Context: an optimization exercise on an open-source flow, tuned for small area, a short achievable clock period and few clock cycles per item. The choices shown serve that exercise and are no tape-out recipe.
Function was checked by simulation only, so behaviour that the tests miss may differ from the original.

Figure 1. Placement by cell class.
Drawn at 1.5 px/µm.
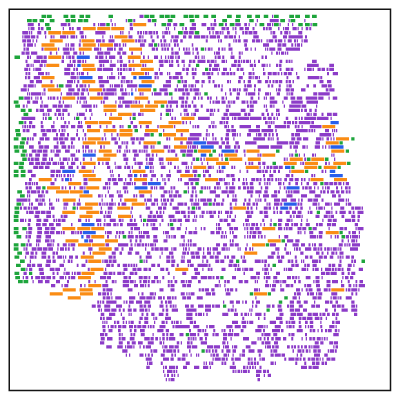
Figure 2. Clock tree after CTS.
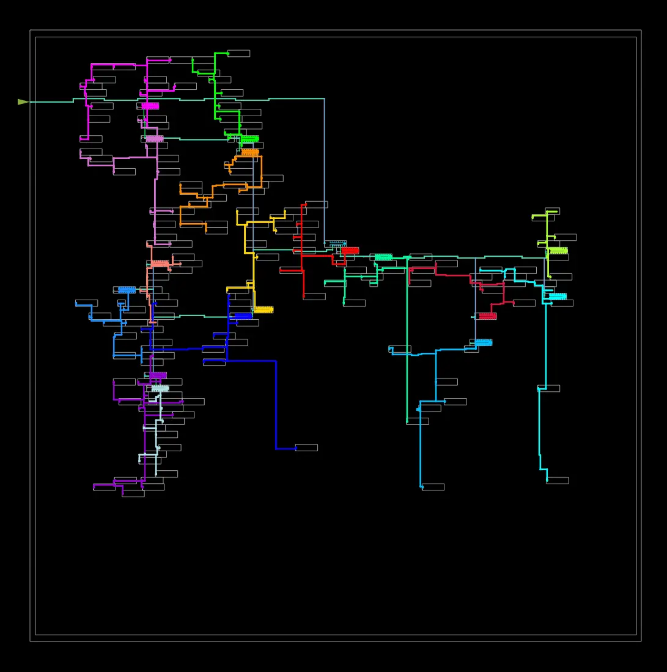
File: flow/run.sh
#!/bin/bash
# synth_recipe.tcl (not shown) runs the flow's synth.tcl, then flattens the netlist and writes it again
# the make line also repeats each setting of config.mk as NAME=value (left out here)
make -C /OpenROAD-flow-scripts/flow DESIGN_CONFIG=/design/flow/config.mk WORK_HOME=/design/flow/orfs CLKGATE_MAP_FILE= SYNTH_SCRIPT=/design/flow/synth_recipe.tcl finish
File: flow/config.mk
export PLATFORM = sky130hd
export DESIGN_NAME = div_sqrt_top_tp
export DESIGN_NICKNAME = div_sqrt_top_tp
export VERILOG_FILES = /design/flow/design.v
export SDC_FILE = /design/flow/constraint.sdc
export NUM_CORES = 4
export LEC_CHECK = 0
export CAP_MARGIN = 20
export CORE_MARGIN = 2
export CORE_UTILIZATION = 40
export SLEW_MARGIN = 20
File: flow/constraint.sdc
create_clock -name core_clock -period 19.0 [get_ports {Clk_CI}]
set_input_delay 3.8000 -clock core_clock [delete_from_list [all_inputs] [get_ports {Clk_CI}]]
set_output_delay 3.8000 -clock core_clock [all_outputs]
set_load 0.01 [all_outputs]
File: flow/design.v
package fpu_defs_div_sqrt_tp;
   parameter C_DIV_RM           = 2;
   parameter C_DIV_RM_NEAREST   = 2'h0;
   parameter C_DIV_RM_TRUNC     = 2'h1;
   parameter C_DIV_RM_PLUSINF   = 2'h2;
   parameter C_DIV_RM_MINUSINF  = 2'h3;
   parameter C_DIV_PC           = 5;
   parameter C_DIV_OP           = 32;
   parameter C_DIV_MANT         = 23;
   parameter C_DIV_EXP          = 8;
   parameter C_DIV_BIAS         = 127;
   parameter C_DIV_BIAS_AONE    = 8'h80;
   parameter C_DIV_HALF_BIAS    = 63;
   parameter C_DIV_MANT_PRENORM = C_DIV_MANT+1;
   parameter C_DIV_EXP_ZERO     = 8'h00;
   parameter C_DIV_EXP_ONE      = 8'h01;
   parameter C_DIV_EXP_INF      = 8'hff;
   parameter C_DIV_MANT_ZERO    = 23'h0;
   parameter C_DIV_MANT_NAN     = 23'h400000;
endpackage : fpu_defs_div_sqrt_tp
module fpu_ff
#(
  parameter LEN = 32
)
(
  input  logic [LEN-1:0]         in_i,
  output logic [$clog2(LEN)-1:0] first_one_o,
  output logic                   no_ones_o
);
  localparam NUM_LEVELS = $clog2(LEN);
  logic [LEN-1:0] [NUM_LEVELS-1:0]           index_lut;
  logic [2**NUM_LEVELS-1:0]                  sel_nodes;
  logic [2**NUM_LEVELS-1:0] [NUM_LEVELS-1:0] index_nodes;
  logic [LEN-1:0]                            in_flipped;
  generate
    genvar j;
    for (j = 0; j < LEN; j++) begin
      assign index_lut[j] = $unsigned(j);
      assign in_flipped[j] = in_i[LEN-j-1];
    end
  endgenerate
  generate
    genvar k;
    genvar l;
    genvar level;
    for (level = 0; level < NUM_LEVELS; level++) begin
    if (level < NUM_LEVELS-1) begin
      for (l = 0; l < 2**level; l++) begin
        assign sel_nodes[2**level-1+l]   = sel_nodes[2**(level+1)-1+l*2] | sel_nodes[2**(level+1)-1+l*2+1];
        assign index_nodes[2**level-1+l] = (sel_nodes[2**(level+1)-1+l*2] == 1'b1) ?
                                           index_nodes[2**(level+1)-1+l*2] : index_nodes[2**(level+1)-1+l*2+1];
      end
    end
    if (level == NUM_LEVELS-1) begin
      for (k = 0; k < 2**level; k++) begin
        if (k * 2 < LEN-1) begin
          assign sel_nodes[2**level-1+k]   = in_flipped[k*2] | in_flipped[k*2+1];
          assign index_nodes[2**level-1+k] = (in_flipped[k*2] == 1'b1) ? index_lut[k*2] : index_lut[k*2+1];
        end
        if (k * 2 == LEN-1) begin
          assign sel_nodes[2**level-1+k]   = in_flipped[k*2];
          assign index_nodes[2**level-1+k] = index_lut[k*2];
        end
        if (k * 2 > LEN-1) begin
          assign sel_nodes[2**level-1+k]   = 1'b0;
          assign index_nodes[2**level-1+k] = '0;
        end
      end
    end
    end
  endgenerate
  assign first_one_o = index_nodes[0];
  assign no_ones_o   = ~sel_nodes[0];
endmodule
import fpu_defs_div_sqrt_tp::*;
module control_tp
#(
   parameter   Precision_ctl_Enable_S = 0,
   parameter   Accuracy_ctl_Enable_S  = 1
)
  ( 
   input logic                                       Clk_CI,
   input logic                                       Rst_RBI,
   input logic                                       Div_start_SI ,
   input logic                                       Sqrt_start_SI,
   input logic                                       Start_SI,
   input logic [C_DIV_PC-1:0]                        Precision_ctl_SI,
   input logic [C_DIV_MANT:0]                        Numerator_DI,
   input logic [C_DIV_EXP:0]                         Exp_num_DI,
   input logic [C_DIV_MANT:0]                        Denominator_DI,
   input logic [C_DIV_EXP:0]                         Exp_den_DI,
   input logic [C_DIV_MANT+1+1:0]                    First_iteration_cell_sum_DI,
   input logic                                       First_iteration_cell_carry_DI,
   input logic [1:0]                                 Sqrt_Da0,
   input logic [C_DIV_MANT+1+2:0]                    Sec_iteration_cell_sum_DI,
   input logic                                       Sec_iteration_cell_carry_DI,
   input logic [1:0]                                 Sqrt_Da1,
   input logic [C_DIV_MANT+1+3:0]                    Thi_iteration_cell_sum_DI,
   input logic                                       Thi_iteration_cell_carry_DI,
   input logic [1:0]                                 Sqrt_Da2,
   input logic [C_DIV_MANT+1+4:0]                    Fou_iteration_cell_sum_DI,
   input logic                                       Fou_iteration_cell_carry_DI,
   input logic [1:0]                                 Sqrt_Da3,
   output logic                                      Div_start_dly_SO ,
   output logic                                      Sqrt_start_dly_SO,
   output logic                                      Div_enable_SO,
   output logic                                      Sqrt_enable_SO,
   output logic [1:0]                                Sqrt_D0,
   output logic [1:0]                                Sqrt_D1,
   output logic [1:0]                                Sqrt_D2,
   output logic [1:0]                                Sqrt_D3,
   output logic [C_DIV_MANT+1+1:0]                   First_iteration_cell_a_DO,
   output logic [C_DIV_MANT+1+1:0]                   First_iteration_cell_b_DO,
   output logic [C_DIV_MANT+1+2:0]                   Sec_iteration_cell_a_DO,
   output logic [C_DIV_MANT+1+2:0]                   Sec_iteration_cell_b_DO,
   output logic [C_DIV_MANT+1+3:0]                   Thi_iteration_cell_a_DO,
   output logic [C_DIV_MANT+1+3:0]                   Thi_iteration_cell_b_DO,
   output logic [C_DIV_MANT+1+4:0]                   Fou_iteration_cell_a_DO,
   output logic [C_DIV_MANT+1+4:0]                   Fou_iteration_cell_b_DO,
   output logic                                      Ready_SO,
   output logic                                      Done_SO,
   output logic [C_DIV_MANT:0]                       Mant_result_prenorm_DO,
   output logic [3:0]                                Round_bit_DO,
   output logic [C_DIV_EXP+1:0]                      Exp_result_prenorm_DO
 );
   logic  [C_DIV_MANT+1+4:0]                         Partial_remainder_DN,Partial_remainder_DP;
   logic  [C_DIV_MANT+4:0]                           Quotient_DP;
   logic [C_DIV_MANT+1:0]                            Numerator_se_D;   
   logic [C_DIV_MANT+1:0]                            Denominator_se_D;  
   logic [C_DIV_MANT+1:0]                            Denominator_se_DB;   
   assign  Numerator_se_D={1'b0,Numerator_DI};
   assign  Denominator_se_D={1'b0,Denominator_DI};
   assign  Denominator_se_DB=~Denominator_se_D;
   logic [C_DIV_MANT+1:0]                            Mant_D_sqrt_Norm;
   assign Mant_D_sqrt_Norm=Exp_num_DI[0]?{1'b0,Numerator_DI}:{Numerator_DI,1'b0};  
   logic [C_DIV_PC-1:0]                              Precision_ctl_S;
   always_ff @(posedge Clk_CI, negedge Rst_RBI)
     begin
        if(~Rst_RBI)
          begin
            Precision_ctl_S<='b0;
          end
        else if(Start_SI)
          begin
             if(Precision_ctl_Enable_S==1)
               begin
                 Precision_ctl_S<=Precision_ctl_SI;
               end
             else
               begin
                 Precision_ctl_S<=5'b10111;
               end
          end
        else
          begin
            Precision_ctl_S<=Precision_ctl_S;
          end
    end
     logic [2:0]                                     State_ctl_S;
     always_comb
       begin
         if(Precision_ctl_Enable_S==1)
         begin
         case(Precision_ctl_S)
           5'b01000,5'b01001,5'b01010,5'b01011:
             begin
               State_ctl_S<=3'b010;
             end
           5'b01100,5'b01101,5'b01110,5'b01111:
             begin
               State_ctl_S<=3'b011;
             end
           5'b10000,5'b10001,5'b10010,5'b10011:
             begin
               State_ctl_S<=3'b100;
             end
           5'b10100,5'b10101,5'b10110,5'b10111:
             begin
               State_ctl_S<=3'b101;
             end
           default:
             begin
               State_ctl_S<=3'b101;
             end
           endcase
          end
        else if(Accuracy_ctl_Enable_S==1)
             begin
               State_ctl_S<=3'b110;
             end
        else
             begin
               State_ctl_S<=3'b101;
             end
       end
   logic                                               Div_start_dly_S;
   always_ff @(posedge Clk_CI, negedge Rst_RBI)    
     begin
        if(~Rst_RBI)
          begin
            Div_start_dly_S<=1'b0;
          end
        else if(Div_start_SI)
         begin
           Div_start_dly_S<=1'b1;
         end
        else
          begin
            Div_start_dly_S<=1'b0;
          end
    end
   assign Div_start_dly_SO=Div_start_dly_S;
   always_ff @(posedge Clk_CI, negedge Rst_RBI)    
     begin
        if(~Rst_RBI)
          begin
            Div_enable_SO<=1'b0;
          end
        else if(Div_start_SI)
         begin
           Div_enable_SO<=1'b1;
         end
         else if(Done_SO)
          begin
            Div_enable_SO<=1'b0;
          end
       else
          begin
            Div_enable_SO<=Div_enable_SO;
          end
    end
   logic                                                Sqrt_start_dly_S;
   always_ff @(posedge Clk_CI, negedge Rst_RBI)    
     begin
        if(~Rst_RBI)
          begin
            Sqrt_start_dly_S<=1'b0;
          end
        else if(Sqrt_start_SI)
         begin
           Sqrt_start_dly_S<=1'b1;
         end
        else
          begin
            Sqrt_start_dly_S<=1'b0;
          end
      end
    assign Sqrt_start_dly_SO=Sqrt_start_dly_S;
   always_ff @(posedge Clk_CI, negedge Rst_RBI)    
     begin
        if(~Rst_RBI)
          begin
            Sqrt_enable_SO<=1'b0;
          end
        else if(Sqrt_start_SI)
         begin
           Sqrt_enable_SO<=1'b1;
         end
        else if(Done_SO)
          begin
           Sqrt_enable_SO<=1'b0;
          end
       else
          begin
           Sqrt_enable_SO<=Sqrt_enable_SO;
          end
    end
   logic [2:0]                                                  Crtl_cnt_S;
   logic                                                        Start_dly_S;
   assign   Start_dly_S=Div_start_dly_S |Sqrt_start_dly_S;
   logic       Fsm_enable_S;
   assign      Fsm_enable_S=(Start_dly_S | (| Crtl_cnt_S[2:0]));
   logic  Final_state_S;
   assign     Final_state_S= (Crtl_cnt_S==State_ctl_S);
   always_ff @(posedge Clk_CI, negedge Rst_RBI)  
     begin
        if (~Rst_RBI)
          begin
             Crtl_cnt_S    <= '0;
          end
          else if (Final_state_S)
            begin
              Crtl_cnt_S    <= '0;
            end
          else if(Fsm_enable_S)  
            begin
              Crtl_cnt_S    <= Crtl_cnt_S+1;
            end
          else
            begin
              Crtl_cnt_S    <= '0;
            end
     end  
    always_ff @(posedge Clk_CI, negedge Rst_RBI)  
      begin
        if(~Rst_RBI)
          begin
            Done_SO<=1'b0;
          end
        else if(Start_SI)
          begin
            Done_SO<=1'b0;
          end
        else if(Final_state_S)
          begin
            Done_SO<=1'b1;
          end
        else
          begin
            Done_SO<=1'b0;
          end
       end
   always_ff @(posedge Clk_CI, negedge Rst_RBI)  
     begin
       if(~Rst_RBI)
         begin
           Ready_SO<=1'b1;
         end
       else if(Start_SI)
         begin
           Ready_SO<=1'b0;
         end
       else if(Final_state_S)
         begin
           Ready_SO<=1'b1;
         end
       else
         begin
           Ready_SO<=Ready_SO;
         end
     end
   logic [3:0]                                                   Qcnt0, Q_cnt_cmp_0;
   logic [6:0]                                                   Qcnt1, Q_cnt_cmp_1;
   logic [10:0]                                                  Qcnt2, Q_cnt_cmp_2;
   logic [14:0]                                                  Qcnt3, Q_cnt_cmp_3;
   logic [18:0]                                                  Qcnt4, Q_cnt_cmp_4;
   logic [22:0]                                                  Qcnt5, Q_cnt_cmp_5;
   logic [26:0]                                                  Qcnt6, Q_cnt_cmp_6;    
   logic [C_DIV_MANT+1+1:0]                                      Sqrt_R0,Sqrt_Q0,Q_sqrt0,Q_sqrt_com_0;
   logic [C_DIV_MANT+1+2:0]                                      Sqrt_R1,Sqrt_Q1,Q_sqrt1,Q_sqrt_com_1;
   logic [C_DIV_MANT+1+3:0]                                      Sqrt_R2,Sqrt_Q2,Q_sqrt2,Q_sqrt_com_2;
   logic [C_DIV_MANT+1+4:0]                                      Sqrt_R3,Sqrt_Q3,Q_sqrt3,Q_sqrt_com_3,Sqrt_R4;  
   assign Qcnt0=    {1'b0,            ~First_iteration_cell_sum_DI[24],~Sec_iteration_cell_sum_DI[24],~Thi_iteration_cell_sum_DI[24]};   
   assign Qcnt1=    {Quotient_DP[3:0],~First_iteration_cell_sum_DI[24],~Sec_iteration_cell_sum_DI[24],~Thi_iteration_cell_sum_DI[24]};
   assign Qcnt2=    {Quotient_DP[7:0],~First_iteration_cell_sum_DI[24],~Sec_iteration_cell_sum_DI[24],~Thi_iteration_cell_sum_DI[24]};
   assign Qcnt3=    {Quotient_DP[11:0],~First_iteration_cell_sum_DI[24],~Sec_iteration_cell_sum_DI[24],~Thi_iteration_cell_sum_DI[24]};
   assign Qcnt4=    {Quotient_DP[15:0],~First_iteration_cell_sum_DI[24],~Sec_iteration_cell_sum_DI[24],~Thi_iteration_cell_sum_DI[24]};
   assign Qcnt5=    {Quotient_DP[19:0],~First_iteration_cell_sum_DI[24],~Sec_iteration_cell_sum_DI[24],~Thi_iteration_cell_sum_DI[24]};   
   assign Qcnt6=    {Quotient_DP[23:0],~First_iteration_cell_sum_DI[25],~Sec_iteration_cell_sum_DI[26],~Thi_iteration_cell_sum_DI[27]};   
   assign Q_cnt_cmp_0=~Qcnt0;
   assign Q_cnt_cmp_1=~Qcnt1;
   assign Q_cnt_cmp_2=~Qcnt2;
   assign Q_cnt_cmp_3=~Qcnt3;
   assign Q_cnt_cmp_4=~Qcnt4;
   assign Q_cnt_cmp_5=~Qcnt5;
   assign Q_cnt_cmp_6=~Qcnt6;    
  always_comb begin   
  case(Crtl_cnt_S)
    3'b000: begin
       Sqrt_D0=Mant_D_sqrt_Norm[C_DIV_MANT+1:C_DIV_MANT];
       Sqrt_D1=Mant_D_sqrt_Norm[C_DIV_MANT-1:C_DIV_MANT-2];
       Sqrt_D2=Mant_D_sqrt_Norm[C_DIV_MANT-3:C_DIV_MANT-4];
       Sqrt_D3=Mant_D_sqrt_Norm[C_DIV_MANT-5:C_DIV_MANT-6];
       Q_sqrt0={24'h000000,Qcnt0[3]};
       Q_sqrt1={23'h000000,Qcnt0[3:2]};
       Q_sqrt2={22'h000000,Qcnt0[3:1]};
       Q_sqrt3={21'h000000,Qcnt0[3:0]};
       Q_sqrt_com_0={24'hffffff, Q_cnt_cmp_0[3]};
       Q_sqrt_com_1={23'h7fffff,Q_cnt_cmp_0[3:2]};
       Q_sqrt_com_2={22'h3fffff,Q_cnt_cmp_0[3:1]};
       Q_sqrt_com_3={21'h1fffff,Q_cnt_cmp_0[3:0]};
       Sqrt_Q0=Q_sqrt_com_0;
       Sqrt_Q1=First_iteration_cell_sum_DI[24]?Q_sqrt1:Q_sqrt_com_1;
       Sqrt_Q2=Sec_iteration_cell_sum_DI[24]?Q_sqrt2:Q_sqrt_com_2;
       Sqrt_Q3=Thi_iteration_cell_sum_DI[24]?Q_sqrt3:Q_sqrt_com_3;
    end
    3'b001: begin
       Sqrt_D0=Mant_D_sqrt_Norm[C_DIV_MANT-7:C_DIV_MANT-8];
       Sqrt_D1=Mant_D_sqrt_Norm[C_DIV_MANT-9:C_DIV_MANT-10];
       Sqrt_D2=Mant_D_sqrt_Norm[C_DIV_MANT-11:C_DIV_MANT-12];
       Sqrt_D3=Mant_D_sqrt_Norm[C_DIV_MANT-13:C_DIV_MANT-14];
       Q_sqrt0={21'h000000,Qcnt1[6:3]};
       Q_sqrt1={20'h00000,Qcnt1[6:2]};
       Q_sqrt2={19'h00000,Qcnt1[6:1]};
       Q_sqrt3={18'h00000,Qcnt1[6:0]};
       Q_sqrt_com_0={21'h1fffff,Q_cnt_cmp_1[6:3]};
       Q_sqrt_com_1={20'hfffff,Q_cnt_cmp_1[6:2]};
       Q_sqrt_com_2={19'h7ffff,Q_cnt_cmp_1[6:1]};
       Q_sqrt_com_3={18'h3ffff,Q_cnt_cmp_1[6:0]};
       Sqrt_Q0=Quotient_DP[0]?Q_sqrt_com_0:Q_sqrt0;
       Sqrt_Q1=First_iteration_cell_sum_DI[24]?Q_sqrt1:Q_sqrt_com_1;
       Sqrt_Q2=Sec_iteration_cell_sum_DI[24]?Q_sqrt2:Q_sqrt_com_2;
       Sqrt_Q3=Thi_iteration_cell_sum_DI[24]?Q_sqrt3:Q_sqrt_com_3;
    end
    3'b010: begin
       Sqrt_D0=Mant_D_sqrt_Norm[C_DIV_MANT-15:C_DIV_MANT-16];
       Sqrt_D1=Mant_D_sqrt_Norm[C_DIV_MANT-17:C_DIV_MANT-18];
       Sqrt_D2=Mant_D_sqrt_Norm[C_DIV_MANT-19:C_DIV_MANT-20];
       Sqrt_D3=Mant_D_sqrt_Norm[C_DIV_MANT-21:C_DIV_MANT-22];
       Q_sqrt0={17'h00000,Qcnt2[10:3]};
       Q_sqrt1={16'h0000,Qcnt2[10:2]};
       Q_sqrt2={15'h0000,Qcnt2[10:1]};
       Q_sqrt3={14'h0000,Qcnt2[10:0]};
       Q_sqrt_com_0={17'h1ffff,Q_cnt_cmp_2[10:3]};
       Q_sqrt_com_1={16'hffff,Q_cnt_cmp_2[10:2]};
       Q_sqrt_com_2={15'h7fff,Q_cnt_cmp_2[10:1]};
       Q_sqrt_com_3={14'h3fff,Q_cnt_cmp_2[10:0]};
       Sqrt_Q0=Quotient_DP[0]?Q_sqrt_com_0:Q_sqrt0;
       Sqrt_Q1=First_iteration_cell_sum_DI[24]?Q_sqrt1:Q_sqrt_com_1;
       Sqrt_Q2=Sec_iteration_cell_sum_DI[24]?Q_sqrt2:Q_sqrt_com_2;
       Sqrt_Q3=Thi_iteration_cell_sum_DI[24]?Q_sqrt3:Q_sqrt_com_3;
    end
    3'b011: begin
       Sqrt_D0={Mant_D_sqrt_Norm[0],1'b0};;
       Sqrt_D1='0;
       Sqrt_D2='0;
       Sqrt_D3='0;
       Q_sqrt0={13'h0000,Qcnt3[14:3]};
       Q_sqrt1={12'h000,Qcnt3[14:2]};
       Q_sqrt2={11'h000,Qcnt3[14:1]};
       Q_sqrt3={10'h000,Qcnt3[14:0]};
       Q_sqrt_com_0={13'h1fff,Q_cnt_cmp_3[14:3]};
       Q_sqrt_com_1={12'hfff,Q_cnt_cmp_3[14:2]};
       Q_sqrt_com_2={11'h7ff,Q_cnt_cmp_3[14:1]};
       Q_sqrt_com_3={10'h3ff,Q_cnt_cmp_3[14:0]};
       Sqrt_Q0=Quotient_DP[0]?Q_sqrt_com_0:Q_sqrt0;
       Sqrt_Q1=First_iteration_cell_sum_DI[24]?Q_sqrt1:Q_sqrt_com_1;
       Sqrt_Q2=Sec_iteration_cell_sum_DI[24]?Q_sqrt2:Q_sqrt_com_2;
       Sqrt_Q3=Thi_iteration_cell_sum_DI[24]?Q_sqrt3:Q_sqrt_com_3;
    end
    3'b100: begin
       Sqrt_D0='0;
       Sqrt_D1='0;
       Sqrt_D2='0;
       Sqrt_D3='0;
       Q_sqrt0={9'h000,Qcnt4[18:3]};
       Q_sqrt1={8'h00,Qcnt4[18:2]};
       Q_sqrt2={7'h00,Qcnt4[18:1]};
       Q_sqrt3={6'h00,Qcnt4[18:0]};
       Q_sqrt_com_0={9'h1ff,Q_cnt_cmp_4[18:3]};
       Q_sqrt_com_1={8'hff,Q_cnt_cmp_4[18:2]};
       Q_sqrt_com_2={7'h7f,Q_cnt_cmp_4[18:1]};
       Q_sqrt_com_3={6'h3f,Q_cnt_cmp_4[18:0]};
       Sqrt_Q0=Quotient_DP[0]?Q_sqrt_com_0:Q_sqrt0;
       Sqrt_Q1=First_iteration_cell_sum_DI[24]?Q_sqrt1:Q_sqrt_com_1;
       Sqrt_Q2=Sec_iteration_cell_sum_DI[24]?Q_sqrt2:Q_sqrt_com_2;
       Sqrt_Q3=Thi_iteration_cell_sum_DI[24]?Q_sqrt3:Q_sqrt_com_3;
    end
    3'b101: begin
       Sqrt_D0='0;
       Sqrt_D1='0;
       Sqrt_D2='0;
       Sqrt_D3='0;
       Q_sqrt0={5'h00,Qcnt5[22:3]};
       Q_sqrt1={4'h0,Qcnt5[22:2]};
       Q_sqrt2={3'h0,Qcnt5[22:1]};
       Q_sqrt3={2'h0,Qcnt5[22:0]};
       Q_sqrt_com_0={5'h1f,Q_cnt_cmp_5[22:3]};
       Q_sqrt_com_1={4'hf,Q_cnt_cmp_5[22:2]};
       Q_sqrt_com_2={3'h7,Q_cnt_cmp_5[22:1]};
       Q_sqrt_com_3={2'h3,Q_cnt_cmp_5[22:0]};
       Sqrt_Q0=Quotient_DP[0]?Q_sqrt_com_0:Q_sqrt0;
       Sqrt_Q1=First_iteration_cell_sum_DI[24]?Q_sqrt1:Q_sqrt_com_1;
       Sqrt_Q2=Sec_iteration_cell_sum_DI[24]?Q_sqrt2:Q_sqrt_com_2;
       Sqrt_Q3=Thi_iteration_cell_sum_DI[24]?Q_sqrt3:Q_sqrt_com_3;
     end
    3'b110: begin
       Sqrt_D0='0;
       Sqrt_D1='0;
       Sqrt_D2='0;
       Sqrt_D3='0;
       Q_sqrt0={2'h0,Qcnt6[26:3]};                   
       Q_sqrt1={2'h0,Qcnt6[26:2]};                   
       Q_sqrt2={2'h0,Qcnt6[26:1]};                   
       Q_sqrt3={2'h0,Qcnt6[26:0]};                   
       Q_sqrt_com_0={2'h3,Q_cnt_cmp_6[26:3]};        
       Q_sqrt_com_1={2'h3,Q_cnt_cmp_6[26:2]};        
       Q_sqrt_com_2={2'h3,Q_cnt_cmp_6[26:1]};        
       Q_sqrt_com_3={2'h3,Q_cnt_cmp_6[26:0]};        
       Sqrt_Q0=Quotient_DP[0]?Q_sqrt_com_0:Q_sqrt0;
       Sqrt_Q1=First_iteration_cell_sum_DI[25]?Q_sqrt1:Q_sqrt_com_1;
       Sqrt_Q2=Sec_iteration_cell_sum_DI[26]?Q_sqrt2:Q_sqrt_com_2;
       Sqrt_Q3=Thi_iteration_cell_sum_DI[27]?Q_sqrt3:Q_sqrt_com_3;
     end
   default: begin
       Sqrt_D0='0;
       Sqrt_D1='0;
       Sqrt_D2='0;
       Sqrt_D3='0;
       Q_sqrt0='0;
       Q_sqrt1='0;
       Q_sqrt2='0;
       Q_sqrt3='0;
       Q_sqrt_com_0='0;
       Q_sqrt_com_1='0;
       Q_sqrt_com_2='0;
       Q_sqrt_com_3='0;
       Sqrt_Q0='0;
       Sqrt_Q1='0;
       Sqrt_Q2='0;
       Sqrt_Q3='0;
    end
  endcase
 end
  logic                                            Extra_Final_State_S;
  assign Extra_Final_State_S = (Crtl_cnt_S==3'b110)&&Sqrt_enable_SO;
  logic                                            Extra_Near_Final_State_S;
  assign Extra_Near_Final_State_S = (Crtl_cnt_S==3'b101)&&Sqrt_enable_SO&&Accuracy_ctl_Enable_S;
  assign Sqrt_R0=Extra_Final_State_S ? {Partial_remainder_DP[C_DIV_MANT+1],Partial_remainder_DP[C_DIV_MANT+1:0]} : ((Sqrt_start_dly_S)?'0:{1'b0,Partial_remainder_DP[C_DIV_MANT+1:0]});
  assign Sqrt_R1=Extra_Final_State_S ? {First_iteration_cell_sum_DI[25],First_iteration_cell_sum_DI[23:0],Sqrt_Da0} : {2'b00,First_iteration_cell_sum_DI[24],First_iteration_cell_sum_DI[21:0],Sqrt_Da0} ;
  assign Sqrt_R2=Extra_Final_State_S ? {Sec_iteration_cell_sum_DI[26],Sec_iteration_cell_sum_DI[24:0],Sqrt_Da1} : {3'b000,Sec_iteration_cell_sum_DI[24],Sec_iteration_cell_sum_DI[21:0],Sqrt_Da1};
  assign Sqrt_R3=Extra_Final_State_S ? {Thi_iteration_cell_sum_DI[27],Thi_iteration_cell_sum_DI[25:0],Sqrt_Da2} : {4'b0000,Thi_iteration_cell_sum_DI[24],Thi_iteration_cell_sum_DI[21:0],Sqrt_Da2};
  assign Sqrt_R4=Extra_Final_State_S ? {Fou_iteration_cell_sum_DI[28],Fou_iteration_cell_sum_DI[25:0],Sqrt_Da3} : { Extra_Near_Final_State_S ? {3'b000,Fou_iteration_cell_sum_DI[24],Fou_iteration_cell_sum_DI[22:0],Sqrt_Da3} : {4'b0000,Fou_iteration_cell_sum_DI[24],Fou_iteration_cell_sum_DI[21:0],Sqrt_Da3} };
  logic [C_DIV_MANT+1:0]                           First_iteration_cell_div_a_D,First_iteration_cell_div_b_D;
  logic                                            Sel_b_for_first_S;
  assign First_iteration_cell_div_a_D=(Div_start_dly_S)?{1'b0,Numerator_se_D}:{1'b0,Partial_remainder_DP[C_DIV_MANT:0],Quotient_DP[0]};
  assign Sel_b_for_first_S=(Div_start_dly_S)?1:Quotient_DP[0];
  assign First_iteration_cell_div_b_D=Sel_b_for_first_S?{1'b0,Denominator_se_DB}:{1'b0,Denominator_se_D};
  assign First_iteration_cell_a_DO=Sqrt_enable_SO?Sqrt_R0:{1'b0,First_iteration_cell_div_a_D};
  assign First_iteration_cell_b_DO=Sqrt_enable_SO?Sqrt_Q0:{1'b0,First_iteration_cell_div_b_D};
  logic [C_DIV_MANT+1:0]                          Sec_iteration_cell_div_a_D,Sec_iteration_cell_div_b_D;
  logic                                           Sel_b_for_sec_S;
  assign Sec_iteration_cell_div_a_D={2'b00,First_iteration_cell_sum_DI[C_DIV_MANT:0],~First_iteration_cell_sum_DI[24]};
  assign Sel_b_for_sec_S=~First_iteration_cell_sum_DI[24];
  assign Sec_iteration_cell_div_b_D=Sel_b_for_sec_S?{2'b00,Denominator_se_DB}:{2'b00,Denominator_se_D};
  assign Sec_iteration_cell_a_DO=Sqrt_enable_SO?Sqrt_R1:{2'b00,Sec_iteration_cell_div_a_D};
  assign Sec_iteration_cell_b_DO=Sqrt_enable_SO?Sqrt_Q1:{2'b00,Sec_iteration_cell_div_b_D};
  logic [C_DIV_MANT+1:0]                          Thi_iteration_cell_div_a_D,Thi_iteration_cell_div_b_D;
  logic                                           Sel_b_for_thi_S;
  assign Thi_iteration_cell_div_a_D={3'b000,Sec_iteration_cell_sum_DI[C_DIV_MANT:0],~Sec_iteration_cell_sum_DI[24]};
  assign Sel_b_for_thi_S=~Sec_iteration_cell_sum_DI[24];
  assign Thi_iteration_cell_div_b_D=Sel_b_for_thi_S?{3'b000,Denominator_se_DB}:{3'b000,Denominator_se_D};
  assign Thi_iteration_cell_a_DO=Sqrt_enable_SO?Sqrt_R2:{3'b000,Thi_iteration_cell_div_a_D};
  assign Thi_iteration_cell_b_DO=Sqrt_enable_SO?Sqrt_Q2:{3'b000,Thi_iteration_cell_div_b_D};
  logic [C_DIV_MANT+1:0]                          Fou_iteration_cell_div_a_D,Fou_iteration_cell_div_b_D;
  logic                                           Sel_b_for_fou_S;
  assign Fou_iteration_cell_div_a_D={4'b0000,Thi_iteration_cell_sum_DI[C_DIV_MANT:0],~Thi_iteration_cell_sum_DI[24]};
  assign Sel_b_for_fou_S=~Thi_iteration_cell_sum_DI[24];
  assign Fou_iteration_cell_div_b_D=Sel_b_for_fou_S?{4'b0000,Denominator_se_DB}:{4'b0000,Denominator_se_D};
  assign Fou_iteration_cell_a_DO=Sqrt_enable_SO?Sqrt_R3:{4'b0000,Fou_iteration_cell_div_a_D};
  assign Fou_iteration_cell_b_DO=Sqrt_enable_SO?Sqrt_Q3:{4'b0000,Fou_iteration_cell_div_b_D};
  always_comb
    begin  
     if (Fsm_enable_S)
       Partial_remainder_DN = Sqrt_enable_SO?Sqrt_R4:Fou_iteration_cell_sum_DI;
      else
       Partial_remainder_DN = Partial_remainder_DP;
    end
   always_ff @(posedge Clk_CI, negedge Rst_RBI)    
     begin
        if(~Rst_RBI)
          begin
             Partial_remainder_DP <= '0;
          end
        else
          begin
             Partial_remainder_DP <= Partial_remainder_DN;
          end
    end
   logic [C_DIV_MANT+4:0] Quotient_DN;
  always_comb
    begin
      if(Fsm_enable_S)
         Quotient_DN=Extra_Final_State_S ? {Quotient_DP[C_DIV_MANT:0],First_iteration_cell_carry_DI,Sec_iteration_cell_carry_DI,Thi_iteration_cell_carry_DI,Fou_iteration_cell_carry_DI} : {Quotient_DP[C_DIV_MANT:0],~First_iteration_cell_sum_DI[24],~Sec_iteration_cell_sum_DI[24],~Thi_iteration_cell_sum_DI[24],~Fou_iteration_cell_sum_DI[24]};
      else
         Quotient_DN=Quotient_DP;
     end
   always_ff @(posedge Clk_CI, negedge Rst_RBI)    
     begin
        if(~Rst_RBI)
          begin
          Quotient_DP <= '0;
          end
        else
          Quotient_DP <= Quotient_DN;
    end
   logic                                               Msc_D;
   logic    [C_DIV_MANT+1:0]                           Sum_msc_D;
   assign {Msc_D,Sum_msc_D}=First_iteration_cell_div_a_D[C_DIV_MANT+1:0]+First_iteration_cell_div_b_D[C_DIV_MANT+1:0];   
   logic [C_DIV_MANT:0]                                Mant_result_prenorm_noncorrect_D;  
   logic [C_DIV_MANT:0]                                Msc_forcorrect_D;
   logic [C_DIV_MANT+1:0]                              Mant_result_prenorm_correct_D;  
     always_comb
       begin
         if(Precision_ctl_Enable_S==1)
         begin
         case(Precision_ctl_S)
           5'b01000:
             begin
               Mant_result_prenorm_noncorrect_D={Quotient_DP[C_DIV_MANT-12:3],15'b0};
               Msc_forcorrect_D={8'b0,Quotient_DP[2],15'b0};
             end
           5'b01001:
             begin
               Mant_result_prenorm_noncorrect_D={Quotient_DP[C_DIV_MANT-12:2],14'b0};
               Msc_forcorrect_D={9'b0,Quotient_DP[1],14'b0};
             end
           5'b01010:
             begin
               Mant_result_prenorm_noncorrect_D={Quotient_DP[C_DIV_MANT-12:1],13'b0};
               Msc_forcorrect_D={10'b0,Quotient_DP[0],13'b0};
             end
           5'b01011:
             begin
               Mant_result_prenorm_noncorrect_D={Quotient_DP[C_DIV_MANT-12:0],12'b0};
               Msc_forcorrect_D={11'b0,Msc_D,12'b0};
             end
           5'b01100:
             begin
               Mant_result_prenorm_noncorrect_D={Quotient_DP[C_DIV_MANT-8:3],11'b0};
               Msc_forcorrect_D={12'b0,Quotient_DP[2],11'b0};
             end
           5'b01101:
             begin
               Mant_result_prenorm_noncorrect_D={Quotient_DP[C_DIV_MANT-8:2],10'b0};
               Msc_forcorrect_D={13'b0,Quotient_DP[1],10'b0};
             end
           5'b01110:
             begin
               Mant_result_prenorm_noncorrect_D={Quotient_DP[C_DIV_MANT-8:1],9'b0};
               Msc_forcorrect_D={14'b0,Quotient_DP[0],9'b0};
             end
           5'b01111:
             begin
               Mant_result_prenorm_noncorrect_D={Quotient_DP[C_DIV_MANT-8:0],8'b0};
               Msc_forcorrect_D={15'b0,Msc_D,8'b0};
             end
           5'b10000:
             begin
               Mant_result_prenorm_noncorrect_D={Quotient_DP[C_DIV_MANT-4:3],7'b0};
               Msc_forcorrect_D={16'b0,Quotient_DP[2],7'b0};
             end
           5'b10001:
             begin
               Mant_result_prenorm_noncorrect_D={Quotient_DP[C_DIV_MANT-4:2],6'b0};
               Msc_forcorrect_D={17'b0,Quotient_DP[1],6'b0};
             end
           5'b10010:
             begin
               Mant_result_prenorm_noncorrect_D={Quotient_DP[C_DIV_MANT-4:1],5'b0};
               Msc_forcorrect_D={18'b0,Quotient_DP[0],5'b0};
             end
           5'b10011:
             begin
               Mant_result_prenorm_noncorrect_D={Quotient_DP[C_DIV_MANT-4:0],4'b0};
               Msc_forcorrect_D={19'b0,Msc_D,4'b0};
             end
           5'b10100:
             begin
               Mant_result_prenorm_noncorrect_D={Quotient_DP[C_DIV_MANT:3],3'b0};
               Msc_forcorrect_D={20'b0,Quotient_DP[2],3'b0};
             end
           5'b10101:
             begin
               Mant_result_prenorm_noncorrect_D={Quotient_DP[C_DIV_MANT:2],2'b0};
               Msc_forcorrect_D={21'b0,Quotient_DP[1],2'b0};
             end
           5'b10110:
             begin
               Mant_result_prenorm_noncorrect_D={Quotient_DP[C_DIV_MANT:1],1'b0};
               Msc_forcorrect_D={22'b0,Quotient_DP[0],1'b0};
             end
           5'b10111:
             begin
               Mant_result_prenorm_noncorrect_D=Quotient_DP[C_DIV_MANT:0];
               Msc_forcorrect_D={23'b0,Msc_D};
             end
           default:
             begin
               Mant_result_prenorm_noncorrect_D=Quotient_DP[C_DIV_MANT:0];
               Msc_forcorrect_D={23'b0,Msc_D};
             end
           endcase
           end
           else
             begin
               Mant_result_prenorm_noncorrect_D=Quotient_DP[C_DIV_MANT:0];
               Msc_forcorrect_D={23'b0,Msc_D};
             end
       end
   assign Mant_result_prenorm_correct_D= Mant_result_prenorm_noncorrect_D + {Div_enable_SO?Msc_forcorrect_D:24'b0};
   assign Mant_result_prenorm_DO = Accuracy_ctl_Enable_S ? Quotient_DP[C_DIV_MANT+4:4] : {Mant_result_prenorm_correct_D[C_DIV_MANT+1]?Mant_result_prenorm_noncorrect_D:Mant_result_prenorm_correct_D[C_DIV_MANT:0]};
   assign Round_bit_DO = Accuracy_ctl_Enable_S ? {Quotient_DP[3:1],1'b1}: 3'b000;
   logic   [C_DIV_EXP+1:0]    Exp_result_prenorm_DN,Exp_result_prenorm_DP;
   logic   [C_DIV_EXP+1:0]                                Exp_add_a_D;
   logic   [C_DIV_EXP+1:0]                                Exp_add_b_D;
   logic   [C_DIV_EXP+1:0]                                Exp_add_c_D;
     assign Exp_add_a_D = {Sqrt_start_dly_S?{Exp_num_DI[C_DIV_EXP],Exp_num_DI[C_DIV_EXP],Exp_num_DI[C_DIV_EXP],Exp_num_DI[C_DIV_EXP:1]}:{Exp_num_DI[C_DIV_EXP],Exp_num_DI[C_DIV_EXP],Exp_num_DI}};
     assign Exp_add_b_D = {Sqrt_start_dly_S?{1'b0,{C_DIV_EXP_ZERO},Exp_num_DI[0]}:{~Exp_den_DI[C_DIV_EXP],~Exp_den_DI[C_DIV_EXP],~Exp_den_DI}};
     assign Exp_add_c_D = {Div_start_dly_S?{2'b00,{C_DIV_BIAS_AONE}}:{2'b00,{C_DIV_HALF_BIAS}}};
     assign Exp_result_prenorm_DN  = (Start_dly_S)?{Exp_add_a_D + Exp_add_b_D + Exp_add_c_D}:Exp_result_prenorm_DP;
    always_ff @(posedge Clk_CI, negedge Rst_RBI)
     begin
        if(~Rst_RBI)
          begin
            Exp_result_prenorm_DP <= '0;
          end
        else
          begin
            Exp_result_prenorm_DP<=  Exp_result_prenorm_DN;
          end
     end
    assign Exp_result_prenorm_DO = Exp_result_prenorm_DP;
endmodule
import fpu_defs_div_sqrt_tp::*;
module fpu_norm_div_sqrt
  ( 
   input logic        [C_DIV_MANT_PRENORM-1:0] Mant_in_DI,
   input logic [3:0]                           Round_bit_DI,
   input logic signed [C_DIV_EXP+1:0]          Exp_in_DI,
   input logic                                 Sign_in_DI,
   input logic                                 Div_enable_SI,
   input logic                                 Sqrt_enable_SI,
   input logic                                 Inf_a_SI,
   input logic                                 Inf_b_SI,
   input logic                                 Zero_a_SI,
   input logic                                 Zero_b_SI,
   input logic                                 NaN_a_SI,
   input logic                                 NaN_b_SI,
   input logic [C_DIV_RM-1:0]                  RM_SI,
   output logic [C_DIV_MANT-1:0]               Mant_res_DO,
   output logic [C_DIV_EXP-1:0]                Exp_res_DO,
   output logic                                Sign_res_DO,
   output logic                                Exp_OF_SO,
   output logic                                Exp_UF_SO,
   output logic                                Div_zero_SO
   );
   logic [C_DIV_MANT:0]                        Mant_res_norm_D;
   logic [C_DIV_EXP-1:0]                       Exp_res_norm_D;
  logic  [C_DIV_EXP+1:0]                       Exp_Max_RS_D;
  assign Exp_Max_RS_D=Exp_in_DI[C_DIV_EXP:0]+C_DIV_MANT+1;  
  logic  [C_DIV_EXP+1:0]                       Num_RS_D;
  assign Num_RS_D=~Exp_in_DI+1+1;             
  logic  [C_DIV_MANT_PRENORM+1:0]              Mant_RS_D;
  logic  [C_DIV_MANT-2:0]                      Mant_forsticky_D;
  assign  {Mant_RS_D,Mant_forsticky_D} ={Mant_in_DI,Round_bit_DI,20'h00000}>>(Num_RS_D); 
   logic [1:0]        Mant_lower_D;
   logic              Mant_sticky_bit_D;
   always_comb
     begin
       if(NaN_a_SI)   
         begin
           Div_zero_SO=1'b0;
           Exp_OF_SO=1'b0;
           Exp_UF_SO=1'b0;
           Mant_res_norm_D={1'b0,C_DIV_MANT_NAN};
           Exp_res_norm_D='1;
           Mant_lower_D={1'b0,1'b0};
           Mant_sticky_bit_D =1'b0;
           Sign_res_DO=1'b0;
         end
      else if(NaN_b_SI)    
        begin
          Div_zero_SO=1'b0;
          Exp_OF_SO=1'b0;
          Exp_UF_SO=1'b0;
          Mant_res_norm_D={1'b0,C_DIV_MANT_NAN};
          Exp_res_norm_D='1;
          Mant_lower_D={1'b0,1'b0};
          Mant_sticky_bit_D =1'b0;
          Sign_res_DO=1'b0;
        end
      else if(Inf_a_SI)
        begin
          if(Div_enable_SI&&Inf_b_SI)                      
            begin
              Div_zero_SO=1'b0;
              Exp_OF_SO=1'b0;
              Exp_UF_SO=1'b0;
              Mant_res_norm_D={1'b0,C_DIV_MANT_NAN};
              Exp_res_norm_D='1;
              Mant_lower_D={1'b0,1'b0};
              Mant_sticky_bit_D =1'b0;
              Sign_res_DO=1'b0;
            end
          else
            begin
              Div_zero_SO=1'b0;
              Exp_OF_SO=1'b1;
              Exp_UF_SO=1'b0;
              Mant_res_norm_D= '0;
              Exp_res_norm_D='1;
              Mant_lower_D={1'b0,1'b0};
              Mant_sticky_bit_D =1'b0;
              Sign_res_DO=Sign_in_DI;
            end
        end
      else if(Div_enable_SI&&Inf_b_SI)
        begin
          Div_zero_SO=1'b0;
          Exp_OF_SO=1'b1;
          Exp_UF_SO=1'b0;
          Mant_res_norm_D= '0;
          Exp_res_norm_D='0;
          Mant_lower_D={1'b0,1'b0};
          Mant_sticky_bit_D =1'b0;
          Sign_res_DO=Sign_in_DI;
        end
     else if(Zero_a_SI)
       begin
         if(Div_enable_SI&&Zero_b_SI)
           begin
              Div_zero_SO=1'b1;
              Exp_OF_SO=1'b0;
              Exp_UF_SO=1'b0;
              Mant_res_norm_D={1'b0,C_DIV_MANT_NAN};
              Exp_res_norm_D='1;
              Mant_lower_D={1'b0,1'b0};
              Mant_sticky_bit_D =1'b0;
              Sign_res_DO=1'b0;
           end
         else
           begin
             Div_zero_SO=1'b0;
             Exp_OF_SO=1'b0;
             Exp_UF_SO=1'b0;
             Mant_res_norm_D='0;
             Exp_res_norm_D='0;
             Mant_lower_D={1'b0,1'b0};
             Mant_sticky_bit_D =1'b0;
             Sign_res_DO=Sign_in_DI;
           end
       end
     else  if(Div_enable_SI&&(Zero_b_SI))   
       begin
         Div_zero_SO=1'b1;
         Exp_OF_SO=1'b0;
         Exp_UF_SO=1'b0;
         Mant_res_norm_D='0;
         Exp_res_norm_D='1;
         Mant_lower_D={1'b0,1'b0};
         Mant_sticky_bit_D =1'b0;
         Sign_res_DO=Sign_in_DI;
       end
      else if(Sign_in_DI&&Sqrt_enable_SI)    
        begin
          Div_zero_SO=1'b0;
          Exp_OF_SO=1'b0;
          Exp_UF_SO=1'b0;
          Mant_res_norm_D={1'b0,C_DIV_MANT_NAN};
          Exp_res_norm_D='1;
          Mant_lower_D={1'b0,1'b0};
          Mant_sticky_bit_D =1'b0;
          Sign_res_DO=1'b0;
        end
     else if((Exp_in_DI[C_DIV_EXP:0]=='0))
       begin
         if(Mant_in_DI!='0)        
           begin
             Div_zero_SO=1'b0;
             Exp_OF_SO=1'b0;
             Exp_UF_SO=1'b1;
             Mant_res_norm_D={1'b0,1'b0,Mant_in_DI[C_DIV_MANT_PRENORM-1:1]};
             Exp_res_norm_D='0;
             Mant_lower_D={Mant_in_DI[0],Round_bit_DI[3]};
             Mant_sticky_bit_D = (| Round_bit_DI[2:0]);
             Sign_res_DO=Sign_in_DI;
           end
         else                  
           begin
             Div_zero_SO=1'b0;
             Exp_OF_SO=1'b0;
             Exp_UF_SO=1'b0;
             Mant_res_norm_D='0;
             Exp_res_norm_D='0;
             Mant_lower_D={1'b0,1'b0};
             Mant_sticky_bit_D =1'b0;
             Sign_res_DO=Sign_in_DI;
           end
        end
      else if((Exp_in_DI[C_DIV_EXP:0]==C_DIV_EXP_ONE)&&(~Mant_in_DI[C_DIV_MANT_PRENORM-1]))   
        begin
          Div_zero_SO=1'b0;
          Exp_OF_SO=1'b0;
          Exp_UF_SO=1'b1;
          Mant_res_norm_D=Mant_in_DI[C_DIV_MANT_PRENORM-1:0];
          Exp_res_norm_D='0;
          Mant_lower_D={Round_bit_DI[3:2]};
          Mant_sticky_bit_D = (| Round_bit_DI[1:0]);
          Sign_res_DO=Sign_in_DI;
        end
      else if(Exp_in_DI[C_DIV_EXP+1])     
        begin
          if(~Exp_Max_RS_D[C_DIV_EXP+1])     
            begin
              Div_zero_SO=1'b0;
              Exp_OF_SO=1'b1;
              Exp_UF_SO=1'b0;
              Mant_res_norm_D='0;
              Exp_res_norm_D='0;
              Mant_lower_D={1'b0,1'b0};
              Mant_sticky_bit_D =1'b0;
              Sign_res_DO=Sign_in_DI;
            end
          else                     
            begin
              Div_zero_SO=1'b0;
              Exp_OF_SO=1'b0;
              Exp_UF_SO=1'b1;
              Mant_res_norm_D={1'b0,Mant_RS_D[C_DIV_MANT+1:2]};
              Exp_res_norm_D='0;
              Mant_lower_D=Mant_RS_D[1:0];
              Mant_sticky_bit_D = (| Mant_forsticky_D);
              Sign_res_DO=Sign_in_DI;
            end
        end
      else if(Exp_in_DI[C_DIV_EXP])             
        begin
          Div_zero_SO=1'b0;
          Exp_OF_SO=1'b1;
          Exp_UF_SO=1'b0;
          Mant_res_norm_D='0;
          Exp_res_norm_D='1;
          Mant_lower_D={1'b0,1'b0};
          Mant_sticky_bit_D =1'b0;
          Sign_res_DO=Sign_in_DI;
        end
      else if(Exp_in_DI[C_DIV_EXP-1:0]=='1)   
        begin
          if(~Mant_in_DI[C_DIV_MANT_PRENORM-1])  
            begin
              Div_zero_SO=1'b0;
              Exp_OF_SO=1'b0;
              Exp_UF_SO=1'b0;
              Mant_res_norm_D={Mant_in_DI[C_DIV_MANT_PRENORM-2:0],Round_bit_DI[3]};
              Exp_res_norm_D=Exp_in_DI[C_DIV_EXP-1:0]-1;
              Mant_lower_D=Round_bit_DI[2:1];
              Mant_sticky_bit_D = ( Round_bit_DI[0]);
              Sign_res_DO=Sign_in_DI;
            end
          else if(Mant_in_DI!='0)          
            begin
              Div_zero_SO=1'b0;
              Exp_OF_SO=1'b1;
              Exp_UF_SO=1'b0;
              Mant_res_norm_D= '0;
              Exp_res_norm_D='1;
              Mant_lower_D={1'b0,1'b0};
              Mant_sticky_bit_D =1'b0;
              Sign_res_DO=Sign_in_DI;
            end
          else                          
            begin
              Div_zero_SO=1'b0;
              Exp_OF_SO=1'b1;
              Exp_UF_SO=1'b0;
              Mant_res_norm_D= '0;
              Exp_res_norm_D='1;
              Mant_lower_D={1'b0,1'b0};
              Mant_sticky_bit_D =1'b0;
              Sign_res_DO=Sign_in_DI;
            end
         end
      else if(Mant_in_DI[C_DIV_MANT_PRENORM-1])   
        begin
           Div_zero_SO=1'b0;
           Exp_OF_SO=1'b0;
           Exp_UF_SO=1'b0;
           Mant_res_norm_D= Mant_in_DI[C_DIV_MANT_PRENORM-1:0];
           Exp_res_norm_D=Exp_in_DI[C_DIV_EXP-1:0];
           Mant_lower_D=Round_bit_DI[3:2];
           Mant_sticky_bit_D =(| Round_bit_DI[1:0]);
           Sign_res_DO=Sign_in_DI;
        end
      else                                    
         begin
           Div_zero_SO=1'b0;
           Exp_OF_SO=1'b0;
           Exp_UF_SO=1'b0;
           Mant_res_norm_D={Mant_in_DI[C_DIV_MANT_PRENORM-2:0],Round_bit_DI[3]};
           Exp_res_norm_D=Exp_in_DI[C_DIV_EXP-1:0]-1;
           Mant_lower_D=Round_bit_DI[2:1];
           Mant_sticky_bit_D =Round_bit_DI[0];
           Sign_res_DO=Sign_in_DI;
         end
     end
   logic [C_DIV_MANT:0]                   Mant_upper_D;
   logic [C_DIV_MANT+1:0]                 Mant_upperRounded_D;
   logic                                  Mant_roundUp_S;
   logic                                  Mant_rounded_S;
   assign Mant_upper_D = Mant_res_norm_D;
   assign Mant_rounded_S = (|(Mant_lower_D))| Mant_sticky_bit_D;
   always_comb  
     begin
        Mant_roundUp_S = 1'b0;
        case (RM_SI)
          C_DIV_RM_NEAREST :
            Mant_roundUp_S = Mant_lower_D[1] && ((Mant_lower_D[0] | Mant_sticky_bit_D )|| Mant_upper_D[0]);
          C_DIV_RM_TRUNC   :
            Mant_roundUp_S = 0;
          C_DIV_RM_PLUSINF :
            Mant_roundUp_S = Mant_rounded_S & ~Sign_in_DI;
          C_DIV_RM_MINUSINF:
            Mant_roundUp_S = Mant_rounded_S & Sign_in_DI;
          default          :
            Mant_roundUp_S = 0;
        endcase  
     end  
   logic                                 Mant_renorm_S;
   assign Mant_upperRounded_D = Mant_upper_D + Mant_roundUp_S;
   assign Mant_renorm_S       = Mant_upperRounded_D[C_DIV_MANT+1];
   assign Mant_res_DO = (Mant_renorm_S)?Mant_upperRounded_D[C_DIV_MANT:1]:Mant_upperRounded_D[C_DIV_MANT-1:0];
   assign Exp_res_DO  = Exp_res_norm_D+Mant_renorm_S;
endmodule  
module iteration_div_sqrt_first
#(
   parameter   WIDTH=25
)
  ( 
   input logic [WIDTH-1:0]       A_DI,
   input logic [WIDTH-1:0]       B_DI,
   input logic                   Div_enable_SI,
   input logic                   Div_start_dly_SI,
   input logic                   Sqrt_enable_SI,
   input logic [1:0]             D_DI,
   output logic [1:0]            D_DO,
   output logic [WIDTH-1:0]      Sum_DO,
   output logic                  Carry_out_DO
    );
   logic                         D_carry_D;
   logic                         Sqrt_cin_D;
   logic                         Cin_D;
   assign D_DO[0]=~D_DI[0];
   assign D_DO[1]=~(D_DI[1] ^ D_DI[0]);
   assign D_carry_D=D_DI[1] | D_DI[0];
   assign Sqrt_cin_D=Sqrt_enable_SI&&D_carry_D;
   assign Cin_D=Div_enable_SI?Div_start_dly_SI:Sqrt_cin_D;
   assign {Carry_out_DO,Sum_DO}=A_DI+B_DI+Cin_D;
endmodule
module iteration_div_sqrt
#(
   parameter   WIDTH=25
)
  ( 
   input logic [WIDTH-1:0]          A_DI,
   input logic [WIDTH-1:0]          B_DI,
   input logic                      Div_enable_SI,
   input logic                      Sqrt_enable_SI,
   input logic [1:0]                D_DI,
   output logic [1:0]               D_DO,
   output logic [WIDTH-1:0]         Sum_DO,
   output logic                     Carry_out_DO
    );
   logic                            D_carry_D;
   logic                            Sqrt_cin_D;
   logic                            Cin_D;
   assign D_DO[0]=~D_DI[0];
   assign D_DO[1]=~(D_DI[1] ^ D_DI[0]);
   assign D_carry_D=D_DI[1] | D_DI[0];
   assign Sqrt_cin_D=Sqrt_enable_SI&&D_carry_D;
   assign Cin_D=Div_enable_SI?0:Sqrt_cin_D;
   assign {Carry_out_DO,Sum_DO}=A_DI+B_DI+Cin_D;
endmodule
import fpu_defs_div_sqrt_tp::*;
module nrbd_nrsc_tp
#(
   parameter   Precision_ctl_Enable_S = 0,
   parameter   Accuracy_ctl_Enable_S  = 1
)
  ( 
   input logic                                 Clk_CI,
   input logic                                 Rst_RBI,
   input logic                                 Div_start_SI,
   input logic                                 Sqrt_start_SI,
   input logic                                 Start_SI,
   input logic [C_DIV_PC-1:0]                  Precision_ctl_SI,
   input logic [C_DIV_MANT:0]                  Mant_a_DI,
   input logic [C_DIV_MANT:0]                  Mant_b_DI,
   input logic [C_DIV_EXP:0]                   Exp_a_DI,
   input logic [C_DIV_EXP:0]                   Exp_b_DI,
   output logic                                Div_enable_SO,
   output logic                                Sqrt_enable_SO,
   output logic                                Ready_SO,
   output logic                                Done_SO,
   output logic  [C_DIV_MANT:0]                Mant_z_DO,
   output logic [C_DIV_EXP+1:0]                Exp_z_DO,
   output logic [3:0]                          Round_bit_DO
    );
    logic [C_DIV_MANT+1+1:0]                  First_iteration_cell_sum_D;
    logic [C_DIV_MANT+1+2:0]                  Sec_iteration_cell_sum_D;
    logic [C_DIV_MANT+1+3:0]                  Thi_iteration_cell_sum_D;
    logic [C_DIV_MANT+1+4:0]                  Fou_iteration_cell_sum_D;
    logic                                     First_iteration_cell_carry_D,Sec_iteration_cell_carry_D,Thi_iteration_cell_carry_D,Fou_iteration_cell_carry_D;
    logic [1:0]                               Sqrt_Da0,Sqrt_Da1,Sqrt_Da2,Sqrt_Da3;
    logic [1:0]                               Sqrt_D0,Sqrt_D1,Sqrt_D2,Sqrt_D3;
    logic [C_DIV_MANT+1+1:0]                  First_iteration_cell_a_D,First_iteration_cell_b_D;
    logic [C_DIV_MANT+1+2:0]                  Sec_iteration_cell_a_D,Sec_iteration_cell_b_D;
    logic [C_DIV_MANT+1+3:0]                  Thi_iteration_cell_a_D,Thi_iteration_cell_b_D;
    logic [C_DIV_MANT+1+4:0]                  Fou_iteration_cell_a_D,Fou_iteration_cell_b_D;
    logic                                     Div_start_dly_S;
control_tp #(Precision_ctl_Enable_S,Accuracy_ctl_Enable_S)         control_U0
(  .Clk_CI                                   (Clk_CI                          ),
   .Rst_RBI                                  (Rst_RBI                         ),
   .Div_start_SI                             (Div_start_SI                    ),
   .Sqrt_start_SI                            (Sqrt_start_SI                   ),
   .Start_SI                                 (Start_SI                        ),
   .Precision_ctl_SI                         (Precision_ctl_SI                ),
   .Numerator_DI                             (Mant_a_DI                       ),
   .Exp_num_DI                               (Exp_a_DI                        ),
   .Denominator_DI                           (Mant_b_DI                       ),
   .Exp_den_DI                               (Exp_b_DI                        ),
   .First_iteration_cell_sum_DI              (First_iteration_cell_sum_D      ),
   .First_iteration_cell_carry_DI            (First_iteration_cell_carry_D    ),
   .Sqrt_Da0                                 (Sqrt_Da0                        ),
   .Sec_iteration_cell_sum_DI                (Sec_iteration_cell_sum_D        ),
   .Sec_iteration_cell_carry_DI              (Sec_iteration_cell_carry_D      ),
   .Sqrt_Da1                                 (Sqrt_Da1                        ),
   .Thi_iteration_cell_sum_DI                (Thi_iteration_cell_sum_D        ),
   .Thi_iteration_cell_carry_DI              (Thi_iteration_cell_carry_D      ),
   .Sqrt_Da2                                 (Sqrt_Da2                        ),
   .Fou_iteration_cell_sum_DI                (Fou_iteration_cell_sum_D        ),
   .Fou_iteration_cell_carry_DI              (Fou_iteration_cell_carry_D      ),
   .Sqrt_Da3                                 (Sqrt_Da3                        ),
   .Div_start_dly_SO                         (Div_start_dly_S                 ),
   .Sqrt_start_dly_SO                        (                                ),
   .Div_enable_SO                            (Div_enable_SO                   ),
   .Sqrt_enable_SO                           (Sqrt_enable_SO                  ),
   .Sqrt_D0                                  (Sqrt_D0                         ),
   .Sqrt_D1                                  (Sqrt_D1                         ),
   .Sqrt_D2                                  (Sqrt_D2                         ),
   .Sqrt_D3                                  (Sqrt_D3                         ),
   .First_iteration_cell_a_DO                (First_iteration_cell_a_D        ),
   .First_iteration_cell_b_DO                (First_iteration_cell_b_D        ),
   .Sec_iteration_cell_a_DO                  (Sec_iteration_cell_a_D          ),
   .Sec_iteration_cell_b_DO                  (Sec_iteration_cell_b_D          ),
   .Thi_iteration_cell_a_DO                  (Thi_iteration_cell_a_D          ),
   .Thi_iteration_cell_b_DO                  (Thi_iteration_cell_b_D          ),
   .Fou_iteration_cell_a_DO                  (Fou_iteration_cell_a_D          ),
   .Fou_iteration_cell_b_DO                  (Fou_iteration_cell_b_D          ),
   .Ready_SO                                 (Ready_SO                        ),
   .Done_SO                                  (Done_SO                         ),
   .Mant_result_prenorm_DO                   (Mant_z_DO                       ),
   .Round_bit_DO                             (Round_bit_DO                    ),
   .Exp_result_prenorm_DO                    (Exp_z_DO                        )
);
iteration_div_sqrt_first #(26) iteration_unit_U0
(
   .A_DI                                    (First_iteration_cell_a_D        ),
   .B_DI                                    (First_iteration_cell_b_D        ),
   .Div_enable_SI                           (Div_enable_SO                   ),
   .Div_start_dly_SI                        (Div_start_dly_S                 ),
   .Sqrt_enable_SI                          (Sqrt_enable_SO                  ),
   .D_DI                                    (Sqrt_D0                         ),
   .D_DO                                    (Sqrt_Da0                        ),
   .Sum_DO                                  (First_iteration_cell_sum_D      ),
   .Carry_out_DO                            (First_iteration_cell_carry_D    )
);
iteration_div_sqrt #(27) iteration_unit_U1
(
   .A_DI                                    (Sec_iteration_cell_a_D          ),
   .B_DI                                    (Sec_iteration_cell_b_D          ),
   .Div_enable_SI                           (Div_enable_SO                   ),
   .Sqrt_enable_SI                          (Sqrt_enable_SO                  ),
   .D_DI                                    (Sqrt_D1                         ),
   .D_DO                                    (Sqrt_Da1                        ),
   .Sum_DO                                  (Sec_iteration_cell_sum_D        ),
   .Carry_out_DO                            (Sec_iteration_cell_carry_D      )
);
iteration_div_sqrt #(28) iteration_unit_U2
(
   .A_DI                                    (Thi_iteration_cell_a_D         ),
   .B_DI                                    (Thi_iteration_cell_b_D         ),
   .Div_enable_SI                           (Div_enable_SO                  ),
   .Sqrt_enable_SI                          (Sqrt_enable_SO                 ),
   .D_DI                                    (Sqrt_D2                        ),
   .D_DO                                    (Sqrt_Da2                       ),
   .Sum_DO                                  (Thi_iteration_cell_sum_D       ),
   .Carry_out_DO                            (Thi_iteration_cell_carry_D     )
);
iteration_div_sqrt #(29) iteration_unit_U3
(
   .A_DI                                    (Fou_iteration_cell_a_D        ),
   .B_DI                                    (Fou_iteration_cell_b_D        ),
   .Div_enable_SI                           (Div_enable_SO                 ),
   .Sqrt_enable_SI                          (Sqrt_enable_SO                ),
   .D_DI                                    (Sqrt_D3                       ),
   .D_DO                                    (Sqrt_Da3                      ),
   .Sum_DO                                  (Fou_iteration_cell_sum_D      ),
   .Carry_out_DO                            (Fou_iteration_cell_carry_D    )
);
endmodule
import fpu_defs_div_sqrt_tp::*;
module preprocess
  (
   input logic                   Clk_CI,
   input logic                   Rst_RBI,
   input logic                   Div_start_SI,
   input logic                   Sqrt_start_SI,
   input logic [C_DIV_OP-1:0]    Operand_a_DI,
   input logic [C_DIV_OP-1:0]    Operand_b_DI,
   input logic [C_DIV_RM-1:0]    RM_SI,
   output logic                  Start_SO,
   output logic [C_DIV_EXP:0]    Exp_a_DO_norm,
   output logic [C_DIV_EXP:0]    Exp_b_DO_norm,
   output logic [C_DIV_MANT:0]   Mant_a_DO_norm,
   output logic [C_DIV_MANT:0]   Mant_b_DO_norm,
   output logic [C_DIV_RM-1:0]   RM_dly_SO,
   output logic                  Sign_z_DO,
   output logic                  Inf_a_SO,
   output logic                  Inf_b_SO,
   output logic                  Zero_a_SO,
   output logic                  Zero_b_SO,
   output logic                  NaN_a_SO,
   output logic                  NaN_b_SO
   );
   logic                       Hb_a_D;
   logic                       Hb_b_D;
   logic [C_DIV_EXP-1:0]       Exp_a_D;
   logic [C_DIV_EXP-1:0]       Exp_b_D;
   logic [C_DIV_MANT:0]        Mant_a_D;
   logic [C_DIV_MANT:0]        Mant_b_D;
   logic                      Sign_a_D,Sign_b_D;
   logic                      Start_S;
   assign Sign_a_D = Operand_a_DI[C_DIV_OP-1];
   assign Sign_b_D = Operand_b_DI[C_DIV_OP-1];
   assign Exp_a_D  = Operand_a_DI[C_DIV_OP-2:C_DIV_MANT];
   assign Exp_b_D  = Operand_b_DI[C_DIV_OP-2:C_DIV_MANT];
   assign Mant_a_D = {Hb_a_D,Operand_a_DI[C_DIV_MANT-1:0]};
   assign Mant_b_D = {Hb_b_D,Operand_b_DI[C_DIV_MANT-1:0]};
   assign Hb_a_D = | Exp_a_D;  
   assign Hb_b_D = | Exp_b_D;  
   assign Start_S= Div_start_SI | Sqrt_start_SI;
   logic               Mant_a_prenorm_zero_S;
   logic               Mant_b_prenorm_zero_S;
   assign Mant_a_prenorm_zero_S=(Operand_a_DI[C_DIV_MANT-1:0] == C_DIV_MANT_ZERO);
   assign Mant_b_prenorm_zero_S=(Operand_b_DI[C_DIV_MANT-1:0] == C_DIV_MANT_ZERO);
   logic               Exp_a_prenorm_zero_S;
   logic               Exp_b_prenorm_zero_S;
   assign Exp_a_prenorm_zero_S=(Exp_a_D == C_DIV_EXP_ZERO);
   assign Exp_b_prenorm_zero_S=(Exp_b_D == C_DIV_EXP_ZERO);
   logic               Exp_a_prenorm_Inf_NaN_S;
   logic               Exp_b_prenorm_Inf_NaN_S;
   assign Exp_a_prenorm_Inf_NaN_S=(Exp_a_D == C_DIV_EXP_INF);
   assign Exp_b_prenorm_Inf_NaN_S=(Exp_b_D == C_DIV_EXP_INF);
   logic               Zero_a_SN,Zero_a_SP;
   logic               Zero_b_SN,Zero_b_SP;
   logic               Inf_a_SN,Inf_a_SP;
   logic               Inf_b_SN,Inf_b_SP;
   logic               NaN_a_SN,NaN_a_SP;
   logic               NaN_b_SN,NaN_b_SP;
   assign Zero_a_SN = Start_S?(Exp_a_prenorm_zero_S&&Mant_a_prenorm_zero_S):Zero_a_SP;
   assign Zero_b_SN = Start_S?(Exp_b_prenorm_zero_S&&Mant_b_prenorm_zero_S):Zero_b_SP;
   assign Inf_a_SN = Start_S?(Exp_a_prenorm_Inf_NaN_S&&Mant_a_prenorm_zero_S):Inf_a_SP;
   assign Inf_b_SN = Start_S?(Exp_b_prenorm_Inf_NaN_S&&Mant_b_prenorm_zero_S):Inf_b_SP;
   assign NaN_a_SN = Start_S?(Exp_a_prenorm_Inf_NaN_S&&(~Mant_a_prenorm_zero_S)):NaN_a_SP;
   assign NaN_b_SN = Start_S?(Exp_b_prenorm_Inf_NaN_S&&(~Mant_b_prenorm_zero_S)):NaN_b_SP;
   always_ff @(posedge Clk_CI, negedge Rst_RBI)
     begin
        if(~Rst_RBI)
          begin
            Zero_a_SP <='0;
            Zero_b_SP <='0;
            Inf_a_SP <='0;
            Inf_b_SP <='0;
            NaN_a_SP <='0;
            NaN_b_SP <='0;
          end
        else
         begin
           Inf_a_SP <=Inf_a_SN;
           Inf_b_SP <=Inf_b_SN;
           Zero_a_SP <=Zero_a_SN;
           Zero_b_SP <=Zero_b_SN;
           NaN_a_SP <=NaN_a_SN;
           NaN_b_SP <=NaN_b_SN;
         end
      end
   logic                   Sign_z_DN;
   logic                   Sign_z_DP;
   always_comb
     begin
       if(Div_start_SI)
           Sign_z_DN = Sign_a_D ^ Sign_b_D;
       else if(Sqrt_start_SI)
           Sign_z_DN = Sign_a_D;
       else
           Sign_z_DN = Sign_z_DP;
    end
   always_ff @(posedge Clk_CI, negedge Rst_RBI)
     begin
       if(~Rst_RBI)
          begin
            Sign_z_DP <= '0;
          end
       else
         begin
            Sign_z_DP <= Sign_z_DN;
         end
    end
   logic [C_DIV_RM-1:0]                  RM_DN;
   logic [C_DIV_RM-1:0]                  RM_DP;
   always_comb
     begin
       if(Start_S)
           RM_DN = RM_SI;
       else
           RM_DN = RM_DP;
    end
   always_ff @(posedge Clk_CI, negedge Rst_RBI)
     begin
       if(~Rst_RBI)
          begin
            RM_DP <= '0;
          end
       else
         begin
            RM_DP <= RM_DN;
         end
    end
   assign RM_dly_SO = RM_DP;
   logic [4:0]                  Mant_leadingOne_a, Mant_leadingOne_b;
   fpu_ff
   #(
     .LEN(C_DIV_MANT+1))
   LOD_Ua
   (
     .in_i        ( Mant_a_D          ),
     .first_one_o ( Mant_leadingOne_a ),
     .no_ones_o   (                   )
   );
   logic [C_DIV_MANT:0]            Mant_a_norm_DN,Mant_a_norm_DP;
   assign  Mant_a_norm_DN = (Start_S)?(Mant_a_D<<(Mant_leadingOne_a)):Mant_a_norm_DP;
   always_ff @(posedge Clk_CI, negedge Rst_RBI)
     begin
        if(~Rst_RBI)
          begin
            Mant_a_norm_DP <= '0;
          end
        else
          begin
            Mant_a_norm_DP<=Mant_a_norm_DN;
          end
     end
   logic [C_DIV_EXP:0]            Exp_a_norm_DN,Exp_a_norm_DP;
   assign  Exp_a_norm_DN = (Start_S)?(Exp_a_D-Mant_leadingOne_a+(|Mant_leadingOne_a)):Exp_a_norm_DP;
   always_ff @(posedge Clk_CI, negedge Rst_RBI)
     begin
        if(~Rst_RBI)
          begin
            Exp_a_norm_DP <= '0;
          end
        else
          begin
            Exp_a_norm_DP<=Exp_a_norm_DN;
          end
     end
   fpu_ff
   #(
     .LEN(C_DIV_MANT+1))
   LOD_Ub
   (
     .in_i        ( Mant_b_D          ),
     .first_one_o ( Mant_leadingOne_b ),
     .no_ones_o   (                   )
   );
   logic [C_DIV_MANT:0]            Mant_b_norm_DN,Mant_b_norm_DP;
   assign  Mant_b_norm_DN = (Start_S)?(Mant_b_D<<(Mant_leadingOne_b)):Mant_b_norm_DP;
   always_ff @(posedge Clk_CI, negedge Rst_RBI)
     begin
        if(~Rst_RBI)
          begin
            Mant_b_norm_DP <= '0;
          end
        else
          begin
            Mant_b_norm_DP<=Mant_b_norm_DN;
          end
     end
   logic [C_DIV_EXP:0]            Exp_b_norm_DN,Exp_b_norm_DP;
   assign  Exp_b_norm_DN = (Start_S)?(Exp_b_D-Mant_leadingOne_b+(|Mant_leadingOne_b)):Exp_b_norm_DP;
   always_ff @(posedge Clk_CI, negedge Rst_RBI)
     begin
        if(~Rst_RBI)
          begin
            Exp_b_norm_DP <= '0;
          end
        else
          begin
            Exp_b_norm_DP<=Exp_b_norm_DN;
          end
     end
   assign Start_SO=Start_S;
   assign Exp_a_DO_norm=Exp_a_norm_DP;
   assign Exp_b_DO_norm=Exp_b_norm_DP;
   assign Mant_a_DO_norm=Mant_a_norm_DP;
   assign Mant_b_DO_norm=Mant_b_norm_DP;
   assign Sign_z_DO=Sign_z_DP;
   assign Inf_a_SO=Inf_a_SP;
   assign Inf_b_SO=Inf_b_SP;
   assign Zero_a_SO=Zero_a_SP;
   assign Zero_b_SO=Zero_b_SP;
   assign NaN_a_SO=NaN_a_SP;
   assign NaN_b_SO=NaN_b_SP;
endmodule
import fpu_defs_div_sqrt_tp::*;
module div_sqrt_top_tp
#(
   parameter   Precision_ctl_Enable_S = 0,
   parameter   Accuracy_ctl_Enable_S  = 1
)
  ( 
   input logic                  Clk_CI,
   input logic                  Rst_RBI,
   input logic                  Div_start_SI,
   input logic                  Sqrt_start_SI,
   input logic [C_DIV_OP-1:0]   Operand_a_DI,
   input logic [C_DIV_OP-1:0]   Operand_b_DI,
   input logic [C_DIV_RM-1:0]   RM_SI,     
   input logic [C_DIV_PC-1:0]   Precision_ctl_SI,  
   output logic [31:0]          Result_DO,
   output logic                 Exp_OF_SO,
   output logic                 Exp_UF_SO,
   output logic                 Div_zero_SO,
   output logic                 Ready_SO,
   output logic                 Done_SO
 );
  logic [C_DIV_MANT-1:0]        Mant_res_DO;
  logic [C_DIV_EXP-1:0]         Exp_res_DO;
  logic                         Sign_res_DO;
   assign Result_DO =   {Sign_res_DO,Exp_res_DO, Mant_res_DO};
   logic                       Sign_a_D;
   logic                       Sign_b_D;
   logic [C_DIV_EXP:0]         Exp_a_D;
   logic [C_DIV_EXP:0]         Exp_b_D;
   logic [C_DIV_MANT:0]        Mant_a_D;
   logic [C_DIV_MANT:0]        Mant_b_D;
   logic [C_DIV_EXP+1:0]       Exp_z_D;
   logic [C_DIV_MANT:0]        Mant_z_D;
   logic                       Sign_z_D;
   logic                       Start_S;
   logic [C_DIV_RM-1:0]        RM_dly_S;
   logic                       Mant_zero_S_a, Mant_zero_S_b;
   logic                       Div_enable_S;
   logic                       Sqrt_enable_S;
   logic                       Inf_a_S;
   logic                       Inf_b_S;
   logic                       Zero_a_S;
   logic                       Zero_b_S;
   logic                       NaN_a_S;
   logic                       NaN_b_S;
   logic [3:0]                 Round_bit_D;
 preprocess  precess_U0
 (
   .Clk_CI                (Clk_CI             ),
   .Rst_RBI               (Rst_RBI            ),
   .Div_start_SI          (Div_start_SI       ),
   .Sqrt_start_SI         (Sqrt_start_SI      ),
   .Operand_a_DI          (Operand_a_DI       ),
   .Operand_b_DI          (Operand_b_DI       ),
   .RM_SI                 (RM_SI              ),
   .Start_SO              (Start_S            ),
   .Exp_a_DO_norm         (Exp_a_D            ),
   .Exp_b_DO_norm         (Exp_b_D            ),
   .Mant_a_DO_norm        (Mant_a_D           ),
   .Mant_b_DO_norm        (Mant_b_D           ),
   .RM_dly_SO             (RM_dly_S           ),
   .Sign_z_DO             (Sign_z_D           ),
   .Inf_a_SO              (Inf_a_S            ),
   .Inf_b_SO              (Inf_b_S            ),
   .Zero_a_SO             (Zero_a_S           ),
   .Zero_b_SO             (Zero_b_S           ),
   .NaN_a_SO              (NaN_a_S            ),
   .NaN_b_SO              (NaN_b_S            )
   );
 nrbd_nrsc_tp #(Precision_ctl_Enable_S, Accuracy_ctl_Enable_S)  nrbd_nrsc_U0
  (
   .Clk_CI                (Clk_CI             ),
   .Rst_RBI               (Rst_RBI            ),
   .Div_start_SI          (Div_start_SI       ) ,
   .Sqrt_start_SI         (Sqrt_start_SI      ),
   .Start_SI              (Start_S            ),
   .Div_enable_SO         (Div_enable_S       ),
   .Sqrt_enable_SO        (Sqrt_enable_S      ),
   .Precision_ctl_SI      (Precision_ctl_SI   ),
   .Exp_a_DI              (Exp_a_D            ),
   .Exp_b_DI              (Exp_b_D            ),
   .Mant_a_DI             (Mant_a_D           ),
   .Mant_b_DI             (Mant_b_D           ),
   .Ready_SO              (Ready_SO           ),
   .Done_SO               (Done_SO            ),
   .Exp_z_DO              (Exp_z_D            ),
   .Mant_z_DO             (Mant_z_D           ),
   .Round_bit_DO          (Round_bit_D        )
    );
 fpu_norm_div_sqrt  fpu_norm_U0
  (
   .Mant_in_DI            (Mant_z_D           ),
   .Round_bit_DI          (Round_bit_D        ),
   .Exp_in_DI             (Exp_z_D            ),
   .Sign_in_DI            (Sign_z_D           ),
   .Div_enable_SI         (Div_enable_S       ),
   .Sqrt_enable_SI        (Sqrt_enable_S      ),
   .Inf_a_SI              (Inf_a_S            ),
   .Inf_b_SI              (Inf_b_S            ),
   .Zero_a_SI             (Zero_a_S           ),
   .Zero_b_SI             (Zero_b_S           ),
   .NaN_a_SI              (NaN_a_S            ),
   .NaN_b_SI              (NaN_b_S            ),
   .RM_SI                 (RM_dly_S           ),
   .Mant_res_DO           (Mant_res_DO        ),
   .Exp_res_DO            (Exp_res_DO         ),
   .Sign_res_DO           (Sign_res_DO        ),
   .Exp_OF_SO             (Exp_OF_SO          ),
   .Exp_UF_SO             (Exp_UF_SO          ),
   .Div_zero_SO           (Div_zero_SO         )
   );
endmodule
==> results.cfg <==
[detailed_routing]
detail_route.iter0.violations = 3113
drc = 0
num_vias = 26078
wire_per_inst_um = 23.0
vias_per_cell = 6.23
postRouteWirelength_mm = 96.3
antenna_left = 0
first_pass_iters = 6

[die]
die_area_um2 = 64100
dieHeight_um = 253
initial_core_util_pct = 40.3
die_width_um = 253
pin_count = 112

[clock_network]
ctsHoldBuffers = 0
clk_path_buf_depth = 2
cts_htree_levels = 4
cts_made_buffers = 17
cts_tree = built
cts.repair.resized = 0
clkTransAtPathRegs_ps = 70
cts_post_setup_buffers_inserted = 0
clock_latency_ps = 460

[global_route]
grt_max_degree = 90
antenna_found_initial = 0
grt_overflow_total = 0
grt_pass1_wl_mm = 145
grt_pass1_vias = 23577
track_usage_pct = 29.4

[timing]
relSlewSlack_pct = 25.6
hold_violations = 0
grt_setup_unrepaired = false
worst_slew_pin_slew_ps = 1120
finalSetupTns_ps = 0
fin_hold_ws_ps = 489
timing.fmax_mhz = 59.9
layout_setup_ws_ps = 2290
finalCriticalPeriod_ps = 16710
setup_viol = 0
finalCritPeriodShare_pct = 87.9
timing.final.max_slew_violations = 0
clock_skew_ps = 21.4

[placed_design]
dp.cells = 4151
gp_congestion = 0.980
dp_hpwl_mm = 74.2
port_buffers = 106
placed_area_um2 = 26600
pre_cts_slack_ps = 2680

[yosys]
synth_nets = 3650
yosysSeqAreaShare_pct = 14.8
synthArstFlopShare_pct = 100
netlist_instances = 3393
syn_area_per_cell_um2 = 7.32
yosysUniqueCellTypes = 96
ys_ff_latch = 147
ys_warn_count = 3
synth_edf_count = 0
syn-cell-area_um2 = 24800
synthFlopType = dfrtp_1

[finish]
syn2layout_area_growth_pct = 9.60
final_common_cell = nand2_1
layoutNonFillerInstCount = 4183
fin_nets = 3590
mostFrequentLayoutCells = 394 x nand2_1, 316 x nor2_1, 272 x o21ai_0
diodes = 0
layout-drive-gt1-share_pct = 7.83
fin_util_pct = 44.2

[setup_path]
critPathMaxStageDelay_ps = 750
cp_top_family = compound AO/OA/AOI/OAI gates
critPathKind = flip-flop to flip-flop
cp.buffers_inverters = 5
crit_required_ps = 19350
path_common_cell = buf_4
worstPathMaxFanout = 23
cp.arrival_ps = 17050
cp-end-kind = flip-flop
crit_slowest_cell = a211oi_1
cp-start-kind = flip-flop

[run]
max_cap_viol_count = 0

[worst_hold_path]
hold_class = flip-flop to flip-flop

[outcome]
status = complete, no violations
Testbench counts, summed over its fixed seeds: cycles 320,000, ops 40,000.
About Figure 1:
| colour | class | cells | share of their area |
|---|---|---|---|
| blue | clock drivers and dummy loads | 32 | 2.2% |
| green | remaining buffers and delay cells | 178 | 6.1% |
| purple | remaining logic cells | 2989 | 78% |
| orange | registers | 147 | 14% |
fin area: 27200 µm²
# rows: 91
core area: 61600 µm²
Seq/total area: 13.5%

About Figure 2:
FFs & Latches: 147
Root Buffer: clkbuf_16
clock sinks: 147

metal layers:
metal | global-route usage [%] | vias up | share of wire (%)
met3 | 6.29 | 213 | 9.0
met2 | 45.0 | 1180 | 43
li1 | - | 12319 | -
met1 | 40.0 | 12366 | 43
met5 | 0 | - | 0
met4 | 12.2 | 0 | 4.5
sequential cells by signal, summed over array words and instances, names as in the netlist:
signal                                         count
nrbd_nrsc_U0.control_U0.Crtl_cnt_S                 3
nrbd_nrsc_U0.control_U0.Div_enable_SO              1
nrbd_nrsc_U0.control_U0.Div_start_dly_S            1
nrbd_nrsc_U0.control_U0.Done_SO                    1
nrbd_nrsc_U0.control_U0.Exp_result_prenorm_DP     10
nrbd_nrsc_U0.control_U0.Partial_remainder_DP      25
nrbd_nrsc_U0.control_U0.Quotient_DP               28
nrbd_nrsc_U0.control_U0.Ready_SO                   1
nrbd_nrsc_U0.control_U0.Sqrt_enable_SO             1
nrbd_nrsc_U0.control_U0.Sqrt_start_dly_S           1
precess_U0.Exp_a_norm_DP                           9
precess_U0.Exp_b_norm_DP                           9
precess_U0.Inf_a_SP                                1
precess_U0.Inf_b_SP                                1
precess_U0.Mant_a_norm_DP                         24
precess_U0.Mant_b_norm_DP                         24
precess_U0.NaN_a_SP                                1
precess_U0.NaN_b_SP                                1
precess_U0.RM_DP                                   2
precess_U0.Sign_z_DP                               1
precess_U0.Zero_a_SP                               1
precess_U0.Zero_b_SP                               1
worst min-delay path, stage by stage (launching register included):
cell and delay (ps):
dfrtp_1 360, nand2_1 50, nand2_1 50
Yosys cell counts (10+ instances only):
cell	count	share of area, %
a22oi_1	21	0.63
a221o_1	10	0.40
nand3_1	68	1.4
nand4_1	24	0.60
and3_1	20	0.50
o22ai_1	53	1.3
inv_1	121	1.8
o21ai_0	272	5.5
or4_1	15	0.45
a22o_1	20	0.71
nor4_1	36	0.91
fa_1	16	1.3
mux4_2	30	2.7
a31oi_1	34	0.86
o31a_1	10	0.35
a21o_1	44	1.3
o31ai_1	26	0.79
o21bai_1	27	0.82
ha_1	166	8.4
mux2i_1	173	7.0
and2_1	29	0.73
a21boi_0	10	0.30
a221oi_1	35	1.2
buf_2	17	0.34
or2_2	22	0.55
o21a_1	35	1.1
nand2_1	395	6.0
nor2_1	319	4.8
o221ai_1	50	1.8
a21oi_1	246	5.0
o211ai_1	30	0.91
xor2_1	76	2.7
xnor2_1	176	6.2
nor2b_1	26	0.65
dfrtp_1	146	15
a211oi_1	25	0.76
mux2_2	49	2.2
buf_1	32	0.48
or3_1	18	0.45
nor3_1	76	1.5
clkbuf_1	205	3.1
nand2b_1	33	0.83
cells by family after synthesis:
family                   share of synthesized area, %
XOR/XNOR                                         8.89
AND/OR/NAND/NOR                                  20.7
adder cells (fa/ha/maj)                          9.65
flip-flops                                       14.8
multiplexers                                     11.9
buffers and inverters                            5.92
AO/OA/AOI/OAI                                    28.1
final timing paths:
path | start | endpoint | slack, ps | depth (start not counted)
setup reg to reg | nrbd_nrsc_U0.control_U0.Crtl_cnt_S[0] | nrbd_nrsc_U0.control_U0.Quotient_DP[0] | 2290 | 56
setup / recovery | nrbd_nrsc_U0.control_U0.Crtl_cnt_S[0] | nrbd_nrsc_U0.control_U0.Quotient_DP[0] | 2290 | 56
min in group asynchronous | Rst_RBI | precess_U0.Exp_b_norm_DP[5] | 3390 | 1
hold / removal | precess_U0.RM_DP[0] | precess_U0.RM_DP[0] | 490 | 2
max in group asynchronous | Rst_RBI | nrbd_nrsc_U0.control_U0.Sqrt_enable_SO | 14130 | 2
hold reg to reg | precess_U0.RM_DP[0] | precess_U0.RM_DP[0] | 490 | 2
area by class of cell:
cell class              instances  area (µm²)
repair buffers                178        1600
clock inverters                15         145
inverters                     125         469
fillers                      6371       34400
clock buffers                  17         425
flip-flops and latches        147        3690
well taps                     837        1050
multi-input cells            2864       19800

separate check: timing with driven ports:
The results above use ideal ports. As a check the final layout listed here was re-extracted and re-timed, cells and wires unchanged.
Step 1 sets driving cells, clkbuf_16 on the clock port and buf_2 on the other inputs (assumed; they add their load-dependent delay and slew).
Step 2 times the ports against the registers' clock, not the clock port: input delays grow and output delays shrink by t, the midpoint of the rising clock arrivals with the driver on.
a / b / c = ideal ports / drivers / drivers and shift; a / b = the first two.
t (ns): 0.504
setup slack, ns: 2.295 / 2.295 / 2.295
slew at the worst register clock pin (ns): 0.08 / 0.08
worst data-port slew with drivers (ns): 0.07
pins driven straight from the clock port: 1
After both steps this run still meets setup and hold. For this run, drivers alone change the setup slack by 0.000 ns; drivers and shift together by 0.000 ns.
